This design comes from an exercise in tuning for small area and a short achievable clock period on the open sky130 flow, not from production work. The RTL was checked by simulation tests, not by an equivalence proof against the original design. The series may have gaps, and a smaller design here may also do less where the tests do not look.

`flow/design.v`:
```
module EdgeRasterizer(clock,									 
						in_sig_start_new_triangle, 				 
						in_sig_get_boundary_coords, 			 
						in_sig_form_edges, 						 
						in_sig_pixel_loop_setup,				 
						in_sig_rasterize_pixels, 				 
						in_v0_screen_x, in_v0_screen_y,			 
						in_v1_screen_x, in_v1_screen_y,			 
						in_v2_screen_x, in_v2_screen_y,			 
						in_v0_depth, in_v1_depth, in_v2_depth,	 
						in_color,								 
						out_sig_rasterize_write_pixel,			 
						out_sig_rasterize_done, 				 
						out_pixel_x, out_pixel_y,				 
						out_pixel_depth,						 
						out_pixel_color);						 
	input [0:0] clock;
	input [0:0] in_sig_start_new_triangle;
	input [0:0] in_sig_get_boundary_coords;
	input [0:0] in_sig_form_edges;
	input [0:0] in_sig_pixel_loop_setup;
	input [0:0] in_sig_rasterize_pixels;
	input [15:0] in_v0_screen_x, in_v0_screen_y;
	input [15:0] in_v1_screen_x, in_v1_screen_y;
	input [15:0] in_v2_screen_x, in_v2_screen_y;
	input [1:0] in_v0_depth, in_v1_depth, in_v2_depth;
	input [15:0] in_color;
	output [0:0] out_sig_rasterize_write_pixel;
	output [0:0] out_sig_rasterize_done;
	output [15:0] out_pixel_x, out_pixel_y;
	output [1:0] out_pixel_depth;
	output [15:0] out_pixel_color;
	reg [15:0] start_v0_screen_x, start_v0_screen_y;
	reg [15:0] start_v1_screen_x, start_v1_screen_y;
	reg [15:0] start_v2_screen_x, start_v2_screen_y;
	reg [1:0] start_v0_depth, start_v1_depth, start_v2_depth;
	reg [15:0] start_color;
	always @(posedge clock) begin
		if (in_sig_start_new_triangle) begin
			start_v0_screen_x <= in_v0_screen_x;
			start_v0_screen_y <= in_v0_screen_y;
			start_v1_screen_x <= in_v1_screen_x;
			start_v1_screen_y <= in_v1_screen_y;
			start_v2_screen_x <= in_v2_screen_x;
			start_v2_screen_y <= in_v2_screen_y;
			start_v0_depth <= in_v0_depth;
			start_v1_depth <= in_v1_depth;
			start_v2_depth <= in_v2_depth;
			start_color <= in_color;
		end
	end
	reg [15:0] min_x, min_y;
	reg [15:0] max_x, max_y;
	reg [15:0] triangle_area;
	reg [15:0] v0_depth_16, v1_depth_16, v2_depth_16;
	always @(posedge clock) begin
		if (in_sig_get_boundary_coords) begin
			if (start_v0_screen_x < start_v1_screen_x &&
				start_v0_screen_x < start_v2_screen_x) begin
				min_x <= start_v0_screen_x;
			end
			else if (start_v1_screen_x < start_v0_screen_x &&
					start_v1_screen_x < start_v2_screen_x) begin
				min_x <= start_v1_screen_x;	
			end
			else begin
				min_x <= start_v2_screen_x;
			end
			if (start_v0_screen_y < start_v1_screen_y &&
				start_v0_screen_y < start_v2_screen_y) begin
				min_y <= start_v0_screen_y;
			end
			else if (start_v1_screen_y < start_v0_screen_y &&
				start_v1_screen_y < start_v2_screen_y) begin
				min_y <= start_v1_screen_y;
			end
			else begin
				min_y <= start_v2_screen_y;
			end
			if (start_v0_screen_x > start_v1_screen_x &&
				start_v0_screen_x > start_v2_screen_x) begin
				max_x <= start_v0_screen_x;
			end
			else if (start_v1_screen_x > start_v0_screen_x &&
					start_v1_screen_x > start_v2_screen_x) begin
				max_x <= start_v1_screen_x;
			end
			else begin
				max_x <= start_v2_screen_x;
			end
			if (start_v0_screen_y > start_v1_screen_y &&
				start_v0_screen_y > start_v2_screen_y) begin
				max_y <= start_v0_screen_y;
			end
			else if (start_v1_screen_y > start_v0_screen_y &&
					start_v1_screen_y > start_v2_screen_y) begin
				max_y <= start_v1_screen_y;
			end
			else begin
				max_y <= start_v2_screen_y;
			end
			triangle_area <= 	(start_v0_screen_x * start_v1_screen_y) +
								(start_v1_screen_x * start_v2_screen_y) +
								(start_v2_screen_x * start_v0_screen_y) -
								(start_v0_screen_x * start_v2_screen_y) -
								(start_v1_screen_x * start_v0_screen_y) - 
								(start_v2_screen_x * start_v1_screen_y);
			v0_depth_16 <= 16'b0 + (start_v0_depth << 7);
			v1_depth_16 <= 16'b0 + (start_v1_depth << 7);
			v2_depth_16 <= 16'b0 + (start_v2_depth << 7);
		end
	end
	reg [15:0] edge0_a, edge0_b, edge0_c;
	reg [15:0] edge1_a, edge1_b, edge1_c;
	reg [15:0] edge2_a, edge2_b, edge2_c;
	reg [15:0] inverse_triangle_area;
	always @(posedge clock) begin
		if (in_sig_form_edges) begin
			edge0_a <= start_v1_screen_y - start_v2_screen_y;
			edge0_b <= start_v2_screen_x - start_v1_screen_x;
			edge0_c <= start_v2_screen_y * start_v1_screen_x -
						start_v2_screen_x * start_v1_screen_y;
			edge1_a <= start_v2_screen_y - start_v0_screen_y;
			edge1_b <= start_v0_screen_x - start_v2_screen_x;
			edge1_c <= start_v0_screen_y * start_v2_screen_x -
						start_v0_screen_x * start_v2_screen_y;
			edge2_a <= start_v0_screen_y - start_v1_screen_y;
			edge2_b <= start_v1_screen_x - start_v0_screen_x;
			edge2_c <= start_v1_screen_y * start_v0_screen_x - 
						start_v1_screen_x * start_v0_screen_y;
			inverse_triangle_area <= (triangle_area == 16'd0) ? 16'd0 : (1'b1 << 7) / (triangle_area);
		end
	end
	reg [15:0] x_pixel_iter;
	reg [15:0] y_pixel_iter;
	reg [15:0] out_pixel_x_reg, out_pixel_y_reg;
	reg [15:0] out_pixel_depth_reg;	 
	reg [15:0] out_pixel_color_reg;
	reg [0:0] out_sig_rasterize_write_pixel_reg;	 
	reg [0:0] out_sig_rasterize_done_reg;	 
	always @(posedge clock) begin
		if (in_sig_pixel_loop_setup) begin
			x_pixel_iter <= min_x;
			y_pixel_iter <= min_y;
		end
		if (in_sig_rasterize_pixels) begin
			if ( (edge0_a * x_pixel_iter + edge0_b * y_pixel_iter + edge0_c) <= 16'h7FFF && 		 
				 (edge1_a * x_pixel_iter + edge1_b * y_pixel_iter + edge1_c) <= 16'h7FFF && 		 
				 (edge2_a * x_pixel_iter + edge2_b * y_pixel_iter + edge2_c) <= 16'h7FFF ) begin 	 
				out_pixel_x_reg <= x_pixel_iter;
				out_pixel_y_reg <= y_pixel_iter;
				out_pixel_color_reg <= start_color; 
				out_pixel_depth_reg <= v0_depth_16
										+
										(
										(v1_depth_16 - v0_depth_16) * 
										((edge1_a * x_pixel_iter + edge1_b * y_pixel_iter + edge1_c) * inverse_triangle_area)
										>> 7)
										+
										(
										(v2_depth_16 - v0_depth_16) * 
										((edge2_a * x_pixel_iter + edge2_b * y_pixel_iter + edge2_c) * inverse_triangle_area)
										>> 7);	
				out_sig_rasterize_write_pixel_reg <= 1'b1;
			end
			else begin
				out_sig_rasterize_write_pixel_reg <= 1'b0;
			end
			if (x_pixel_iter < max_x) begin
				x_pixel_iter <= x_pixel_iter + 16'd1;
			end
			else if (x_pixel_iter >= max_x && y_pixel_iter < max_y) begin
				x_pixel_iter <= min_x;
				y_pixel_iter <= y_pixel_iter + 16'd1;
			end
			if (x_pixel_iter >= max_x && y_pixel_iter >= max_y) begin
				out_sig_rasterize_done_reg <= 1'b1;
			end
			else begin	 
				out_sig_rasterize_done_reg <= 1'b0;
			end
		end
		else begin
			out_sig_rasterize_done_reg <= 1'b0;
			out_sig_rasterize_write_pixel_reg <= 1'b0;
		end
	end
	assign out_sig_rasterize_done = out_sig_rasterize_done_reg;
	assign out_sig_rasterize_write_pixel = out_sig_rasterize_write_pixel_reg;
	assign out_pixel_x = out_pixel_x_reg;
	assign out_pixel_y = out_pixel_y_reg;
	assign out_pixel_depth = (out_pixel_depth_reg >= 16'b101000000) ? 2'b11 :	 
							((out_pixel_depth_reg[6] == 1'b1) ? (out_pixel_depth_reg[8:7] + 1'b1) : (out_pixel_depth_reg[8:7]));
	assign out_pixel_color = out_pixel_color_reg;
endmodule
```
`flow/run.sh`:
```
#!/bin/bash
# synth_recipe.tcl (not shown) runs the flow's synth.tcl, then flattens the netlist and writes it again
# the make line also repeats each setting of config.mk as NAME=value (left out here)
make -C /OpenROAD-flow-scripts/flow DESIGN_CONFIG=/design/flow/config.mk WORK_HOME=/design/flow/orfs CLKGATE_MAP_FILE= SYNTH_SCRIPT=/design/flow/synth_recipe.tcl finish
```
`flow/config.mk`:
```
export PLATFORM = sky130hd
export DESIGN_NAME = EdgeRasterizer
export DESIGN_NICKNAME = EdgeRasterizer
export VERILOG_FILES = /design/flow/design.v
export SDC_FILE = /design/flow/constraint.sdc
export NUM_CORES = 4
export LEC_CHECK = 0
export CAP_MARGIN = 20
export CORE_MARGIN = 2
export CORE_UTILIZATION = 40
export SLEW_MARGIN = 20
```
`flow/constraint.sdc`:
```
create_clock -name core_clock -period 28.0 [get_ports {clock}]
set_input_delay 5.6000 -clock core_clock [delete_from_list [all_inputs] [get_ports {clock}]]
set_output_delay 5.6000 -clock core_clock [all_outputs]
set_load 0.01 [all_outputs]
```
Run 1, clock nets:
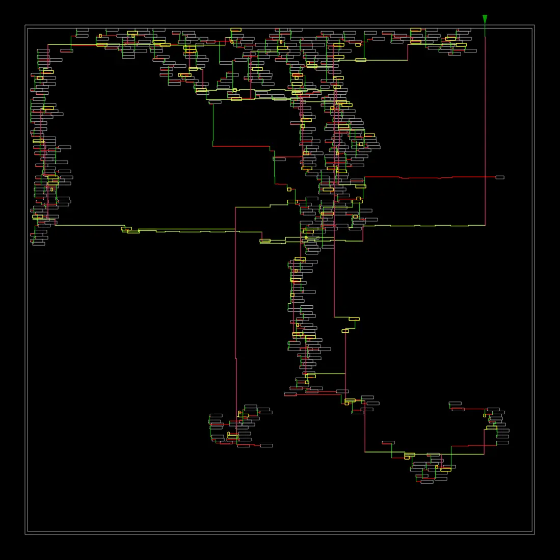
CTS buffer count: 51
Sink Count: 450

Run 1, M3 wires:
The bar under the picture is 100 um long.
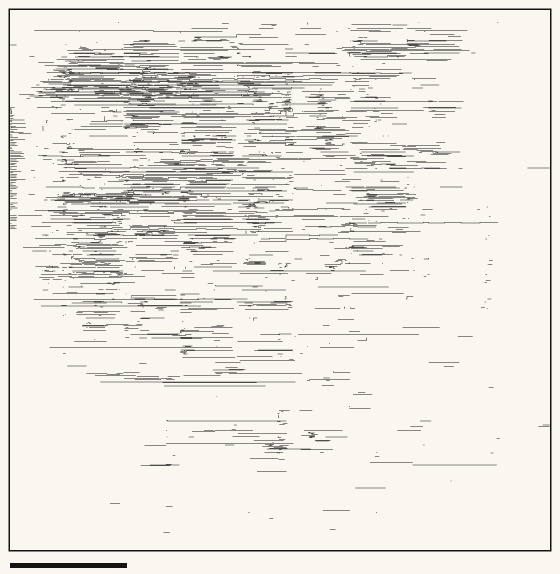
wire length on this layer: 28.8 mm
share of all routed wire: 9.6%

Run 1, cell outlines without signal wires:
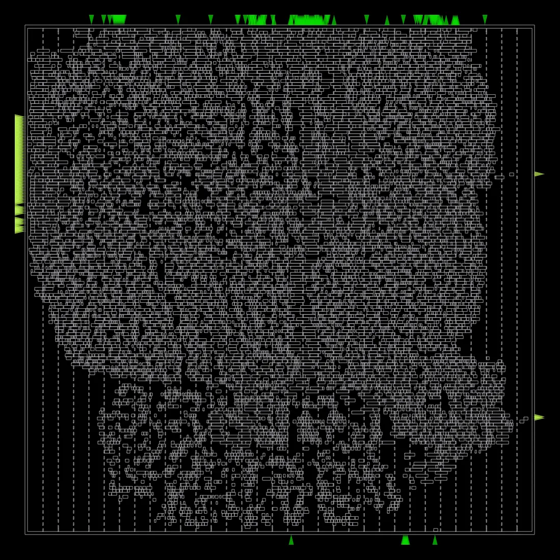
Fillers: 20200
FP Rows: 167

==> reports/results.tsv, run 1 <==
stage	metric	value	unit
final_layout	Seq area share	14.3	%
critical_path	Worst R2R Path Depth	125	
timing	final setup vio count	0	
floorplanning	Ports	176	
timing	Tmin final	26.01	ns
route	Antenna Nets Post-Route	0	
timing	Slew Limit Headroom	27.4	%
final_layout	Finished Cell Area	0.0924	mm^2
worst_hold_path	hold path endpoint	v2_depth_16[7]$_DFFE_PP_	
critical_path	delay-heaviest family, CP	compound AO/OA/AOI/OAI gates	
floorplanning	die area	0.212	mm^2
final_layout	ClkCell Share	1.91	%
synthesis	Simple-Gate Fraction of Synth Area	14.6	%
critical_path	WP data arrival	26.45	ns
synthesis	Synth area leaders	fa_1 (29%), ha_1 (15%), edfxtp_1 (15%), inv_1 (8.3%), xnor2_1 (5.6%)	
critical_path	CP Buf/Inv Count	9	
status	status	complete, no violations	
final_layout	Multi-input gate area	0.0617	mm^2
final_layout	multi-input combinational area share	66.8	%
global_route	met2 Use GR	43.5	%
synthesis	Synth Area in XOR/XNOR	7.01	%
worst_hold_path	Worst Hold Launch	start_v2_depth[0]$_DFFE_PP_	
route	first-pass iteration count of the detailed router	6	
synthesis	most instantiated cells after synthesis	inv_1 (1849), fa_1 (1191), nand2_1 (1127)	
critical_path	worst r2r src	triangle_area[14]$_DFFE_PP_	
clocking	Reg clk slew, reported paths	0.07	ns
critical_path	maximum fanout along the worst path	8	
global_route	initial antenna violation count	20	
floorplanning	die width	460	um
timing	final hold vios	0	
critical_path	r2r endpoint	inverse_triangle_area[0]$_SDFFCE_PN0P_	
final_layout	multi-input gates	6591	
route	Met1 Wirelength	125000	um
critical_path	CP required	28.44	ns
placed_design	DP Area	0.0905	mm^2
global_route	largest net degree at the start of global routing	87	
global_route	GRT Total Usage	28.3	%
route	routed len/inst	24.1	um
final_layout	count of non-CTS buffers in the layout	634	
synthesis	Unique masters post-synth	93	
critical_path	CP max stage delay	0.64	ns
final_layout	non-clk buf share	5.65	%
synthesis	Post-synth EDFFs	416	
synthesis	Async S/R FF share, synth	0	%
synthesis	Synth top area share	28.7	%
placed_design	dpl cells	12300	
synthesis	main combinational cell family by area after synthesis	adder cells	
## run 1: how the worst max path moves through the flow
stage                                        endpoint  slack, ns
6_report       inverse_triangle_area[0]$_SDFFCE_PN0P_       1.99
3_5_place_dp   inverse_triangle_area[0]$_SDFFCE_PN0P_       0.91
4_1_cts        inverse_triangle_area[0]$_SDFFCE_PN0P_       0.72
2_1_floorplan  inverse_triangle_area[0]$_SDFFCE_PN0P_       2.65
5_1_grt        inverse_triangle_area[0]$_SDFFCE_PN0P_      -0.02
3_3_place_gp   inverse_triangle_area[0]$_SDFFCE_PN0P_       1.00
## run 1: worst reg2reg max path, delay by kind of cell, from the launching register on
| family | cells | cell delay [ns] |
|---|---|---|
| buffers and inverters | 9 | 1.37 |
| XOR/XNOR | 1 | 0.18 |
| adder cells (fa/ha/maj) | 14 | 4.23 |
| flip-flops | 1 | 0.47 |
| AND/OR/NAND/NOR | 38 | 6.46 |
| AO/OA/AOI/OAI | 58 | 11.77 |
| multiplexers | 5 | 1.25 |
Run 1, signal wires on met2:
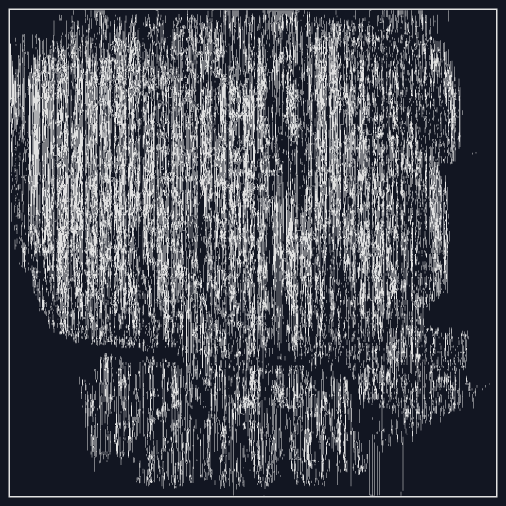

## Run 2: files that changed since run 1, shown whole
==> flow/design.v <==
module EdgeRasterizer(clock,
						in_sig_start_new_triangle,
						in_sig_get_boundary_coords,
						in_sig_form_edges,
						in_sig_pixel_loop_setup,
						in_sig_rasterize_pixels,
						in_v0_screen_x, in_v0_screen_y,
						in_v1_screen_x, in_v1_screen_y,
						in_v2_screen_x, in_v2_screen_y,
						in_v0_depth, in_v1_depth, in_v2_depth,
						in_color,
						out_sig_rasterize_write_pixel,
						out_sig_rasterize_done,
						out_pixel_x, out_pixel_y,
						out_pixel_depth,
						out_pixel_color);
	input [0:0] clock;
	input [0:0] in_sig_start_new_triangle;
	input [0:0] in_sig_get_boundary_coords;
	input [0:0] in_sig_form_edges;
	input [0:0] in_sig_pixel_loop_setup;
	input [0:0] in_sig_rasterize_pixels;
	input [15:0] in_v0_screen_x, in_v0_screen_y;
	input [15:0] in_v1_screen_x, in_v1_screen_y;
	input [15:0] in_v2_screen_x, in_v2_screen_y;
	input [1:0] in_v0_depth, in_v1_depth, in_v2_depth;
	input [15:0] in_color;
	output [0:0] out_sig_rasterize_write_pixel;
	output [0:0] out_sig_rasterize_done;
	output [15:0] out_pixel_x, out_pixel_y;
	output [1:0] out_pixel_depth;
	output [15:0] out_pixel_color;
	wire st = in_sig_start_new_triangle;
	wire bd = in_sig_get_boundary_coords;
	wire fe = in_sig_form_edges;
	wire ls = in_sig_pixel_loop_setup;
	wire rs = in_sig_rasterize_pixels;
	reg ph_b, ph_c, ph_d;	 
	always @(posedge clock) begin
		if (st | bd | fe | ls | rs) begin
			ph_b <= bd;
			ph_c <= fe;
			ph_d <= ls;
		end
	end
	reg [15:0] r0, r1, r2, r3, r4, r5;
	reg [1:0] dep0, dep1, dep2;
	reg [15:0] color;
	reg [15:0] max_x;
	reg [15:0] x, y;
	reg [15:0] area;
	reg [15:0] e1, e2;
	reg [8:0] m1, m2;
	reg j1, j2;
	wire [15:0] vx0 = r0, vy0 = r1, vx1 = r2, vy1 = r3, vx2 = r4, vy2 = r5;
	wire [16:0] sa1 = {1'b0, vy2} - {1'b0, vy0};	 
	wire [16:0] sa2 = {1'b0, vy0} - {1'b0, vy1};	 
	wire [16:0] sb1 = {1'b0, vx0} - {1'b0, vx2};	 
	wire [16:0] sb2 = {1'b0, vx1} - {1'b0, vx0};	 
	wire za1 = ~|sa1[15:0], za2 = ~|sa2[15:0], zb1 = ~|sb1[15:0], zb2 = ~|sb2[15:0];
	wire x10 = sb2[16], x01 = ~sb2[16] & ~zb2;	 
	wire x02 = sb1[16], x20 = ~sb1[16] & ~zb1;
	wire x12 = vx1 < vx2, x21 = vx2 < vx1;
	wire y20 = sa1[16], y02 = ~sa1[16] & ~za1;
	wire y01 = sa2[16], y10 = ~sa2[16] & ~za2;
	wire y12 = vy1 < vy2, y21 = vy2 < vy1;
	wire ix0 = x01 & x02, ix1 = x10 & x12;		 
	wire iy0 = y01 & y02, iy1 = y10 & y12;		 
	wire kx0 = x10 & x20, kx1 = x01 & x21;		 
	wire ky0 = y10 & y20, ky1 = y01 & y21;		 
	wire [15:0] mnx = ix0 ? vx0 : ix1 ? vx1 : vx2;
	wire [15:0] mny = iy0 ? vy0 : iy1 ? vy1 : vy2;
	wire [15:0] mxx = kx0 ? vx0 : kx1 ? vx1 : vx2;
	wire [15:0] mxy = ky0 ? vy0 : ky1 ? vy1 : vy2;
	wire [15:0] xj = iy0 ? vx0 : iy1 ? vx1 : vx2;
	wire [15:0] q1 = ph_b ? r3 : r4;
	wire [15:0] q2 = ph_b ? r2 : r4;
	wire [15:0] z1 = ph_b ? 16'd0 : ph_c ? (j1 ? area : 16'd0) : r2;
	wire [15:0] z2 = ph_b ? 16'd0 : ph_c ? (j2 ? area : 16'd0) : r3;
	wire [15:0] p1 = r0 * q1 + z1;
	wire [15:0] p2 = r1 * q2 + z2;
	wire [7:0] inv = (area[15:8] != 8'd0 || area[7:0] == 8'd0) ? 8'd0 :
		(area[7:0] <= 8'd1) ? 8'd128 :
		(area[7:0] <= 8'd2) ? 8'd64 :
		(area[7:0] <= 8'd3) ? 8'd42 :
		(area[7:0] <= 8'd4) ? 8'd32 :
		(area[7:0] <= 8'd5) ? 8'd25 :
		(area[7:0] <= 8'd6) ? 8'd21 :
		(area[7:0] <= 8'd7) ? 8'd18 :
		(area[7:0] <= 8'd8) ? 8'd16 :
		(area[7:0] <= 8'd9) ? 8'd14 :
		(area[7:0] <= 8'd10) ? 8'd12 :
		(area[7:0] <= 8'd11) ? 8'd11 :
		(area[7:0] <= 8'd12) ? 8'd10 :
		(area[7:0] <= 8'd14) ? 8'd9 :
		(area[7:0] <= 8'd16) ? 8'd8 :
		(area[7:0] <= 8'd18) ? 8'd7 :
		(area[7:0] <= 8'd21) ? 8'd6 :
		(area[7:0] <= 8'd25) ? 8'd5 :
		(area[7:0] <= 8'd32) ? 8'd4 :
		(area[7:0] <= 8'd42) ? 8'd3 :
		(area[7:0] <= 8'd64) ? 8'd2 :
		(area[7:0] <= 8'd128) ? 8'd1 : 8'd0;
	wire [8:0] dd1 = {7'd0, dep1} - {7'd0, dep0};
	wire [8:0] dd2 = {7'd0, dep2} - {7'd0, dep0};
	wire [15:0] e0 = area - e1 - e2;
	wire in_tri = ~e0[15] & ~e1[15] & ~e2[15];
	wire [8:0] t1 = m1 * e1[8:0];
	wire [8:0] t2 = m2 * e2[8:0];
	wire [10:0] dsum = {2'b00, dep0, 7'b0} + {2'b00, t1} + {2'b00, t2};
	wire [1:0] dq = (dsum >= 11'd320) ? 2'b11 : (dsum[6] ? dsum[8:7] + 2'd1 : dsum[8:7]);
	wire atx = (x == max_x);
	wire aty = (y == r5);
	reg [15:0] ox, oy;
	reg [1:0] od;
	reg wr, dn;
	always @(posedge clock) begin
		if (st) begin
			r0 <= in_v0_screen_x; r1 <= in_v0_screen_y;
			r2 <= in_v1_screen_x; r3 <= in_v1_screen_y;
			r4 <= in_v2_screen_x; r5 <= in_v2_screen_y;
			dep0 <= in_v0_depth; dep1 <= in_v1_depth; dep2 <= in_v2_depth;
			color <= in_color;
		end
		if (bd) begin
			r0 <= sa1[15:0];
			r1 <= sa2[15:0];
			r2 <= sb1[15:0];
			r3 <= sb2[15:0];
			r4 <= mnx - xj;
			r5 <= mxy;
			max_x <= mxx;
			x <= mnx;
			y <= mny;
			j1 <= iy1;
			j2 <= ~iy0 & ~iy1;
		end
		if (fe) begin
			area <= p1 - p2;
		end
		if (ls) begin
			e1 <= p1;
			e2 <= p2;
			m1 <= dd1 * {1'b0, inv};
			m2 <= dd2 * {1'b0, inv};
			r4 <= x - max_x;
		end
		if (rs) begin
			if (ph_d) begin
				r2 <= p1;		 
				r3 <= p2;		 
				r4 <= x;		 
			end
			if (!atx) begin
				x <= x + 16'd1;
				e1 <= e1 + r0;
				e2 <= e2 + r1;
			end else if (!aty) begin
				x <= ph_d ? x : r4;
				y <= y + 16'd1;
				e1 <= e1 + r2;
				e2 <= e2 + r3;
			end
			ox <= x;
			oy <= y;
			od <= dq;
			wr <= in_tri;
			dn <= atx & aty;
		end else begin
			wr <= 1'b0;
			dn <= 1'b0;
		end
	end
	assign out_sig_rasterize_write_pixel = wr;
	assign out_sig_rasterize_done = dn;
	assign out_pixel_x = ox;
	assign out_pixel_y = oy;
	assign out_pixel_depth = od;
	assign out_pixel_color = color;
endmodule
Run 2, signal wires on met2:
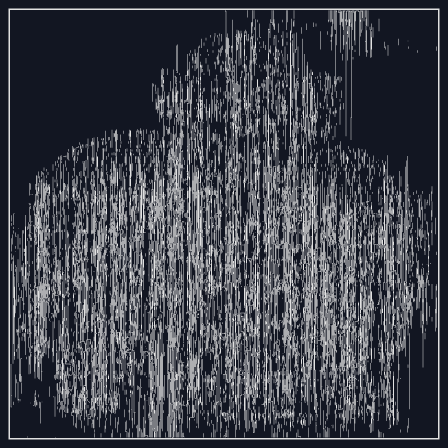
longest straight run: 102 um
wire length on this layer: 57.9 mm
share of all routed wire: 42%
nets with wire on the layer: 4293

Run 2, cells by drive strength:
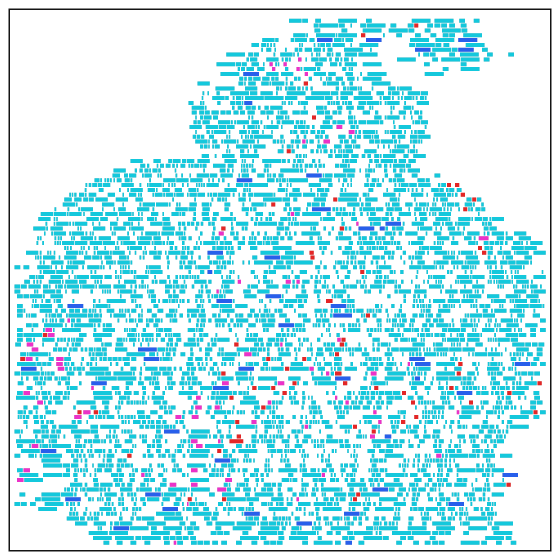
legend:
  x6 and larger:
    color: blue
    cells: 49
    share: 1.1%
  x2:
    color: magenta
    cells: 72
    share: 1.6%
  x1 and smaller:
    color: cyan
    cells: 4317
    share: 96%
  x3 and x4:
    color: red
    cells: 65
    share: 1.4%

==> run 2 against run 1 <==
  * Still clean
  * Global-route usage up 0.71 points
  * Setup slack better by 18 ns
  * Final cell count down 54%
  * Clock skew down 0.0052 ns
  * Clock-buffer cell count down 12
  * Sequential share of layout area up 3.6 points
  * Non-clock buffer count down 399
  * Sequential cell count down 177
  * Worst hold slack better by 0.11 ns
  * Critical path type unchanged
  * Highest routed layer unchanged
==> reports/results.tsv, run 2 <==
stage	metric	value	unit	change
status	status	complete, no violations		unchanged
floorplanning	die width	304	um	was 460 um
critical_path	CP Buf/Inv Count	5		was 9
route	Antenna Nets Post-Route	0		unchanged
global_route	initial antenna violation count	5		was 20
route	Met1 Wirelength	57000	um	was 125000 um
worst_hold_path	hold path endpoint	oy[12]$_DFFE_PP_		was v2_depth_16[7]$_DFFE_PP_
timing	Tmin final	8.37	ns	was 26.01 ns
timing	final hold vios	0		unchanged
route	first-pass iteration count of the detailed router	6		unchanged
critical_path	WP data arrival	8.69	ns	was 26.45 ns
clocking	Reg clk slew, reported paths	0.06	ns	was 0.07 ns
floorplanning	die area	0.0924	mm^2	was 0.212 mm^2
final_layout	Finished Cell Area	0.0403	mm^2	was 0.0924 mm^2
floorplanning	Ports	176		unchanged
global_route	GRT Total Usage	29.1	%	was 28.3%
critical_path	end of the critical path	area[15]$_DFFE_PP_		was inverse_triangle_area[0]$_SDFFCE_PN0P_
final_layout	Fillers	8730		was 20200
floorplanning	FP Rows	109		was 167
synthesis	Synth Area in XOR/XNOR	6.91	%	was 7.01%
critical_path	CP required	28.33	ns	was 28.44 ns
synthesis	Synth area leaders	fa_1 (15%), edfxtp_1 (15%), ha_1 (14%), inv_1 (5.9%), nand2_1 (5.8%)		was fa_1 (29%), ha_1 (15%), edfxtp_1 (15%), inv_1 (8.3%), xnor2_1 (5.6%)
synthesis	Unique masters post-synth	77		was 93
clocking	CTS buffer count	39		was 51
worst_hold_path	Worst Hold Launch	y[12]$_DFF_P_		was start_v2_depth[0]$_DFFE_PP_
global_route	largest net degree at the start of global routing	80		was 87
timing	Slew Limit Headroom	8.68	%	was 27.4%
==> run 2: area by class of cell <==
class                   count  area [um^2]  area share (%)
well taps                1165         1460            3.62
clock inverters            21          216           0.537
flip-flops and latches    273         7220            17.9
inverters                 570         2140            5.31
repair buffers            235         2200            5.45
clock buffers              50         1030            2.55
diodes                      2         5.00          0.0124
multi-input cells        3354        26000            64.6
==> run 2: through the flow <==
| stage | hold WS [ns] | instances |
|---|---|---|
| floorplan | 0.406 | 4367 |
| global placement | 0.524 | 5595 |
| detailed placement | 0.517 | 5595 |
| CTS | 0.528 | 5666 |
| global route | 0.533 | 5668 |
| finish | 0.528 | 5670 |
==> run 2: cells by family after synthesis <==
kind of cell | count (synthesis)
compound gates | 990
xor+xnor | 284
fa+ha+maj | 668
buf+inv | 740
flops | 273
mux | 110
simple gates | 1302
==> run 2: layer usage <==
layer | global-route usage, % | vias to the layer above
met5 | 0 | -
met4 | 12.9 | 2
met3 | 6.31 | 339
met2 | 43.5 | 1732
met1 | 40.1 | 15700
li1 | - | 15000
Run 2, cell outlines without signal wires:
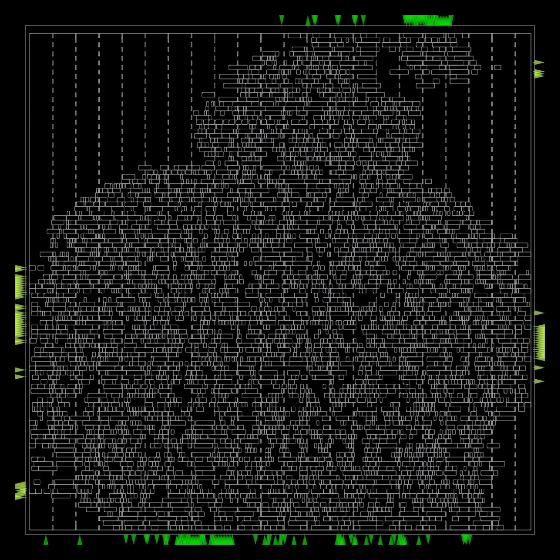

## Run 3: large edit since run 2, in outline
flow/design.v: 180 -> 922 lines; modules unchanged: 0
  EdgeRasterizer_add16: new, 28 lines
  EdgeRasterizer: edited, 180 -> 894 lines
==> module EdgeRasterizer_add16 as of run 3 <==
module EdgeRasterizer_add16(a, b, ci, s, co);
	input [15:0] a, b;
	input ci;
	output [15:0] s;
	output co;
	wire [15:0] p = a ^ b;
	wire [15:0] G [0:7];
	wire [15:0] P [0:7];
	assign G[0] = (a & b) | {15'd0, p[0] & ci};
	assign P[0] = p;
	genvar l, i;
	generate
		for (l = 0; l < 7; l = l + 1) begin : lv
			localparam integer D = (l < 4) ? (1 << l) : (1 << (6 - l));
			for (i = 0; i < 16; i = i + 1) begin : bt
				if ((l < 4 && i % (2 * D) == 2 * D - 1) || (l >= 4 && i >= 3 * D - 1 && (i - (3 * D - 1)) % (2 * D) == 0)) begin : op
					assign G[l + 1][i] = G[l][i] | (P[l][i] & G[l][i - D]);
					assign P[l + 1][i] = P[l][i] & P[l][i - D];
				end else begin : pass
					assign G[l + 1][i] = G[l][i];
					assign P[l + 1][i] = P[l][i];
				end
			end
		end
	endgenerate
	assign s = p ^ {G[7][14:0], ci};
	assign co = G[7][15];
endmodule
Run 3, cell outlines without signal wires:
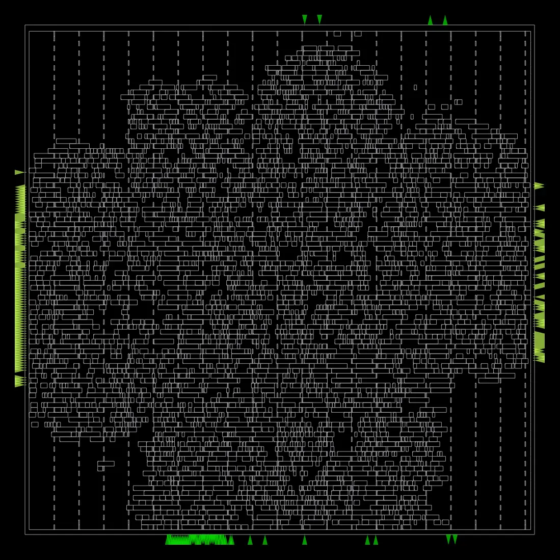
Fillers: 7532
Post-Layout Cell Count: 4581
Finished Core Util: 45.6%
tap cell count: 1040

Run 3, M3 wires:
The bar under the picture is 100 um long.
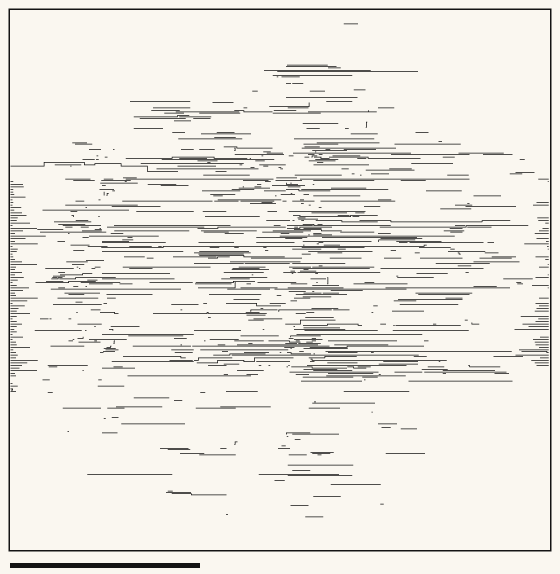
longest straight run: 137 um
nets with wire on the layer: 473
share of all routed wire: 9.9%

==> run 3 against run 2 <==
  * First-iteration DRC count shrank 27%
  * Critical path type unchanged
  * Global-route usage decreased by 1.6 points
  * Non-clock buffer count increased by 5
  * Die area fell by 13%
  * Final cell count down 19%
  * Sequential share of layout area grew 2.7 points
  * Largest cell class unchanged
  * Critical endpoint is now r2[15]$_DFFE_PP_
  * Clock-buffer cell count down 18
  * Final area fell by 12%
  * Worst hold slack better by 0.17 ns
==> reports/results.tsv, run 3 <==
stage	metric	value	unit	change
status	status	complete, no violations		unchanged
critical_path	delay-heaviest family, CP	adder cells		unchanged
critical_path	WP data arrival	10.14	ns	was 8.69 ns
final_layout	non-clk buf share	6.38	%	was 5.45%
clocking	CTS buffer count	30		was 39
final_layout	cell kind with the greatest summed area	multi-input combinational cells		unchanged
global_route	initial antenna violation count	0		was 5
floorplanning	die area	0.0805	mm^2	was 0.0924 mm^2
worst_hold_path	hold path endpoint	wr$_DFF_P_		was oy[12]$_DFFE_PP_
final_layout	count of non-CTS buffers in the layout	240		was 235
final_layout	# clk buffers	32		was 50
synthesis	Unique masters post-synth	70		was 77
global_route	GRT Total Usage	27.5	%	was 29.1%
critical_path	CP Buf/Inv Count	6		was 5
timing	final hold vios	0		unchanged
final_layout	multi-input gates	2499		was 3354
global_route	grt met3 use	5.45	%	was 6.31%
route	first-pass iteration count of the detailed router	6		unchanged
route	Met1 Wirelength	47300	um	was 57000 um
final_layout	Non-clk invs	504		was 570
synthesis	most instantiated cells after synthesis	inv_1 (495), nor2_1 (376), fa_1 (328)		was inv_1 (565), nand2_1 (555), ha_1 (399)
global_route	met2 Use GR	41.6	%	was 43.5%
final_layout	multi-input combinational area share	61.2	%	was 64.6%
floorplanning	die width	284	um	was 304 um
floorplanning	Ports	176		unchanged
clocking	Reg clk slew, reported paths	0.07	ns	was 0.06 ns
timing	Tmin final	9.82	ns	was 8.37 ns
worst_hold_path	Worst Hold Launch	e1[15]$_DFFE_PP_		was y[12]$_DFF_P_
critical_path	maximum fanout along the worst path	64		was 61
synthesis	Synth area leaders	edfxtp_1 (23%), fa_1 (21%), ha_1 (12%), inv_1 (5.9%), xnor2_1 (4.6%)		was fa_1 (15%), edfxtp_1 (15%), ha_1 (14%), inv_1 (5.9%), nand2_1 (5.8%)
floorplanning	FP Rows	102		was 109
route	routed len/inst	24.1	um	about the same
final_layout	Finished Cell Area	0.0353	mm^2	was 0.0403 mm^2
critical_path	CP max stage delay	1.05	ns	was 0.76 ns
critical_path	r2r endpoint	r2[15]$_DFFE_PP_		was area[15]$_DFFE_PP_
clocking	Sink Count	244		was 273
critical_path	worst r2r src	ph_b$_DFFE_PP_		unchanged
## run 3: changes by cell type after synthesis, moves of 56 or more
cell	before	now
inv_1	565	495
dfxtp_1	98	4
nand2b_1	81	25
nand2_1	555	307
ha_1	399	292
o21ai_0	274	167
nand3_1	82	17
a21oi_1	321	150
nor2_1	303	376
edfxtp_1	175	240
fa_1	269	328
## run 3: worst reg2reg max path, delay by kind of cell (launching register included)
family | cells | cell delay [ns]
AOI/OAI and AO/OA | 4 | 1.01
xor gates and xnor gates | 8 | 1.69
adders and majority gates | 8 | 4.07
buffers and inverters | 6 | 1.39
DFF | 1 | 1.05
and+or+nand+nor | 2 | 0.32
## run 3: logic make-up (layout without fill, tap and decap cells)
| family | Yosys count | after routing | synth area share (%) |
|---|---|---|---|
| multiplexers | 165 | 165 | 5.52 |
| XOR/XNOR | 239 | 239 | 6.78 |
| AO/OA/AOI/OAI | 560 | 560 | 11.4 |
| adder cells (fa/ha/maj) | 620 | 620 | 32.7 |
| buffers and inverters | 629 | 798 | 7.64 |
| flip-flops | 244 | 244 | 23.3 |
| AND/OR/NAND/NOR | 915 | 915 | 12.7 |
Run 3, ports around the boundary:
Pins as bars across the die edge, other pins in gray.
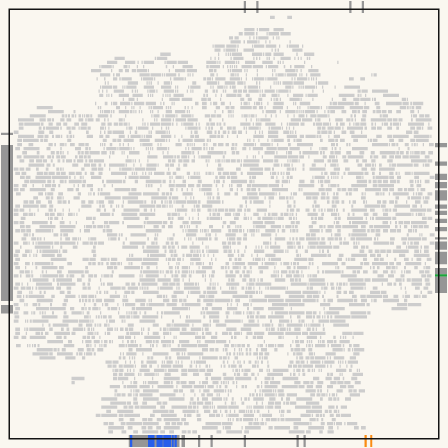

--- run 4: outline of the changes from run 3 ---
flow/design.v: 922 -> 925 lines; modules unchanged: 1
  EdgeRasterizer: edited, 894 -> 897 lines
Run 4, ports around the boundary:
Pins as bars across the die edge, other pins in gray.
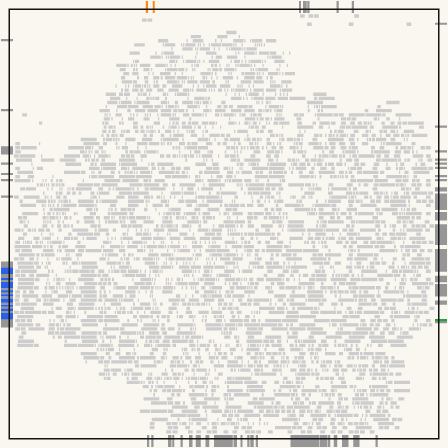
legend:
  out_pixel_color:
    color: blue
    pins: 16
    direction: output
    edge: left
  in_sig_get_boundary_coords:
    color: green
    pins: 1
    direction: input
    edge: right
  out_pixel_depth:
    color: orange
    pins: 2
    direction: output
    edge: top
all pins by edge: 70 bottom, 56 right, 42 left, 8 top

Run 4, cell outlines without signal wires:
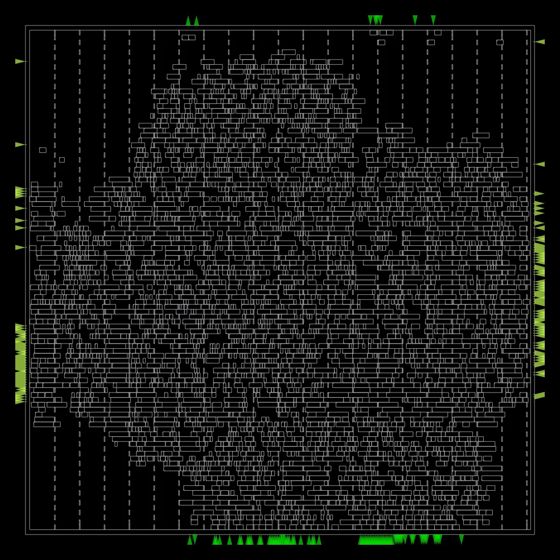
Seq area share: 23.4%
core area: 0.0772 mm^2
Post-Layout Cell Count: 4417
Fillers: 7385
FFs & Latches: 276

==> run 4 against run 3 <==
  * Worst hold slack worse by 0.20 ns
  * Final cell count down 3.6%
  * Area after synthesis down 0.62%
  * Final area down 0.18%
  * Critical path depth unchanged
  * Highest routed layer unchanged
  * Global-route usage down 1.2 points
==> reports/results.tsv, run 4 <==
stage	metric	value	unit	change
status	status	complete, no violations		unchanged
final_layout	number of diodes	0		unchanged
global_route	initial antenna violation count	1		was 0
critical_path	WP data arrival	9.20	ns	was 10.14 ns
route	Antenna Nets Post-Route	0		unchanged
floorplanning	die area	0.0800	mm^2	was 0.0805 mm^2
route	Met1 Wirelength	43400	um	was 47300 um
synthesis	Synth Area in XOR/XNOR	6.03	%	was 6.78%
global_route	largest net degree at the start of global routing	90		was 159
critical_path	maximum fanout along the worst path	45		was 64
timing	final setup vio count	0		unchanged
synthesis	Synth top area share	26.3	%	was 23.0%
route	first-pass iteration count of the detailed router	5		was 6
global_route	Most Crowded Layer GR	met2		unchanged
global_route	GRT met1 Usage	35.9	%	was 39.0%
clocking	Sink Count	276		was 244
timing	Slew Limit Headroom	21.7	%	was 28.2%
synthesis	Post-synth EDFFs	272		was 240
timing	hold slack	0.498	ns	was 0.701 ns
final_layout	most common cell after layout, fill and taps aside	inv_1		unchanged
clocking	CTS tree	built		unchanged
clocking	CTS buffer count	37		was 30
timing	Worst Skew	0.0400	ns	was 0.0290 ns
synthesis	Unique masters post-synth	80		was 70
synthesis	main combinational cell family by area after synthesis	adder cells		unchanged
synthesis	most instantiated cells after synthesis	inv_1 (491), nor2_1 (379), fa_1 (291)		was inv_1 (495), nor2_1 (376), fa_1 (328)
global_route	GRT Total Usage	26.2	%	was 27.5%
timing	Tmin final	8.90	ns	was 9.82 ns
floorplanning	FP Rows	102		unchanged
placed_design	dpl cells	4351		was 4527
critical_path	Worst R2R Path Depth	28		unchanged
critical_path	CP required	28.30	ns	was 28.32 ns
timing	final hold vios	0		unchanged
critical_path	CP max stage delay	0.72	ns	was 1.05 ns
final_layout	Finished Core Util	45.7	%	was 45.6%
synthesis	Simple-Gate Fraction of Synth Area	11.1	%	was 12.7%
global_route	met2 Use GR	42.1	%	was 41.6%
floorplanning	Ports	176		unchanged
route	routed len/inst	23.3	um	was 24.1 um
synthesis	Async S/R FF share, synth	0	%	unchanged
final_layout	Finished Cell Area	0.0353	mm^2	about the same
synthesis	Synth area leaders	edfxtp_1 (26%), fa_1 (19%), ha_1 (11%), inv_1 (5.9%), mux2i_1 (5.9%)		was edfxtp_1 (23%), fa_1 (21%), ha_1 (12%), inv_1 (5.9%), xnor2_1 (4.6%)
global_route	grt met3 use	3.94	%	was 5.45%
run 4: cell type report:
type	count	area [um^2]	share of cell area, %
clock buffers	41	962	2.73
clock inverters	25	319	0.904
inverters	494	1870	5.29
multi-input cells	2317	20500	58.0
flip-flops and latches	276	8250	23.4
well taps	1040	1300	3.69
repair buffers	224	2120	6.01
run 4: final timing paths:
check	start	to	slack [ns]
worst max-delay path	ph_c$_DFFE_PP_	rs1[15]$_DFFE_PP_	19.10
worst min-delay path	e2[15]$_DFFE_PP_	wr$_DFF_P_	0.50
worst max register to register	ph_c$_DFFE_PP_	rs1[15]$_DFFE_PP_	19.10
worst min register to register	e2[15]$_DFFE_PP_	wr$_DFF_P_	0.50
run 4: critical path, delay by kind of cell, from the launching register on:
kind | cells | cell delay [ns]
AND/OR/NAND/NOR | 3 | 0.94
flip-flops | 1 | 0.42
multiplexers | 1 | 0.25
adder cells (fa/ha/maj) | 8 | 4.11
buffers and inverters | 6 | 1.17
XOR/XNOR | 9 | 1.54
AO/OA/AOI/OAI | 1 | 0.20
Run 4, clock nets:
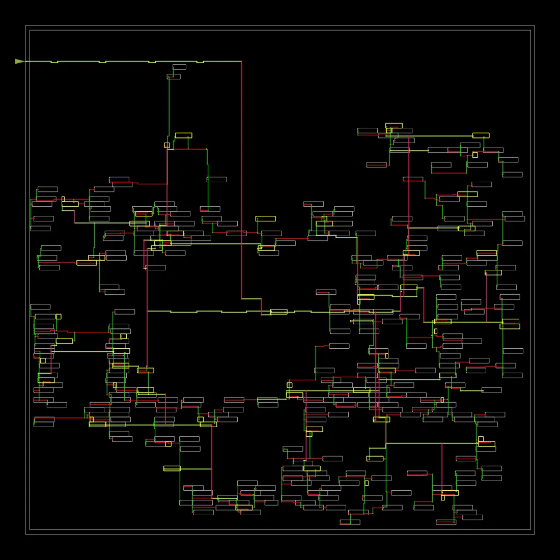

==> inputs of run 5 (changes only) <==
--- a/flow/design.v
+++ b/flow/design.v
@@ -809,10 +809,10 @@
 	wire [15:0] c2v = {m2t_c344, m2t_c342, m2t_c340, m2t_c338, m2t_c336, m2t_c334, m2t_c332, m2t_c330, m2t_c328, m2t_c326, m2t_c324, m2t_c322, m2t_c320, m2t_p32, m2t_p17, 1'b0};
-	wire [15:0] u1 = ph_b ? ~s2v : (ph_c & j1) ? area : 16'd0;
-	wire [15:0] v1 = ph_b ? ~c2v : 16'd0;
+	wire [15:0] area_c;
+	wire area_cc;
+	EdgeRasterizer_add16 u_area(e1, ~e2, 1'b1, area_c, area_cc);
+	wire [15:0] u1 = (ph_c & j1) ? area_c : 16'd0;
 	wire [15:0] f1s = s1v ^ c1v ^ u1;
 	wire [15:0] f1c = (s1v & c1v) | (s1v & u1) | (c1v & u1);
-	wire [15:0] g1s = f1s ^ {f1c[14:0], ph_b} ^ v1;
-	wire [15:0] g1c = (f1s & {f1c[14:0], ph_b}) | (f1s & v1) | ({f1c[14:0], ph_b} & v1);
-	wire [15:0] res1 = g1s + {g1c[14:0], ph_b};
-	wire [15:0] u2 = (ph_c & j2) ? area : 16'd0;
+	wire [15:0] res1 = f1s + {f1c[14:0], 1'b0};
+	wire [15:0] u2 = (ph_c & j2) ? area_c : 16'd0;
 	wire [15:0] f2s = s2v ^ c2v ^ u2;
@@ -823,24 +823,24 @@
 	EdgeRasterizer_add16 u_xd(x, ~r4, 1'b1, xd, xd_c);
-	wire [7:0] inv = (area[15:8] != 8'd0 || area[7:0] == 8'd0) ? 8'd0 :
-		(area[7:0] <= 8'd1) ? 8'd128 :
-		(area[7:0] <= 8'd2) ? 8'd64 :
-		(area[7:0] <= 8'd3) ? 8'd42 :
-		(area[7:0] <= 8'd4) ? 8'd32 :
-		(area[7:0] <= 8'd5) ? 8'd25 :
-		(area[7:0] <= 8'd6) ? 8'd21 :
-		(area[7:0] <= 8'd7) ? 8'd18 :
-		(area[7:0] <= 8'd8) ? 8'd16 :
-		(area[7:0] <= 8'd9) ? 8'd14 :
-		(area[7:0] <= 8'd10) ? 8'd12 :
-		(area[7:0] <= 8'd11) ? 8'd11 :
-		(area[7:0] <= 8'd12) ? 8'd10 :
-		(area[7:0] <= 8'd14) ? 8'd9 :
-		(area[7:0] <= 8'd16) ? 8'd8 :
-		(area[7:0] <= 8'd18) ? 8'd7 :
-		(area[7:0] <= 8'd21) ? 8'd6 :
-		(area[7:0] <= 8'd25) ? 8'd5 :
-		(area[7:0] <= 8'd32) ? 8'd4 :
-		(area[7:0] <= 8'd42) ? 8'd3 :
-		(area[7:0] <= 8'd64) ? 8'd2 :
-		(area[7:0] <= 8'd128) ? 8'd1 : 8'd0;
+	wire [7:0] inv = (area_c[15:8] != 8'd0 || area_c[7:0] == 8'd0) ? 8'd0 :
+		(area_c[7:0] <= 8'd1) ? 8'd128 :
+		(area_c[7:0] <= 8'd2) ? 8'd64 :
+		(area_c[7:0] <= 8'd3) ? 8'd42 :
+		(area_c[7:0] <= 8'd4) ? 8'd32 :
+		(area_c[7:0] <= 8'd5) ? 8'd25 :
+		(area_c[7:0] <= 8'd6) ? 8'd21 :
+		(area_c[7:0] <= 8'd7) ? 8'd18 :
+		(area_c[7:0] <= 8'd8) ? 8'd16 :
+		(area_c[7:0] <= 8'd9) ? 8'd14 :
+		(area_c[7:0] <= 8'd10) ? 8'd12 :
+		(area_c[7:0] <= 8'd11) ? 8'd11 :
+		(area_c[7:0] <= 8'd12) ? 8'd10 :
+		(area_c[7:0] <= 8'd14) ? 8'd9 :
+		(area_c[7:0] <= 8'd16) ? 8'd8 :
+		(area_c[7:0] <= 8'd18) ? 8'd7 :
+		(area_c[7:0] <= 8'd21) ? 8'd6 :
+		(area_c[7:0] <= 8'd25) ? 8'd5 :
+		(area_c[7:0] <= 8'd32) ? 8'd4 :
+		(area_c[7:0] <= 8'd42) ? 8'd3 :
+		(area_c[7:0] <= 8'd64) ? 8'd2 :
+		(area_c[7:0] <= 8'd128) ? 8'd1 : 8'd0;
 	wire [8:0] dd1 = {7'd0, dep1} - {7'd0, dep0};
@@ -895,5 +895,4 @@
 		end
-		if (fe)
-			area <= res1;
 		if (ls) begin
+			area <= area_c;
 			m1 <= dd1 * {1'b0, inv};
@@ -901,5 +900,5 @@
 		end
-		if (ls | (rs & ~hold)) begin
-			e1 <= ph_c ? res1 : e1n;
-			e2 <= ph_c ? res2 : e2n;
+		if (fe | ls | (rs & ~hold)) begin
+			e1 <= setup_bc ? res1 : e1n;
+			e2 <= setup_bc ? res2 : e2n;
 		end
Run 5, clock nets:
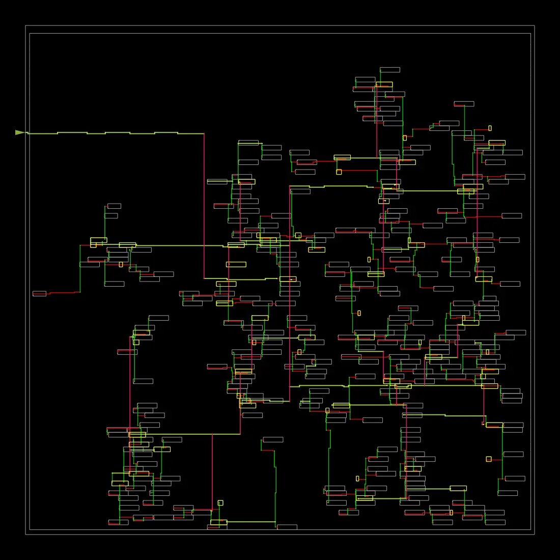
worst skew pair latency: 0.58 ns

Run 5, cells by drive strength:
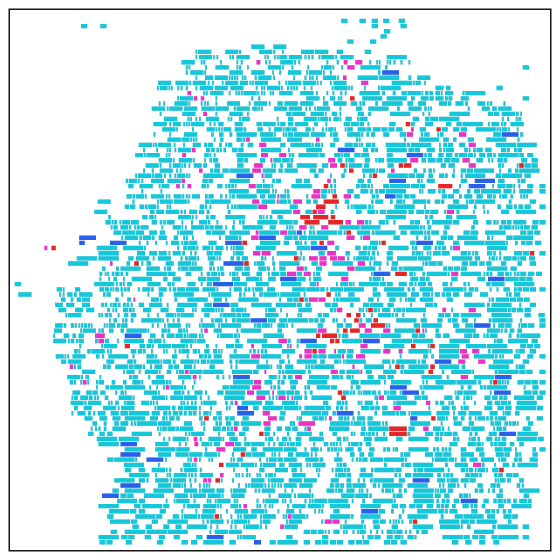
legend:
  x1 and smaller:
    color: cyan
    cells: 3138
    share: 92%
  x3 and x4:
    color: red
    cells: 66
    share: 1.9%
  x6 and larger:
    color: blue
    cells: 49
    share: 1.4%
  x2:
    color: magenta
    cells: 154
    share: 4.5%

==> run 5 against run 4 <==
  * Sequential share of layout area shrank 0.29 points
  * Largest cell class unchanged
  * Area after synthesis up 1.3%
  * Global-route usage decreased by 1.1 points
  * Core utilization is 0.27 points higher
  * Clock-buffer cell count grew 2
  * Sequential cell count unchanged
  * Non-clock buffer count down 1
  * Via count hardly changed
  * Clock skew fell by 0.0053 ns
==> reports/results.tsv, run 5 <==
stage	metric	value	unit	change
floorplanning	die width	285	um	was 283 um
status	status	complete, no violations		unchanged
final_layout	Fillers	7347		was 7385
global_route	grt met3 use	3.47	%	was 3.94%
placed_design	dpl cells	4377		was 4351
critical_path	delay-heaviest family, CP	simple AND/OR/NAND/NOR gates		was adder cells
synthesis	Unique masters post-synth	80		unchanged
route	routed len/inst	22.6	um	was 23.3 um
global_route	met2 Use GR	40.7	%	was 42.1%
critical_path	CP required	28.42	ns	was 28.30 ns
route	Met1 Wirelength	43200	um	was 43400 um
synthesis	Compound-Gate Fraction of Synth Area	9.87	%	was 10.2%
synthesis	Synth Area in XOR/XNOR	6.26	%	was 6.03%
final_layout	Post-Layout Cell Count	4447		was 4417
global_route	largest net degree at the start of global routing	75		was 90
critical_path	maximum fanout along the worst path	45		unchanged
synthesis	mux cell area share after synthesis	8.55	%	was 8.58%
timing	Slew Limit Headroom	27.3	%	was 21.7%
floorplanning	FP Rows	102		unchanged
clocking	CTS tree	built		unchanged
synthesis	Synth top area share	25.9	%	was 26.3%
synthesis	adder-cell share of the synthesized area	30.0	%	was 29.8%
route	first-pass iteration count of the detailed router	6		was 5
synthesis	Simple-Gate Fraction of Synth Area	11.7	%	was 11.1%
timing	Worst Skew	0.0347	ns	was 0.0400 ns
global_route	initial antenna violation count	0		was 1
critical_path	CP max stage delay	0.52	ns	was 0.72 ns
route	Antenna Nets Post-Route	0		unchanged
final_layout	Finished Core Util	46.0	%	was 45.7%
timing	Tmin final	7.80	ns	was 8.90 ns
run 5: changes by cell type after synthesis, sizes merged, moves of 13 or more:
cell / change
a211oi: -24
mux2: +24
a221oi: +15
clkbuf: -14
nand2: -17
mux2i: -19
nor2b: +15
o21a: -13
a31oi: +26
inv: -15
and2: +15
ha: +25
run 5: layout make-up:
cell class	instances	share of cell area, %
Tap cell	1040	3.64
Clock buffer	43	2.71
Sequential cell	276	23.1
Timing Repair Buffer	223	5.91
Inverter	481	5.05
Multi-Input combinational cell	2358	58.8
Clock inverter	26	0.820
run 5: path summary, 6_finish.rpt:
check / depth (start not counted) / slack, ns / startpoint / to
worst max register to register: 30 / 20.20 / x[0]$_DFFE_PP_ / rs1[14]$_DFFE_PP_
worst max-delay path: 30 / 20.20 / x[0]$_DFFE_PP_ / rs1[14]$_DFFE_PP_
worst min-delay path: 2 / 0.72 / r5[1]$_DFFE_PP_ / y[1]$_DFFE_PP_
worst min register to register: 2 / 0.72 / r5[1]$_DFFE_PP_ / y[1]$_DFFE_PP_
Run 5, cell outlines without signal wires:
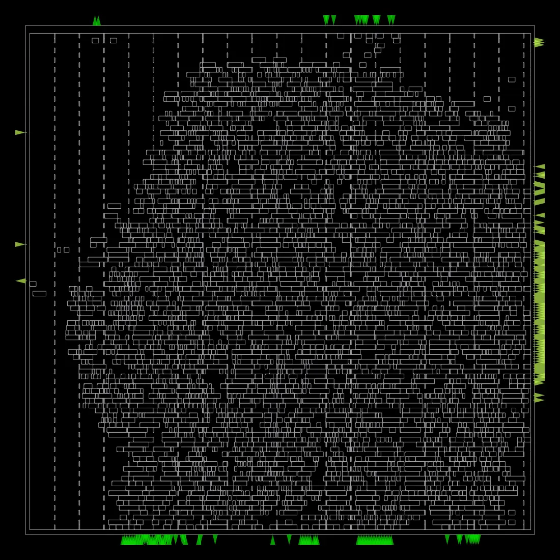

==> inputs of run 6 (changes only) <==
--- a/flow/design.v
+++ b/flow/design.v
@@ -815,3 +815,2 @@
 	wire [15:0] f1c = (s1v & c1v) | (s1v & u1) | (c1v & u1);
-	wire [15:0] res1 = f1s + {f1c[14:0], 1'b0};
 	wire [15:0] u2 = (ph_c & j2) ? area_c : 16'd0;
@@ -819,3 +818,2 @@
 	wire [15:0] f2c = (s2v & c2v) | (s2v & u2) | (c2v & u2);
-	wire [15:0] res2 = f2s + {f2c[14:0], 1'b0};
 	wire [15:0] xd;
@@ -847,3 +845,7 @@
 	wire [8:0] dd2 = {7'd0, dep2} - {7'd0, dep0};
-	wire [15:0] e0 = area - e1 - e2;
+	wire [15:0] z0s = area ^ ~e1 ^ ~e2;
+	wire [15:0] z0c = (area & ~e1) | (area & ~e2) | (~e1 & ~e2);
+	wire [15:0] e0;
+	wire e0_c;
+	EdgeRasterizer_add16 u_e0(z0s, {z0c[14:0], 1'b1}, 1'b1, e0, e0_c);
 	wire in_tri = ~e0[15] & ~e1[15] & ~e2[15];
@@ -860,6 +862,8 @@
 	wire aty = (yi == r5);
-	wire [15:0] e1n, e2n;
-	wire e1n_c, e2n_c;
-	EdgeRasterizer_add16 u_e1(atx ? rs1 : e1, atx ? r2 : r0, 1'b0, e1n, e1n_c);
-	EdgeRasterizer_add16 u_e2(atx ? rs2 : e2, atx ? r3 : r1, 1'b0, e2n, e2n_c);
+	wire [15:0] ea1 = setup_bc ? f1s : atx ? rs1 : e1;
+	wire [15:0] eb1 = setup_bc ? {f1c[14:0], 1'b0} : atx ? r2 : r0;
+	wire [15:0] ea2 = setup_bc ? f2s : atx ? rs2 : e2;
+	wire [15:0] eb2 = setup_bc ? {f2c[14:0], 1'b0} : atx ? r3 : r1;
+	wire [15:0] e1n = ea1 + eb1;
+	wire [15:0] e2n = ea2 + eb2;
 	wire hold = atx & aty;
@@ -901,8 +905,8 @@
 		if (fe | ls | (rs & ~hold)) begin
-			e1 <= setup_bc ? res1 : e1n;
-			e2 <= setup_bc ? res2 : e2n;
+			e1 <= e1n;
+			e2 <= e2n;
 		end
 		if (ls | (rs & wrap)) begin
-			rs1 <= ph_c ? res1 : e1n;
-			rs2 <= ph_c ? res2 : e2n;
+			rs1 <= e1n;
+			rs2 <= e2n;
 		end
Run 6, cell outlines without signal wires:
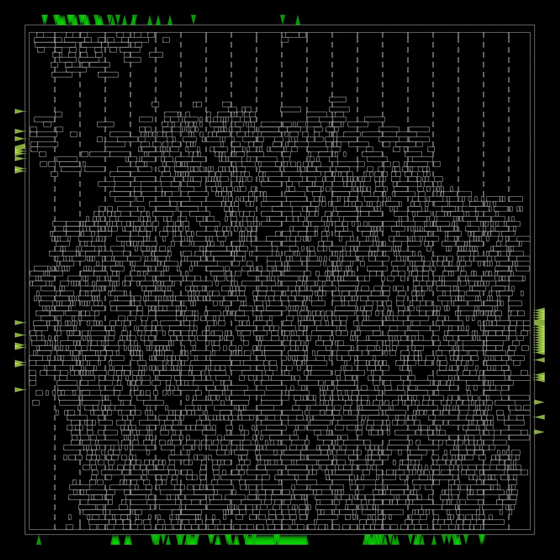
Seq area share: 24.1%
FP Rows: 100
Finished Core Util: 45.9%
tap cell count: 969
Fillers: 7162

Run 6, M3 wires:
The bar under the picture is 100 um long.
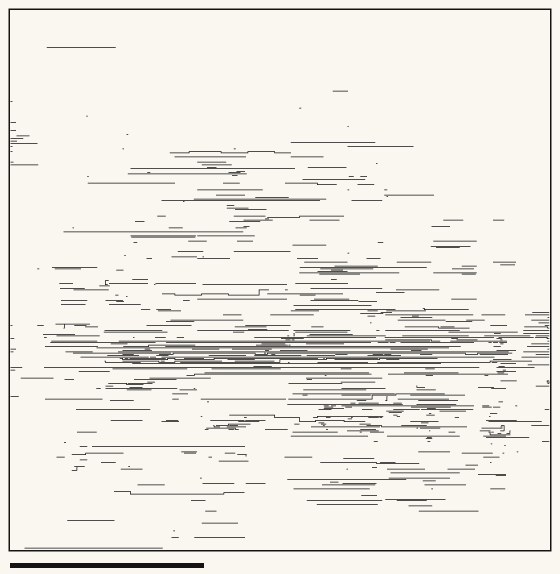
wire length on this layer: 9610 um
main direction: horizontal
nets with wire on the layer: 341

==> run 6 against run 5 <==
  * Still clean on timing, DRC and antenna
  * Maximum frequency is 2.0% lower
  * Via count decreased by 1.7%
  * Clock skew increased by 0.012 ns
  * Final cell count shrank 4.4%
  * Register-to-register slack worse by 0.16 ns
  * Final area decreased by 4.2%
==> reports/results.tsv, run 6 <==
stage	metric	value	unit	change
global_route	grt met3 use	6.26	%	was 3.47%
clocking	CTS buffer count	37		was 38
synthesis	Synth top area share	27.0	%	was 25.9%
route	Antenna Nets Post-Route	0		unchanged
floorplanning	core area	0.0746	mm^2	was 0.0777 mm^2
synthesis	most instantiated cells after synthesis	inv_1 (389), nor2_1 (334), ha_1 (273)		was inv_1 (462), nor2_1 (381), ha_1 (300)
critical_path	Setup crit start	e1[0]$_DFFE_PP_		was x[0]$_DFFE_PP_
critical_path	delay-heaviest family, CP	compound AO/OA/AOI/OAI gates		was simple AND/OR/NAND/NOR gates
floorplanning	die width	279	um	was 285 um
timing	Worst Skew	0.0466	ns	was 0.0347 ns
status	status	complete, no violations		unchanged
route	routed len/inst	23.3	um	was 22.6 um
critical_path	CP max stage delay	0.67	ns	was 0.52 ns
final_layout	Post-Layout Cell Count	4252		was 4447
final_layout	most common cell after layout, fill and taps aside	inv_1		unchanged
clocking	CTS tree	built		unchanged
timing	final setup vio count	0		unchanged
global_route	initial antenna violation count	3		was 0
critical_path	worst r2r src	e1[0]$_DFFE_PP_		was x[0]$_DFFE_PP_
timing	final hold vios	0		unchanged
critical_path	r2r endpoint	m2[8]$_DFFE_PP_		was rs1[14]$_DFFE_PP_
critical_path	CP required	28.31	ns	was 28.42 ns
placed_design	DP Area	0.0330	mm^2	was 0.0344 mm^2
worst_hold_path	hold path endpoint	e1[0]$_DFFE_PP_		was y[1]$_DFFE_PP_
timing	Slew Limit Headroom	29.4	%	was 27.3%
timing	Tmin final	7.96	ns	was 7.80 ns
worst_hold_path	Worst Hold Launch	rs1[0]$_DFFE_PP_		was r5[1]$_DFFE_PP_
worst_hold_path	hold depth	3		was 2
global_route	largest net degree at the start of global routing	81		was 75
floorplanning	die area	0.0777	mm^2	was 0.0810 mm^2
timing	hold slack	0.737	ns	was 0.724 ns
clocking	Reg clk slew, reported paths	0.06	ns	about the same
placed_design	dpl cells	4186		was 4377
critical_path	end of the critical path	m2[8]$_DFFE_PP_		was rs1[14]$_DFFE_PP_
synthesis	Unique masters post-synth	78		was 80
critical_path	maximum fanout along the worst path	8		was 45
global_route	GRT met1 Usage	34.5	%	about the same
synthesis	Async S/R FF share, synth	0	%	unchanged
global_route	met2 Use GR	40.4	%	was 40.7%
critical_path	Worst R2R Path Depth	32		was 30
synthesis	Synth area leaders	edfxtp_1 (27%), fa_1 (18%), ha_1 (11%), mux2i_1 (5.4%), inv_1 (4.8%)		was edfxtp_1 (26%), fa_1 (18%), ha_1 (12%), inv_1 (5.5%), mux2i_1 (5.3%)
## run 6: changes by cell type in the layout (fill, tap and decap cells not counted), moves of 15 or more
cell	previous run	this run
a21o_1	60	26
fa_1	285	270
ha_1	300	273
inv_1	462	389
mux2_2	64	41
nand2_1	190	214
nand2b_1	21	37
nand3_1	20	43
nor2_1	379	333
o21a_1	19	42
o21ai_0	144	128
o21ai_1	10	36
xnor2_1	135	152
xor2_1	69	52
## run 6: area by class of cell
class,count,area [um^2]
flip-flops and latches,276,8250
fillers,7162,40300
multi-input cells,2323,20000
inverters,391,1470
clock inverters,17,213
diodes,1,2.50
clock buffers,48,967
repair buffers,227,2140
well taps,969,1210
## run 6: cells by family after synthesis
logic type	after synthesis	synth area share [%]
muxes	208	7.12
and+or+nand+nor	829	12.6
buffers and inverters	512	6.70
xor gates and xnor gates	204	5.91
adders and majority gates	543	29.2
AOI/OAI and AO/OA	539	11.2
DFF	276	27.3
## run 6: worst min-delay path, stage by stage (launching register included)
cell and delay (ns):
edfxtp_1 0.32, mux2i_1 0.06, o21ai_1 0.12, ha_1 0.16
Run 6, cells by drive strength:
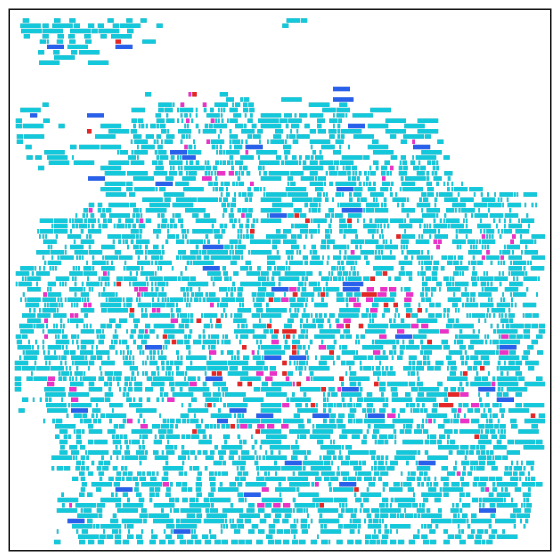

==> inputs of run 7 (changes only) <==
--- a/flow/design.v
+++ b/flow/design.v
@@ -809,5 +809,3 @@
 	wire [15:0] c2v = {m2t_c344, m2t_c342, m2t_c340, m2t_c338, m2t_c336, m2t_c334, m2t_c332, m2t_c330, m2t_c328, m2t_c326, m2t_c324, m2t_c322, m2t_c320, m2t_p32, m2t_p17, 1'b0};
-	wire [15:0] area_c;
-	wire area_cc;
-	EdgeRasterizer_add16 u_area(e1, ~e2, 1'b1, area_c, area_cc);
+	wire [15:0] area_c = e1 - e2;
 	wire [15:0] u1 = (ph_c & j1) ? area_c : 16'd0;
@@ -845,7 +843,3 @@
 	wire [8:0] dd2 = {7'd0, dep2} - {7'd0, dep0};
-	wire [15:0] z0s = area ^ ~e1 ^ ~e2;
-	wire [15:0] z0c = (area & ~e1) | (area & ~e2) | (~e1 & ~e2);
-	wire [15:0] e0;
-	wire e0_c;
-	EdgeRasterizer_add16 u_e0(z0s, {z0c[14:0], 1'b1}, 1'b1, e0, e0_c);
+	wire [15:0] e0 = area - e1 - e2;
 	wire in_tri = ~e0[15] & ~e1[15] & ~e2[15];
@@ -855,6 +849,4 @@
 	wire [1:0] dq = (dsum[10:9] != 2'b00) ? 2'b11 : dsum[8:7];
-	wire [15:0] xi, yi;
-	wire xi_c, yi_c;
-	EdgeRasterizer_add16 u_xi(x, 16'd0, nincx, xi, xi_c);
-	EdgeRasterizer_add16 u_yi(y, 16'd0, nincy, yi, yi_c);
+	wire [15:0] xi = x + {15'd0, nincx};
+	wire [15:0] yi = y + {15'd0, nincy};
 	wire [15:0] nx = nsel ? r4 : xi;
Run 7, cells by drive strength:
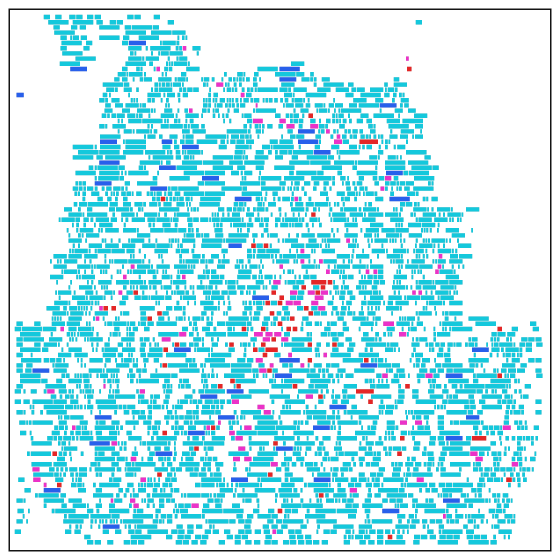
legend:
  x2:
    color: magenta
    cells: 100
    share: 2.9%
  x6 and larger:
    color: blue
    cells: 47
    share: 1.4%
  x1 and smaller:
    color: cyan
    cells: 3250
    share: 94%
  x3 and x4:
    color: red
    cells: 69
    share: 2.0%

Run 7, ports around the boundary:
Pins as bars across the die edge, other pins in gray.
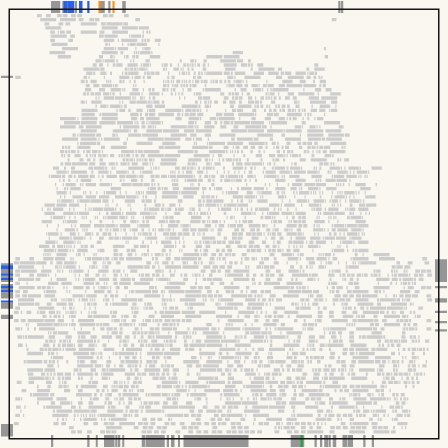
legend:
  in_sig_get_boundary_coords:
    color: green
    pins: 1
    direction: input
    edge: bottom
  out_pixel_depth:
    color: orange
    pins: 2
    direction: output
    edge: top
  out_pixel_color:
    color: blue
    pins: 16
    direction: output
    edge: 9 top, 7 left

==> run 7 against run 6 <==
  * Worst hold slack worse by 0.16 ns
  * First-iteration DRC count is 13% higher
  * Clock skew is 0.0037 ns higher
  * Via count is 6.2% higher
  * Critical path depth is 28 lower
  * Largest cell class unchanged
==> reports/results.tsv, run 7 <==
stage	metric	value	unit	change
global_route	Most Crowded Layer GR	met2		unchanged
timing	final hold vios	0		unchanged
critical_path	Setup crit start	in_sig_start_new_triangle[0]		was e1[0]$_DFFE_PP_
global_route	largest net degree at the start of global routing	85		was 81
global_route	GRT met1 Usage	36.0	%	was 34.5%
synthesis	Synth area leaders	edfxtp_1 (26%), fa_1 (17%), ha_1 (11%), mux2i_1 (5.8%), inv_1 (5.0%)		was edfxtp_1 (27%), fa_1 (18%), ha_1 (11%), mux2i_1 (5.4%), inv_1 (4.8%)
route	Antenna Nets Post-Route	0		unchanged
route	first-pass iteration count of the detailed router	5		unchanged
timing	final setup vio count	0		unchanged
synthesis	Unique masters post-synth	90		was 78
global_route	GRT Total Usage	26.3	%	was 25.4%
synthesis	Compound-Gate Fraction of Synth Area	12.5	%	was 11.2%
clocking	Sink Count	276		unchanged
floorplanning	FP Rows	102		was 100
timing	Worst Skew	0.0503	ns	was 0.0466 ns
final_layout	most common cell after layout, fill and taps aside	inv_1		unchanged
synthesis	most instantiated cells after synthesis	inv_1 (413), nor2_1 (377), edfxtp_1 (272)		was inv_1 (389), nor2_1 (334), ha_1 (273)
placed_design	dpl cells	4438		was 4186
floorplanning	core area	0.0771	mm^2	was 0.0746 mm^2
synthesis	Synth top area share	26.3	%	was 27.0%
critical_path	worst r2r src	setup_bc$_DFFE_PP_		was e1[0]$_DFFE_PP_
final_layout	Finished Core Util	45.8	%	was 45.9%
global_route	grt met3 use	3.96	%	was 6.26%
clocking	worst skew pair latency	0.59	ns	was 0.61 ns
clocking	CTS buffer count	36		was 37
timing	Tmin final	7.92	ns	was 7.96 ns
final_layout	Post-Layout Cell Count	4508		was 4252
floorplanning	die width	282	um	was 279 um
clocking	CTS tree	built		unchanged
clocking	Reg clk slew, reported paths	0.06	ns	about the same
synthesis	Synth Area in XOR/XNOR	6.06	%	was 5.91%
synthesis	adder-cell share of the synthesized area	27.6	%	was 29.2%
status	status	complete, no violations		unchanged
-- run 7: through the flow --
stage          area (um^2)
6_report             35300
5_1_grt              35300
4_1_cts              35200
3_5_place_dp         34000
3_3_place_gp         34000
2_1_floorplan        31000
-- run 7: final timing paths --
path | endpoint | slack, ns | cells past startpoint
setup / recovery | r5[3]$_DFFE_PP_ | 20.08 | 4
hold / removal | wr$_DFF_P_ | 0.57 | 3
setup reg to reg | rs1[14]$_DFFE_PP_ | 20.30 | 20
hold reg to reg | wr$_DFF_P_ | 0.57 | 3
-- run 7: layout make-up --
cell class / instances / area, um^2
multi-input cells: 2471 / 20700
clock buffers: 43 / 948
well taps: 1040 / 1300
clock inverters: 23 / 277
diodes: 2 / 5.00
inverters: 417 / 1570
flip-flops and latches: 276 / 8250
repair buffers: 236 / 2230
fillers: 7416 / 41800
-- run 7: critical path: stages --
cell and delay, ns:
buf_6 0.38, buf_4 0.60, buf_4 0.78, a21o_1 0.67
Run 7, M3 wires:
The bar under the picture is 100 um long.
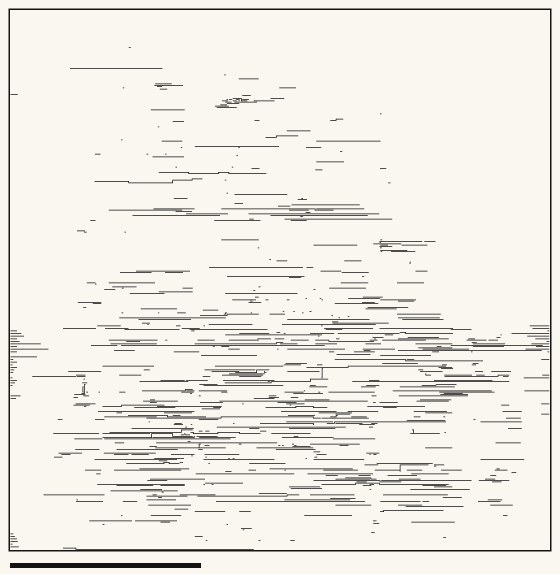

==> inputs of run 8 (changes only) <==
--- a/flow/design.v
+++ b/flow/design.v
@@ -78,3 +78,3 @@
 	reg [15:0] color;
-	reg [15:0] max_x;
+	reg [15:0] max_x;		 
 	reg [15:0] x, y;
@@ -86,2 +86,4 @@
 	reg nsel, nincx, nincy;	 
+	reg natx, naty;		 
+	reg w0, h0;		 
 	wire [15:0] vx0 = r0, vy0 = r1, vx1 = r2, vy1 = r3, vx2 = r4, vy2 = r5;
@@ -109,2 +111,14 @@
 	wire [15:0] xj = iy0 ? vx0 : iy1 ? vx1 : vx2;
+	wire [15:0] mxx_z, mxy_z;	 
+	assign mxx_z[0] = 1'b1;
+	assign mxy_z[0] = 1'b1;
+	genvar gi;
+	generate
+		for (gi = 1; gi < 16; gi = gi + 1) begin : dec
+			assign mxx_z[gi] = ~|mxx[gi - 1:0];
+			assign mxy_z[gi] = ~|mxy[gi - 1:0];
+		end
+	endgenerate
+	wire [15:0] mxx_m1 = mxx ^ mxx_z;
+	wire [15:0] mxy_m1 = mxy ^ mxy_z;
 	wire [15:0] p1 = {r0[15:9], setup_bc ? r0[8:0] : m1};
@@ -852,4 +866,4 @@
 	wire [15:0] nx = nsel ? r4 : xi;
-	wire atx = (nx == max_x);
-	wire aty = (yi == r5);
+	wire atx = natx;
+	wire aty = naty;
 	wire [15:0] ea1 = setup_bc ? f1s : atx ? rs1 : e1;
@@ -874,3 +888,3 @@
 			r1 <= st ? in_v0_screen_y : a2;
-			r5 <= st ? in_v2_screen_y : mxy;
+			r5 <= st ? in_v2_screen_y : mxy_m1;
 		end
@@ -883,3 +897,5 @@
 		if (bd) begin
-			max_x <= mxx;
+			max_x <= mxx_m1;
+			w0 <= mnx == mxx;
+			h0 <= mny == mxy;
 			j1 <= iy1;
@@ -908,2 +924,4 @@
 			nincy <= ~ph_c & wrap;
+			natx <= ph_c ? w0 : hold | (wrap ? w0 : nx == max_x);
+			naty <= ph_c ? h0 : wrap ? yi == r5 : naty;
 		end
Run 8, M3 wires:
The bar under the picture is 100 um long.
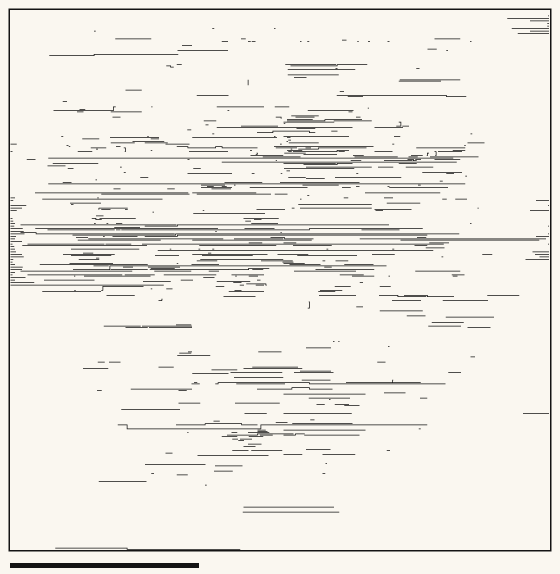
longest straight run: 221 um
wire length on this layer: 8830 um
share of all routed wire: 8.6%

==> run 8 against run 7 <==
  * Wire length shrank 0.66%
  * Non-clock buffer count shrank 10
  * Setup slack gained 0.052 ns
  * Final cell count grew 4.1%
  * Critical endpoint is now rs1[15]$_DFFE_PP_
==> reports/results.tsv, run 8 <==
stage	metric	value	unit	change
floorplanning	die width	286	um	was 282 um
global_route	GRT Total Usage	25.1	%	was 26.3%
floorplanning	FP Rows	103		was 102
worst_hold_path	hold depth	1		was 3
final_layout	cell kind with the greatest summed area	multi-input combinational cells		unchanged
critical_path	worst r2r src	ph_b$_DFFE_PP_		was setup_bc$_DFFE_PP_
route	routed len/inst	22.0	um	was 23.1 um
synthesis	Post-synth EDFFs	276		was 272
critical_path	Crit-path slowest cell	edfxtp_1		was buf_4
timing	final setup vio count	0		unchanged
timing	Tmin final	7.86	ns	was 7.92 ns
synthesis	Unique masters post-synth	97		was 90
final_layout	# clk buffers	44		was 43
timing	hold slack	0.572	ns	about the same
clocking	Reg clk slew, reported paths	0.06	ns	about the same
floorplanning	tap cell count	1050		was 1040
timing	Worst Skew	0.0318	ns	was 0.0503 ns
critical_path	Worst R2R Path Depth	20		unchanged
critical_path	CP required	28.30	ns	was 28.21 ns
worst_hold_path	Worst Hold Launch	e1[15]$_DFFE_PP_		was area[15]$_DFFE_PP_
route	Antenna Nets Post-Route	0		unchanged
synthesis	Synth top area share	26.0	%	was 26.3%
synthesis	main combinational cell family by area after synthesis	adder cells		unchanged
final_layout	multi-input gates	2668		was 2471
floorplanning	Ports	176		unchanged
global_route	initial antenna violation count	2		unchanged
synthesis	Synth Area in XOR/XNOR	7.09	%	was 6.06%
synthesis	Synth area leaders	edfxtp_1 (26%), fa_1 (16%), ha_1 (11%), xnor2_1 (5.2%), nor2_1 (4.9%)		was edfxtp_1 (26%), fa_1 (17%), ha_1 (11%), mux2i_1 (5.8%), inv_1 (5.0%)
critical_path	register-to-register setup slack	20.14	ns	was 20.30 ns
synthesis	adder-cell share of the synthesized area	27.1	%	was 27.6%
critical_path	CP Buf/Inv Count	3		unchanged
final_layout	ClkCell Share	3.34	%	was 3.47%
critical_path	CP Cell Sequence	buf_4 -> nor2_1 -> nor2_1 -> nor2_1 -> ha_1 -> inv_1 -> fa_1 -> fa_1 -> inv_1 -> fa_1 -> fa_1 -> fa_1 -> nand2_1 -> o21ai_0 -> ha_1 -> o311ai_0 -> o2111ai_1 -> a21oi_1 -> xnor2_1 -> xnor2_1		was buf_6 -> buf_4 -> buf_4 -> a21o_1
critical_path	CP max stage delay	1.06	ns	was 0.78 ns
status	status	complete, no violations		unchanged
critical_path	WP data arrival	8.16	ns	was 8.12 ns
final_layout	Non-clk invs	406		was 417
clocking	CTS tree	built		unchanged
final_layout	most common cell after layout, fill and taps aside	nor2_1		was inv_1
critical_path	delay-heaviest family, CP	adder cells		was buffers and inverters
Run 8, signal wires on met2:
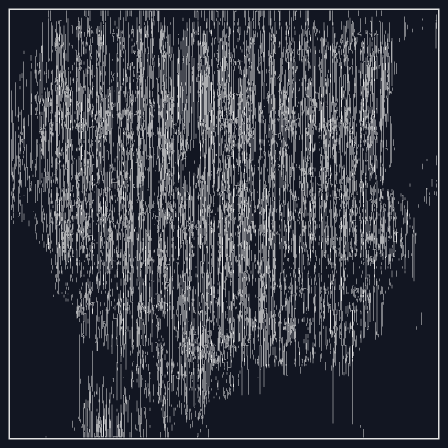
main direction: vertical
longest straight run: 78.2 um
nets with wire on the layer: 3494
share of all routed wire: 45%

## run 8: changes by cell type after synthesis, sizes merged, moves of 16 or more
cell	delta
nand2	+66
a21oi	+57
xnor2	+47
nor2	+39
mux2i	-27
mux2	-20
a22o	-16
nand3	+16
## run 8: worst max-delay path by stage
stage / cells past startpoint / endpoint / startpoint
6_report: 20 / rs1[15]$_DFFE_PP_ / ph_b$_DFFE_PP_
5_1_grt: 20 / rs1[15]$_DFFE_PP_ / ph_b$_DFFE_PP_
4_1_cts: 20 / rs1[15]$_DFFE_PP_ / ph_b$_DFFE_PP_
3_5_place_dp: 4 / r3[12]$_DFFE_PP_ / in_sig_get_boundary_coords[0]
3_3_place_gp: 4 / r3[12]$_DFFE_PP_ / in_sig_get_boundary_coords[0]
2_1_floorplan: 2 / r0[0]$_DFFE_PP_ / in_sig_start_new_triangle[0]
## run 8: routing by layer
layer	share of wire, %	routed length [um]	GRT usage (%)
met5	0.0087	9	0
met4	3.6	3710	8.61
met3	8.5	8830	5.90
met2	45	46800	39.6
met1	43	43900	33.7
Run 8, ports around the boundary:
Pins as bars across the die edge, other pins in gray.
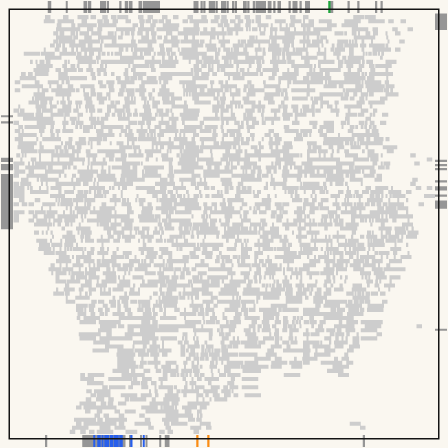

==> inputs of run 9 (changes only) <==
--- a/flow/design.v
+++ b/flow/design.v
@@ -83,3 +83,4 @@
 	reg [15:0] rs1, rs2;	 
-	reg [8:0] m1, m2;
+	reg [8:0] p1l, p2l;	 
+	reg [15:0] q1r, q2r;	 
 	reg j1, j2;
@@ -123,6 +124,6 @@
 	wire [15:0] mxy_m1 = mxy ^ mxy_z;
-	wire [15:0] p1 = {r0[15:9], setup_bc ? r0[8:0] : m1};
-	wire [15:0] p2 = {r1[15:9], setup_bc ? r1[8:0] : m2};
-	wire [15:0] q1 = ph_b ? r3 : {r4[15:9], ph_c ? r4[8:0] : e1[8:0]};
-	wire [15:0] q2 = ph_b ? r2 : {r4[15:9], ph_c ? r4[8:0] : e2[8:0]};
+	wire [15:0] p1 = {r0[15:9], p1l};
+	wire [15:0] p2 = {r1[15:9], p2l};
+	wire [15:0] q1 = q1r;
+	wire [15:0] q2 = q2r;
 	wire m1t_p1 = p1[0] & q1[0];
@@ -894,4 +895,4 @@
 		end
-		if (st | bd | fe | ls)
-			r4 <= st ? in_v2_screen_x : ph_a ? xj : ph_b ? xd : x;
+		if (st | bd | fe)
+			r4 <= st ? in_v2_screen_x : ph_a ? xj : x;
 		if (bd) begin
@@ -907,6 +908,11 @@
 		end
-		if (ls) begin
+		if (ls)
 			area <= area_c;
-			m1 <= dd1 * {1'b0, inv};
-			m2 <= dd2 * {1'b0, inv};
+		if (bd | ls) begin
+			p1l <= ph_a ? a1[8:0] : dd1 * {1'b0, inv};
+			p2l <= ph_a ? a2[8:0] : dd2 * {1'b0, inv};
+		end
+		if (bd | fe | ls | (rs & ~hold)) begin
+			q1r <= ph_a ? b2 : ph_b ? xd : e1n;
+			q2r <= ph_a ? b1 : ph_b ? xd : e2n;
 		end
Run 9, ports around the boundary:
Pins as bars across the die edge, other pins in gray.
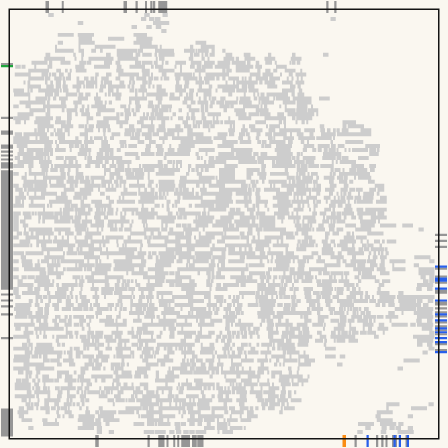
legend:
  in_sig_get_boundary_coords:
    color: green
    pins: 1
    direction: input
    edge: left
  out_pixel_color:
    color: blue
    pins: 16
    direction: output
    edge: 12 right, 4 bottom
  out_pixel_depth:
    color: orange
    pins: 2
    direction: output
    edge: bottom
all pins by edge: 92 left, 36 bottom, 31 right, 17 top

Run 9, signal wires on met2:
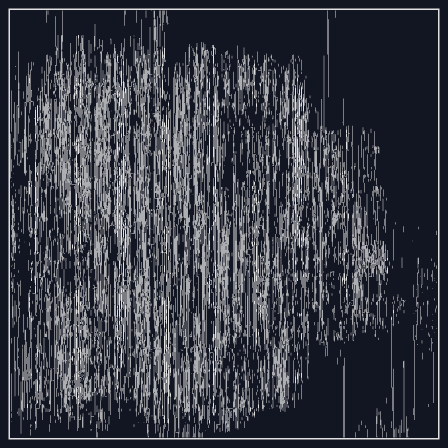
main direction: vertical
nets with wire on the layer: 3513

==> run 9 against run 8 <==
  * Still clean on timing, DRC and antenna
  * Via count increased by 5.4%
  * Final cell count increased by 2.0%
  * Wire length increased by 8.7%
==> reports/results.tsv, run 9 <==
stage	metric	value	unit	change
synthesis	mux cell area share after synthesis	4.27	%	was 5.48%
critical_path	worst r2r src	e1[0]$_DFFE_PP_		was ph_b$_DFFE_PP_
synthesis	adder-cell share of the synthesized area	25.9	%	was 27.1%
critical_path	CP Buf/Inv Count	2		was 3
clocking	Reg clk slew, reported paths	0.07	ns	was 0.06 ns
critical_path	maximum fanout along the worst path	8		was 58
timing	hold slack	0.587	ns	was 0.572 ns
route	first-pass iteration count of the detailed router	6		unchanged
route	Met1 Wirelength	48400	um	was 43900 um
critical_path	r2r endpoint	p1l[8]$_DFFE_PP_		was rs1[15]$_DFFE_PP_
clocking	CTS tree	built		unchanged
route	top layer in use	met5		unchanged
floorplanning	die area	0.0859	mm^2	was 0.0820 mm^2
floorplanning	core area	0.0832	mm^2	was 0.0790 mm^2
final_layout	Finished Core Util	45.1	%	was 45.6%
timing	final setup vio count	0		unchanged
final_layout	register area	0.00933	mm^2	was 0.00837 mm^2
global_route	GRT Total Usage	26.1	%	was 25.1%
global_route	GRT met1 Usage	36.6	%	was 33.7%
synthesis	Simple-Gate Fraction of Synth Area	15.9	%	was 15.1%
critical_path	Crit-path slowest cell	a211oi_2		was edfxtp_1
critical_path	delay-heaviest family, CP	compound AO/OA/AOI/OAI gates		was adder cells
route	routed len/inst	23.4	um	was 22.0 um
synthesis	Compound-Gate Fraction of Synth Area	12.9	%	was 12.5%
floorplanning	die width	293	um	was 286 um
status	status	complete, no violations		unchanged
synthesis	Synth Area in XOR/XNOR	6.74	%	was 7.09%
timing	final hold vios	0		unchanged
clocking	CTS buffer count	39		was 36
clocking	Sink Count	312		was 280
global_route	Most Crowded Layer GR	met2		unchanged
global_route	initial antenna violation count	3		was 2
timing	Slew Limit Headroom	23.1	%	was 20.3%
worst_hold_path	hold path endpoint	natx$_DFFE_PP_		was wr$_DFF_P_
critical_path	CP required	28.32	ns	was 28.30 ns
synthesis	most instantiated cells after synthesis	inv_1 (400), nand2_1 (382), edfxtp_1 (308)		was nor2_1 (415), inv_1 (401), nand2_1 (296)
final_layout	most common cell after layout, fill and taps aside	inv_1		was nor2_1
final_layout	number of diodes	0		unchanged
[run 9: changes by cell type after synthesis, moves of 25 or more]
| cell | before | now |
|---|---|---|
| mux2i_1 | 154 | 129 |
| edfxtp_1 | 276 | 308 |
| nor2_1 | 415 | 192 |
| clkbuf_1 | 86 | 116 |
| and2_1 | 9 | 224 |
| nand2_1 | 296 | 382 |
| o21ai_0 | 187 | 221 |
[run 9: worst max path at each step]
stage | from | end | cells past startpoint
finish | e1[0]$_DFFE_PP_ | p1l[8]$_DFFE_PP_ | 25
CTS | e2[0]$_DFFE_PP_ | p1l[8]$_DFFE_PP_ | 24
floorplan | in_sig_start_new_triangle[0] | r0[0]$_DFFE_PP_ | 3
global route | e1[0]$_DFFE_PP_ | p1l[8]$_DFFE_PP_ | 25
detailed placement | in_sig_get_boundary_coords[0] | r2[8]$_DFFE_PP_ | 4
global placement | in_sig_get_boundary_coords[0] | r2[6]$_DFFE_PP_ | 4
[run 9: final cells by class]
class                      count  share of cell area, %
tap                         1080                   3.61
inverter                     403                   4.04
timing repair buffer         206                   5.35
multi-input combinational   2718                   58.7
clock buffer                  48                   2.70
sequential                   312                   24.9
clock inverter                23                  0.718
Run 9, clock nets:
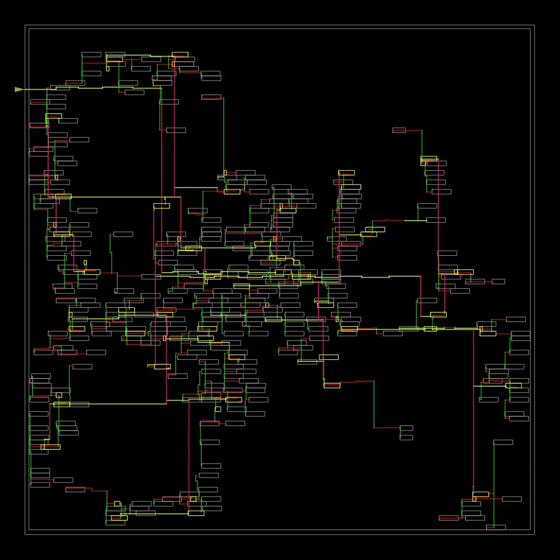

==> inputs of run 10 (changes only) <==
--- a/flow/design.v
+++ b/flow/design.v
@@ -84,3 +84,2 @@
 	reg [8:0] p1l, p2l;	 
-	reg [15:0] q1r, q2r;	 
 	reg j1, j2;
@@ -126,4 +125,4 @@
 	wire [15:0] p2 = {r1[15:9], p2l};
-	wire [15:0] q1 = q1r;
-	wire [15:0] q2 = q2r;
+	wire [15:0] q1 = e1;
+	wire [15:0] q2 = e2;
 	wire m1t_p1 = p1[0] & q1[0];
@@ -824,3 +823,3 @@
 	wire [15:0] c2v = {m2t_c344, m2t_c342, m2t_c340, m2t_c338, m2t_c336, m2t_c334, m2t_c332, m2t_c330, m2t_c328, m2t_c326, m2t_c324, m2t_c322, m2t_c320, m2t_p32, m2t_p17, 1'b0};
-	wire [15:0] area_c = e1 - e2;
+	wire [15:0] area_c = rs1 - rs2;
 	wire [15:0] u1 = (ph_c & j1) ? area_c : 16'd0;
@@ -889,7 +888,5 @@
 			r1 <= st ? in_v0_screen_y : a2;
-			r5 <= st ? in_v2_screen_y : mxy_m1;
-		end
-		if (st | bd) begin
-			r2 <= st ? in_v1_screen_x : b1;
-			r3 <= st ? in_v1_screen_y : b2;
+			r2 <= bd ? b1 : in_v1_screen_x;
+			r3 <= bd ? b2 : in_v1_screen_y;
+			r5 <= bd ? mxy_m1 : in_v2_screen_y;
 		end
@@ -915,10 +912,6 @@
 		if (bd | fe | ls | (rs & ~hold)) begin
-			q1r <= ph_a ? b2 : ph_b ? xd : e1n;
-			q2r <= ph_a ? b1 : ph_b ? xd : e2n;
-		end
-		if (fe | ls | (rs & ~hold)) begin
-			e1 <= e1n;
-			e2 <= e2n;
+			e1 <= ph_a ? b2 : ph_b ? xd : e1n;
+			e2 <= ph_a ? b1 : ph_b ? xd : e2n;
 		end
-		if (ls | (rs & wrap)) begin
+		if (fe | ls | (rs & wrap)) begin
 			rs1 <= e1n;
--- a/flow/config.mk
+++ b/flow/config.mk
@@ -7,5 +7,5 @@
 export LEC_CHECK = 0
-export CAP_MARGIN = 20
+export CAP_MARGIN = 80
 export CORE_MARGIN = 2
 export CORE_UTILIZATION = 40
-export SLEW_MARGIN = 20
+export SLEW_MARGIN = 80
Run 10, clock nets:
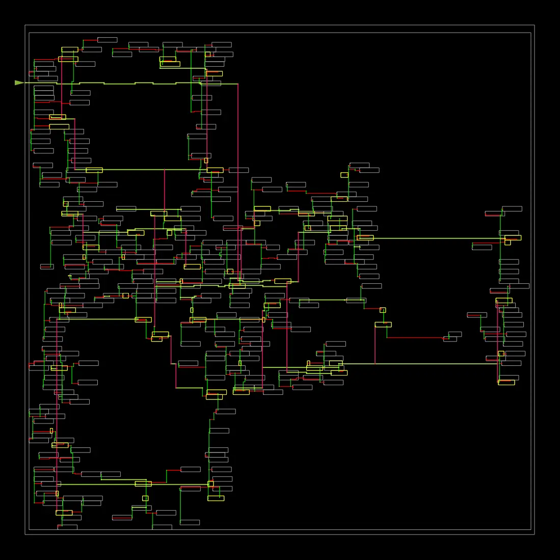
worst skew pair latency: 0.59 ns
FFs & Latches: 280
Worst Skew: 0.0326 ns
CTS buffer count: 37

Run 10, ports around the boundary:
Pins as bars across the die edge, other pins in gray.
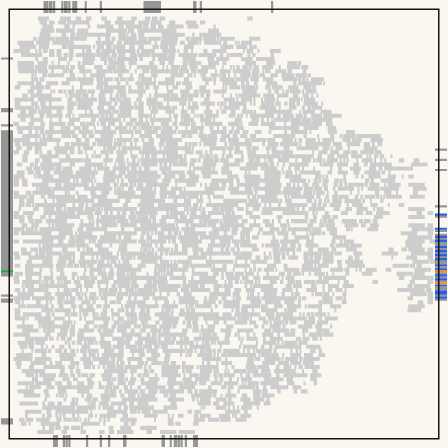
legend:
  out_pixel_depth:
    color: orange
    pins: 2
    direction: output
    edge: right
  in_sig_get_boundary_coords:
    color: green
    pins: 1
    direction: input
    edge: left
  out_pixel_color:
    color: blue
    pins: 16
    direction: output
    edge: right
all pins by edge: 82 left, 41 right, 31 top, 22 bottom

==> run 10 against run 9 <==
  * Worst hold slack better by 0.022 ns
  * Via count grew 1.3%
  * Critical path depth fell by 24
  * Sequential share of layout area decreased by 4.3 points
  * Critical path type is now reg -> out
  * Largest cell class unchanged
==> reports/results.tsv, run 10 <==
stage	metric	value	unit	change
floorplanning	Ports	176		unchanged
final_layout	multi-input gates	2606		was 2718
synthesis	Post-synth EDFFs	276		was 308
final_layout	number of diodes	0		unchanged
critical_path	delay-heaviest family, CP	buffers and inverters		was compound AO/OA/AOI/OAI gates
synthesis	Compound-Gate Fraction of Synth Area	12.6	%	was 12.9%
critical_path	CP Cell Sequence	clkdlybuf4s50_1		
route	Antenna Nets Post-Route	0		unchanged
synthesis	Synth top area share	25.8	%	was 27.7%
floorplanning	die area	0.0825	mm^2	was 0.0859 mm^2
global_route	GRT met1 Usage	36.5	%	was 36.6%
clocking	Sink Count	280		was 312
synthesis	Unique masters post-synth	84		was 93
global_route	initial antenna violation count	6		was 3
final_layout	Fillers	7280		was 8056
timing	Slew Limit Headroom	78.7	%	was 23.1%
status	status	complete, no violations		unchanged
critical_path	WP data arrival	1.70	ns	was 7.94 ns
critical_path	Crit-path slowest cell	clkdlybuf4s50_1		was a211oi_2
route	Met2 Wirelength	50800	um	was 49700 um
timing	Tmin final	7.30	ns	was 7.62 ns
global_route	GRT Total Usage	27.0	%	was 26.1%
global_route	met2 Use GR	43.3	%	was 41.0%
final_layout	multi-input combinational area share	57.2	%	was 58.7%
floorplanning	FP Rows	103		was 106
synthesis	Synth area leaders	edfxtp_1 (26%), fa_1 (16%), ha_1 (10%), inv_1 (5.3%), xnor2_1 (4.9%)		was edfxtp_1 (28%), fa_1 (16%), ha_1 (10%), inv_1 (4.5%), xnor2_1 (4.3%)
clocking	CTS tree	built		unchanged
synthesis	main combinational cell family by area after synthesis	adder cells		unchanged
route	routed len/inst	22.5	um	was 23.4 um
synthesis	Async S/R FF share, synth	0	%	unchanged
final_layout	Multi-input gate area	0.0233	mm^2	was 0.0220 mm^2
final_layout	Seq area share	20.6	%	was 24.9%
critical_path	CP required	22.40	ns	was 28.32 ns
final_layout	# clk buffers	43		was 48
critical_path	CP Buf/Inv Count	1		was 2
final_layout	most common cell after layout, fill and taps aside	inv_1		unchanged
synthesis	Seq/Total Area, Yosys	26.1	%	was 27.9%
synthesis	Simple-Gate Fraction of Synth Area	15.1	%	was 15.9%
route	top layer in use	met5		unchanged
floorplanning	tap cell count	1050		was 1080
final_layout	Non-clk invs	455		was 403
global_route	Most Crowded Layer GR	met2		unchanged
final_layout	cell kind with the greatest summed area	multi-input combinational cells		unchanged
timing	final setup vio count	0		unchanged
floorplanning	die width	287	um	was 293 um
synthesis	adder-cell share of the synthesized area	26.5	%	was 25.9%
synthesis	Synth Area in XOR/XNOR	7.21	%	was 6.74%
clocking	Reg clk slew, reported paths	0.06	ns	was 0.07 ns
run 10: cell types whose count changed in the layout (fill, tap and decap cells not counted), sizes merged, moves of 14 or more:
cell           before  now
clkdlybuf4s18       0   67
xnor2             166  180
nor2              192  240
buf                32  225
nor2b              28   13
nand3              62   42
edfxtp            308  276
inv               404  456
o21ai             239  199
nand2             382  316
mux2               12   33
and2              224  199
clkdlybuf4s15       0   26
run 10: path summary, 6_finish.rpt:
kind / start / end / slack [ns] / cells after the start
max reg2reg: r0[14]$_DFFE_PP_ / e1[15]$_DFFE_PP_ / 21.14 / 22
max: x[13]$_DFFE_PP_ / out_pixel_x[13] / 20.70 / 1
min reg2reg: w0$_DFFE_PP_ / natx$_DFFE_PP_ / 0.61 / 2
min: w0$_DFFE_PP_ / natx$_DFFE_PP_ / 0.61 / 2
run 10: through the flow:
| step | cells | util, % |
|---|---|---|
| detailed placement | 4884 | 49.0 |
| global route | 4970 | 51.3 |
| finish | 4970 | 51.3 |
| global placement | 4601 | 44.0 |
| CTS | 4952 | 50.6 |
| floorplan | 3481 | - |
run 10: tightest hold or removal path, cell delays in order, from the launching register on:
cell	delay (ns)
edfxtp_1	0.35
nor2_1	0.05
a21oi_1	0.10
Run 10, cell outlines without signal wires:
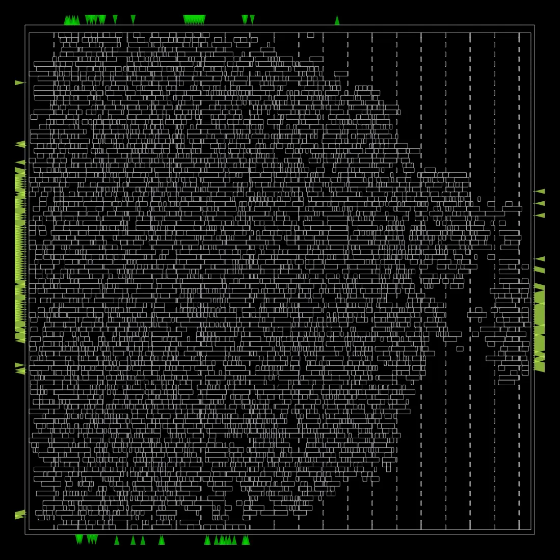

==> inputs of run 11 (changes only) <==
--- a/flow/config.mk
+++ b/flow/config.mk
@@ -7,5 +7,5 @@
 export LEC_CHECK = 0
-export CAP_MARGIN = 80
+export CAP_MARGIN = 20
 export CORE_MARGIN = 2
 export CORE_UTILIZATION = 40
-export SLEW_MARGIN = 80
+export SLEW_MARGIN = 20
Run 11, cell outlines without signal wires:
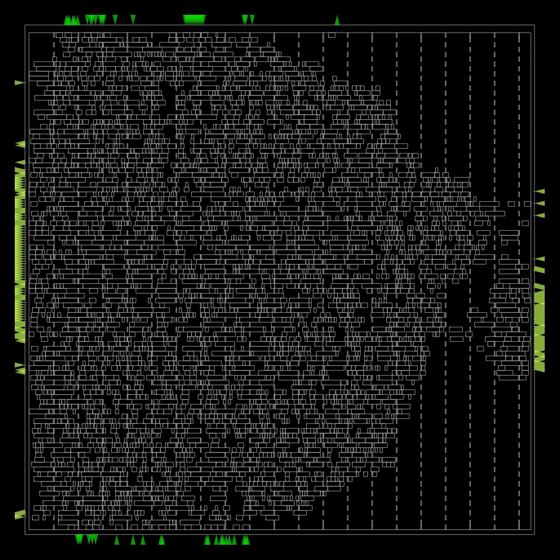
Finished Core Util: 45.5%
Seq area share: 23.2%
Post-Layout Cell Count: 4668

==> run 11 against run 10 <==
  * Still clean
  * First-iteration DRC count down 2.7%
  * Wire length decreased by 2.7%
  * Non-clock buffer count down 300
  * Maximum frequency down 1.8%
  * Clock-buffer cell count down 2
  * Worst hold slack worse by 0.019 ns
  * Critical path depth grew 4
  * Area after synthesis unchanged
  * Clock skew hardly changed
  * Final area is 11% lower
  * Critical endpoint is now r1[9]$_DFFE_PP_
==> reports/results.tsv, run 11 <==
stage	metric	value	unit	change
status	status	complete, no violations		unchanged
synthesis	Seq/Total Area, Yosys	26.1	%	unchanged
global_route	largest net degree at the start of global routing	81		was 46
final_layout	non-clk buf share	5.64	%	was 11.6%
clocking	Reg clk slew, reported paths	0.06	ns	about the same
final_layout	Non-clk invs	455		unchanged
critical_path	maximum fanout along the worst path	58		was 6
global_route	GRT met1 Usage	36.0	%	was 36.5%
floorplanning	tap cell count	1050		unchanged
placed_design	DP Area	0.0349	mm^2	was 0.0388 mm^2
timing	final setup vio count	0		unchanged
timing	hold slack	0.591	ns	was 0.609 ns
critical_path	r2r endpoint	e1[15]$_DFFE_PP_		unchanged
critical_path	Crit-path slowest cell	buf_4		was clkdlybuf4s50_1
final_layout	most common cell after layout, fill and taps aside	inv_1		unchanged
final_layout	number of diodes	3		was 0
route	routed len/inst	23.3	um	was 22.5 um
floorplanning	FP Rows	103		unchanged
floorplanning	die area	0.0825	mm^2	unchanged
clocking	CTS tree	built		unchanged
route	Met1 Wirelength	46200	um	was 46000 um
final_layout	Finished Cell Area	0.0360	mm^2	was 0.0407 mm^2
clocking	worst skew pair latency	0.58	ns	was 0.59 ns
global_route	initial antenna violation count	5		was 6
global_route	grt met3 use	4.20	%	was 4.30%
clocking	CTS buffer count	35		was 37
critical_path	worst r2r src	e1[2]$_DFFE_PP_		was r0[14]$_DFFE_PP_
synthesis	Async S/R FF share, synth	0	%	unchanged
critical_path	CP required	28.25	ns	was 22.40 ns
worst_hold_path	hold depth	2		unchanged
critical_path	CP Buf/Inv Count	4		was 1
critical_path	WP data arrival	7.68	ns	was 1.70 ns
final_layout	FFs & Latches	280		unchanged
synthesis	Synth top area share	25.8	%	unchanged
synthesis	Synth area leaders	edfxtp_1 (26%), fa_1 (16%), ha_1 (10%), inv_1 (5.3%), xnor2_1 (4.9%)		unchanged
final_layout	multi-input gates	2606		unchanged
global_route	Most Crowded Layer GR	met2		unchanged
final_layout	multi-input combinational area share	59.6	%	was 57.2%
final_layout	# clk buffers	41		was 43
critical_path	Worst R2R Path Depth	20		was 22
critical_path	CP max stage delay	0.63	ns	was 0.62 ns
synthesis	Post-synth EDFFs	276		unchanged
final_layout	ClkCell Share	3.15	%	was 3.12%
timing	final hold vios	0		unchanged
critical_path	register-to-register setup slack	20.96	ns	was 21.14 ns
Run 11, ports around the boundary:
Pins as bars across the die edge, other pins in gray.
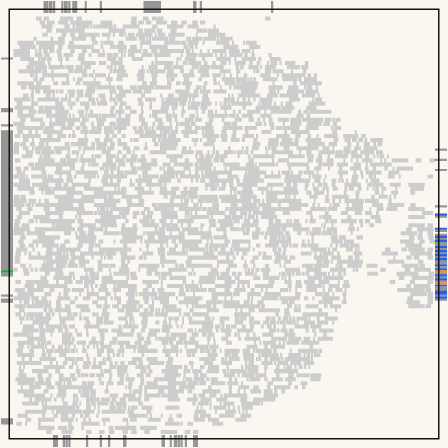
legend:
  out_pixel_color:
    color: blue
    pins: 16
    direction: output
    edge: right
  in_sig_get_boundary_coords:
    color: green
    pins: 1
    direction: input
    edge: left
  out_pixel_depth:
    color: orange
    pins: 2
    direction: output
    edge: right

==> run 11: worst max path at each step <==
stage,slack (ns),cells after the start,endpoint,startpoint
2_1_floorplan,20.42,3,r0[0]$_DFFE_PP_,in_sig_get_boundary_coords[0]
3_3_place_gp,19.79,4,r2[11]$_DFFE_PP_,in_sig_get_boundary_coords[0]
3_5_place_dp,19.77,4,r5[9]$_DFFE_PP_,in_sig_get_boundary_coords[0]
4_1_cts,20.39,4,r3[14]$_DFFE_PP_,in_sig_get_boundary_coords[0]
5_1_grt,20.45,5,r1[9]$_DFFE_PP_,in_sig_get_boundary_coords[0]
6_report,20.56,5,r1[9]$_DFFE_PP_,in_sig_get_boundary_coords[0]
==> run 11: cell families after synthesis <==
group | after synthesis | share of synthesized area, %
and+or+nand+nor | 995 | 15.1
AOI/OAI and AO/OA | 661 | 12.6
buffers and inverters | 595 | 7.06
adders and majority gates | 522 | 26.5
DFF | 280 | 26.1
xor gates and xnor gates | 258 | 7.21
muxes | 170 | 5.43
==> run 11: tightest hold or removal path: stages, from the launching register on <==
cell	delay (ns)
edfxtp_1	0.33
nor2_1	0.05
a21oi_1	0.10
Run 11, M3 wires:
The bar under the picture is 100 um long.
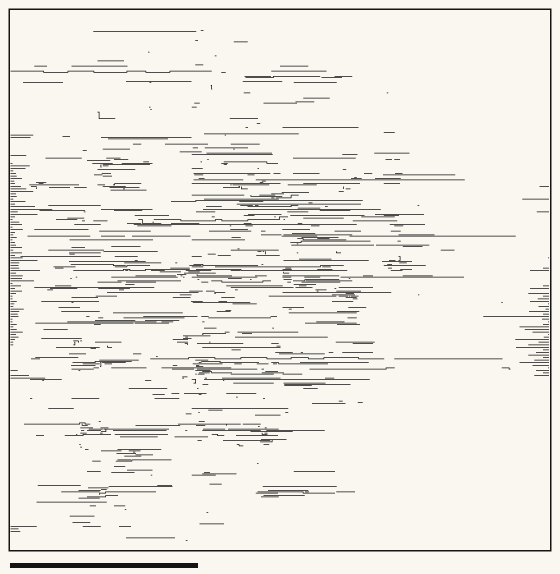

==> inputs of run 12 (changes only) <==
--- a/flow/design.v
+++ b/flow/design.v
@@ -87,3 +87,3 @@
 	reg natx, naty;		 
-	reg w0, h0;		 
+	reg w0;			 
 	wire [15:0] vx0 = r0, vy0 = r1, vx1 = r2, vy1 = r3, vx2 = r4, vy2 = r5;
@@ -117,8 +117,8 @@
 		for (gi = 1; gi < 16; gi = gi + 1) begin : dec
-			assign mxx_z[gi] = ~|mxx[gi - 1:0];
-			assign mxy_z[gi] = ~|mxy[gi - 1:0];
+			assign mxx_z[gi] = ~|max_x[gi - 1:0];
+			assign mxy_z[gi] = ~|r5[gi - 1:0];
 		end
 	endgenerate
-	wire [15:0] mxx_m1 = mxx ^ mxx_z;
-	wire [15:0] mxy_m1 = mxy ^ mxy_z;
+	wire [15:0] mxx_m1 = max_x ^ mxx_z;
+	wire [15:0] mxy_m1 = r5 ^ mxy_z;
 	wire [15:0] p1 = {r0[15:9], p1l};
@@ -855,4 +855,33 @@
 		(area_c[7:0] <= 8'd128) ? 8'd1 : 8'd0;
-	wire [8:0] dd1 = {7'd0, dep1} - {7'd0, dep0};
-	wire [8:0] dd2 = {7'd0, dep2} - {7'd0, dep0};
+	wire [8:0] inv3 = (area_c[15:8] != 8'd0 || area_c[7:0] == 8'd0) ? 9'd0 :
+		(area_c[7:0] <= 8'd1) ? 9'd384 :
+		(area_c[7:0] <= 8'd2) ? 9'd192 :
+		(area_c[7:0] <= 8'd3) ? 9'd126 :
+		(area_c[7:0] <= 8'd4) ? 9'd96 :
+		(area_c[7:0] <= 8'd5) ? 9'd75 :
+		(area_c[7:0] <= 8'd6) ? 9'd63 :
+		(area_c[7:0] <= 8'd7) ? 9'd54 :
+		(area_c[7:0] <= 8'd8) ? 9'd48 :
+		(area_c[7:0] <= 8'd9) ? 9'd42 :
+		(area_c[7:0] <= 8'd10) ? 9'd36 :
+		(area_c[7:0] <= 8'd11) ? 9'd33 :
+		(area_c[7:0] <= 8'd12) ? 9'd30 :
+		(area_c[7:0] <= 8'd14) ? 9'd27 :
+		(area_c[7:0] <= 8'd16) ? 9'd24 :
+		(area_c[7:0] <= 8'd18) ? 9'd21 :
+		(area_c[7:0] <= 8'd21) ? 9'd18 :
+		(area_c[7:0] <= 8'd25) ? 9'd15 :
+		(area_c[7:0] <= 8'd32) ? 9'd12 :
+		(area_c[7:0] <= 8'd42) ? 9'd9 :
+		(area_c[7:0] <= 8'd64) ? 9'd6 :
+		(area_c[7:0] <= 8'd128) ? 9'd3 : 9'd0;
+	function [8:0] dinv;
+		input [1:0] d;
+		input [7:0] i1;
+		input [8:0] i3;
+		dinv = (d == 2'd0) ? 9'd0 : (d == 2'd1) ? {1'b0, i1} : (d == 2'd2) ? {i1, 1'b0} : i3;
+	endfunction
+	wire [8:0] di0 = dinv(dep0, inv, inv3);
+	wire [8:0] m1v = dinv(dep1, inv, inv3) - di0;
+	wire [8:0] m2v = dinv(dep2, inv, inv3) - di0;
 	wire [15:0] e0 = area - e1 - e2;
@@ -890,4 +919,9 @@
 			r3 <= bd ? b2 : in_v1_screen_y;
-			r5 <= bd ? mxy_m1 : in_v2_screen_y;
 		end
+		if (st | bd | ls)
+			r5 <= st ? in_v2_screen_y : ph_a ? mxy : mxy_m1;	 
+		if (bd | ls)
+			max_x <= ph_a ? mxx : mxx_m1;	 
+		if (ls)
+			w0 <= x == max_x;
 		if (st | bd | fe)
@@ -895,5 +929,2 @@
 		if (bd) begin
-			max_x <= mxx_m1;
-			w0 <= mnx == mxx;
-			h0 <= mny == mxy;
 			j1 <= iy1;
@@ -908,4 +939,4 @@
 		if (bd | ls) begin
-			p1l <= ph_a ? a1[8:0] : dd1 * {1'b0, inv};
-			p2l <= ph_a ? a2[8:0] : dd2 * {1'b0, inv};
+			p1l <= ph_a ? a1[8:0] : m1v;
+			p2l <= ph_a ? a2[8:0] : m2v;
 		end
@@ -923,4 +954,4 @@
 			nincy <= ~ph_c & wrap;
-			natx <= ph_c ? w0 : hold | (wrap ? w0 : nx == max_x);
-			naty <= ph_c ? h0 : wrap ? yi == r5 : naty;
+			natx <= ph_c ? x == max_x : hold | (wrap ? w0 : nx == max_x);
+			naty <= ph_c ? y == r5 : wrap ? yi == r5 : naty;
 		end
Run 12, M3 wires:
The bar under the picture is 100 um long.
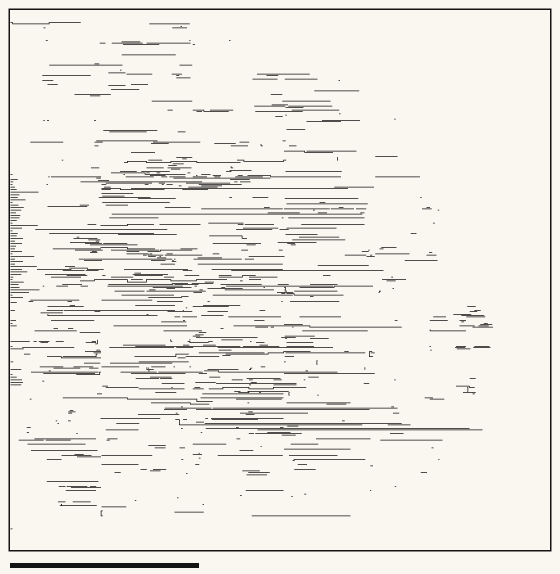
share of all routed wire: 7.8%
main direction: horizontal
longest straight run: 139 um

==> run 12 against run 11 <==
  * Critical path depth unchanged
  * Final cell count is 0.56% lower
  * Worst hold slack got worse by 0.045 ns
  * Clock skew is 0.0061 ns lower
  * Area after synthesis is 0.96% lower
==> reports/results.tsv, run 12 <==
stage	metric	value	unit	change
status	status	complete, no violations		unchanged
route	first-pass iteration count of the detailed router	8		was 7
critical_path	CP max stage delay	0.89	ns	was 0.63 ns
synthesis	Async S/R FF share, synth	0	%	unchanged
critical_path	CP Cell Sequence	clkdlybuf4s50_1 -> buf_4 -> or2_2 -> o21ai_0 -> nand2b_1		was buf_4 -> buf_4 -> or2_4 -> buf_4 -> buf_16
timing	Tmin final	8.06	ns	was 7.44 ns
final_layout	number of diodes	0		was 3
final_layout	count of non-CTS buffers in the layout	209		was 211
clocking	CTS tree	built		unchanged
critical_path	Crit-path slowest cell	or2_2		was buf_4
timing	final hold vios	0		unchanged
global_route	largest net degree at the start of global routing	69		was 81
clocking	Reg clk slew, reported paths	0.06	ns	about the same
floorplanning	tap cell count	1050		unchanged
route	routed len/inst	24.8	um	was 23.3 um
timing	hold slack	0.546	ns	was 0.591 ns
synthesis	Unique masters post-synth	79		was 84
critical_path	delay-heaviest family, CP	simple AND/OR/NAND/NOR gates		was buffers and inverters
clocking	worst skew pair latency	0.58	ns	about the same
final_layout	multi-input combinational area share	59.6	%	about the same
synthesis	Post-synth EDFFs	275		was 276
critical_path	CP Buf/Inv Count	2		was 4
critical_path	CP required	28.18	ns	was 28.25 ns
final_layout	Seq area share	23.4	%	was 23.2%
synthesis	most instantiated cells after synthesis	inv_1 (417), nand2_1 (317), edfxtp_1 (275)		was inv_1 (454), nand2_1 (316), edfxtp_1 (276)
final_layout	Finished Core Util	45.3	%	was 45.5%
final_layout	non-clk buf share	5.62	%	was 5.64%
placed_design	dpl cells	4579		was 4601
timing	Slew Limit Headroom	26.3	%	was 25.6%
placed_design	DP Area	0.0345	mm^2	was 0.0349 mm^2
final_layout	cell kind with the greatest summed area	multi-input combinational cells		unchanged
synthesis	Synth top area share	26.0	%	was 25.8%
synthesis	Synth area leaders	edfxtp_1 (26%), fa_1 (15%), ha_1 (9.9%), xnor2_1 (5.5%), inv_1 (4.9%)		was edfxtp_1 (26%), fa_1 (16%), ha_1 (10%), inv_1 (5.3%), xnor2_1 (4.9%)
final_layout	Fillers	7679		was 7723
final_layout	Non-clk invs	421		was 455
Run 12, cell outlines without signal wires:
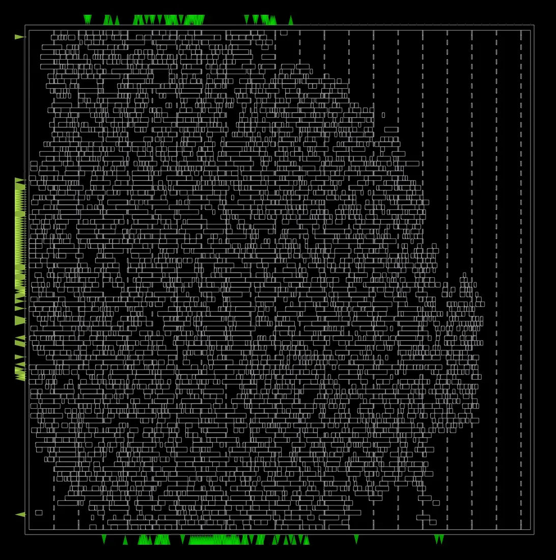
core area: 0.0789 mm^2
FP Rows: 103

## run 12: cells by family after synthesis
group	Yosys count	share of synthesized area, %
AOI/OAI and AO/OA	689	13.7
xor gates and xnor gates	263	7.25
adders and majority gates	498	25.4
buffers and inverters	574	6.82
DFF	279	26.2
muxes	149	4.79
and+or+nand+nor	1021	15.8
## run 12: per-layer routing
metal  global-route usage [%]  part of all wire, %  vias to the layer above
met3                     4.09                  7.8                      235
met4                     12.5                  5.1                        2
li1                         -                    -                    12100
met2                     44.4                   45                     1201
met1                     37.9                   42                    13200
met5                        0                0.011                        -
## run 12: final timing paths
path | depth (start not counted) | to | startpoint | slack (ns)
min reg2reg | 1 | wr$_DFF_P_ | e2[15]$_DFFE_PP_ | 0.55
min | 1 | wr$_DFF_P_ | e2[15]$_DFFE_PP_ | 0.55
max | 5 | r5[2]$_DFFE_PP_ | in_sig_pixel_loop_setup[0] | 19.94
max reg2reg | 21 | e1[15]$_DFFE_PP_ | r0[12]$_DFFE_PP_ | 20.95

## Gallery

Ports around the boundary.
Pins as bars across the die edge, other pins in gray.
shot_01.png
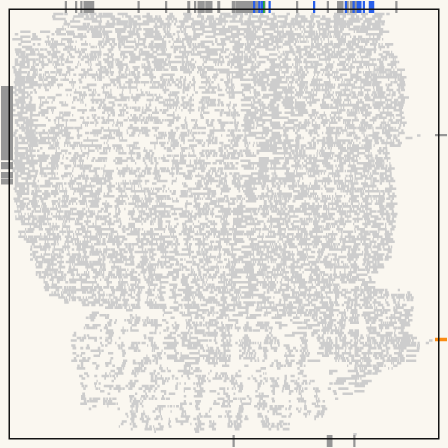
shot_02.png
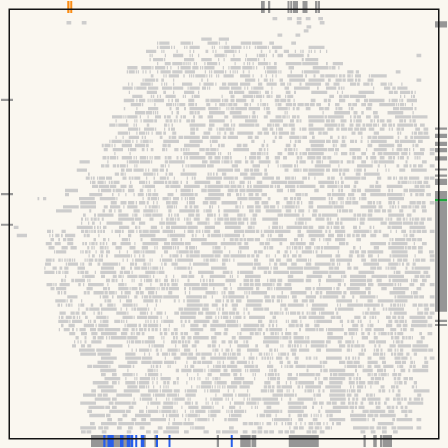
shot_03.png
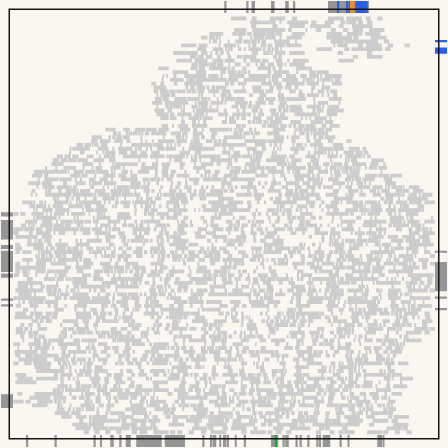
shot_04.png
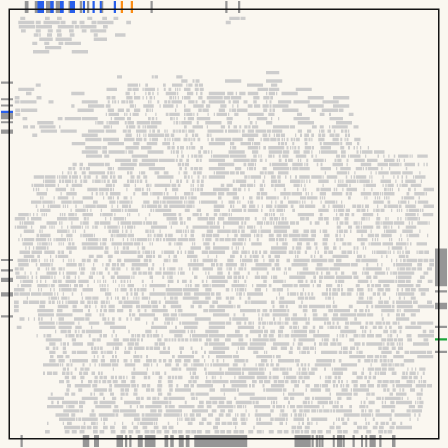
shot_05.png
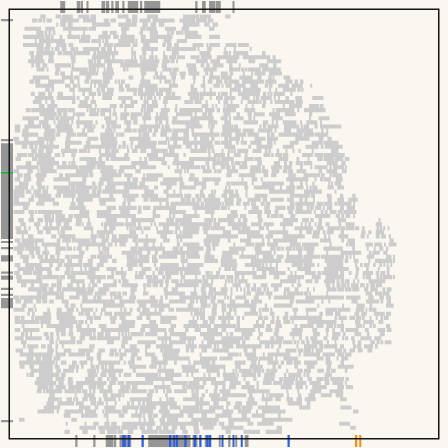
- run 5 = shot_02.png
- run 6 = shot_04.png
- run 12 = shot_05.png
- run 1 = shot_01.png
- run 2 = shot_03.png

Key to shot_01.png:
legend:
  in_sig_get_boundary_coords:
    color: green
    pins: 1
    direction: input
    edge: top
  out_pixel_depth:
    color: orange
    pins: 2
    direction: output
    edge: right
  out_pixel_color:
    color: blue
    pins: 16
    direction: output
    edge: top
all pins by edge: 95 top, 71 left, 7 bottom, 3 right


==> notes/layouts.md <==
Pictures saved along the way, in no particular order.

Signal wires on met2.
(a)
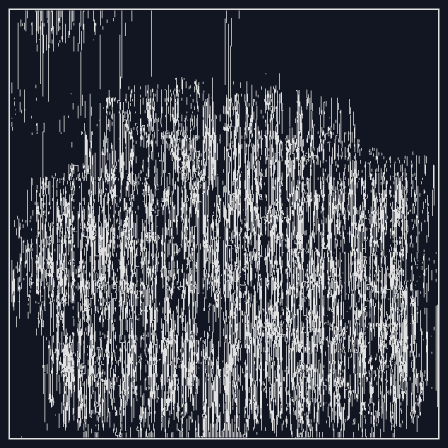
(b)
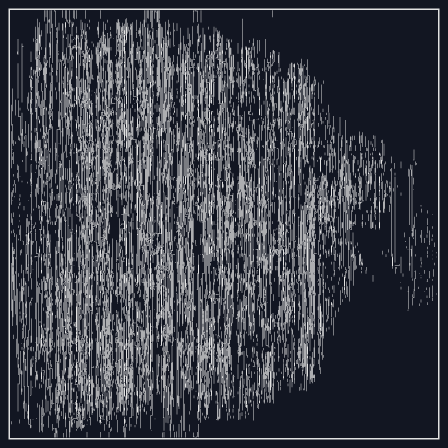
(c)
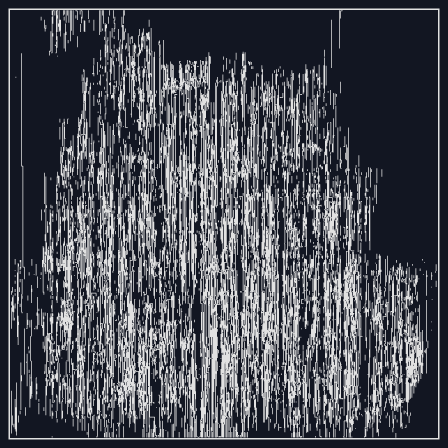
(d)
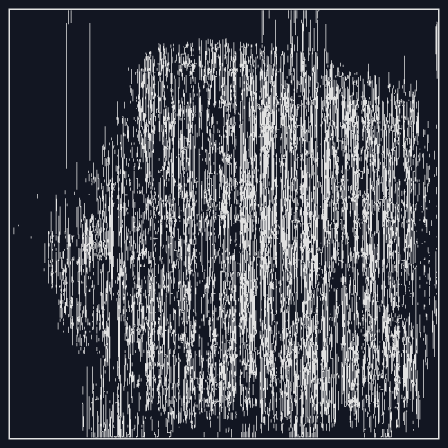
(e)
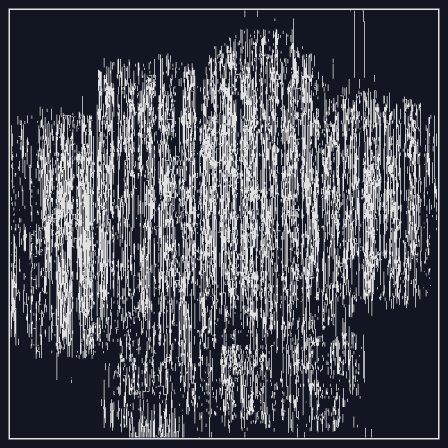
(f)
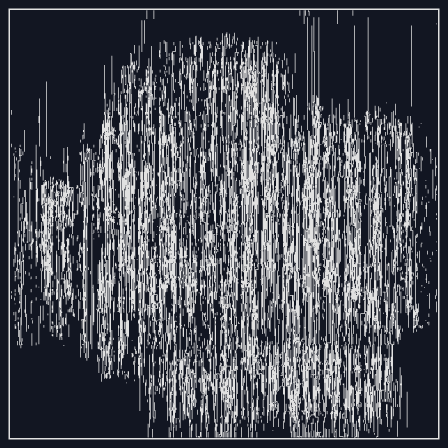
run 6 -> (a)
run 3 -> (e)
run 7 -> (c)
run 10 -> (b)
run 4 -> (f)
run 5 -> (d)

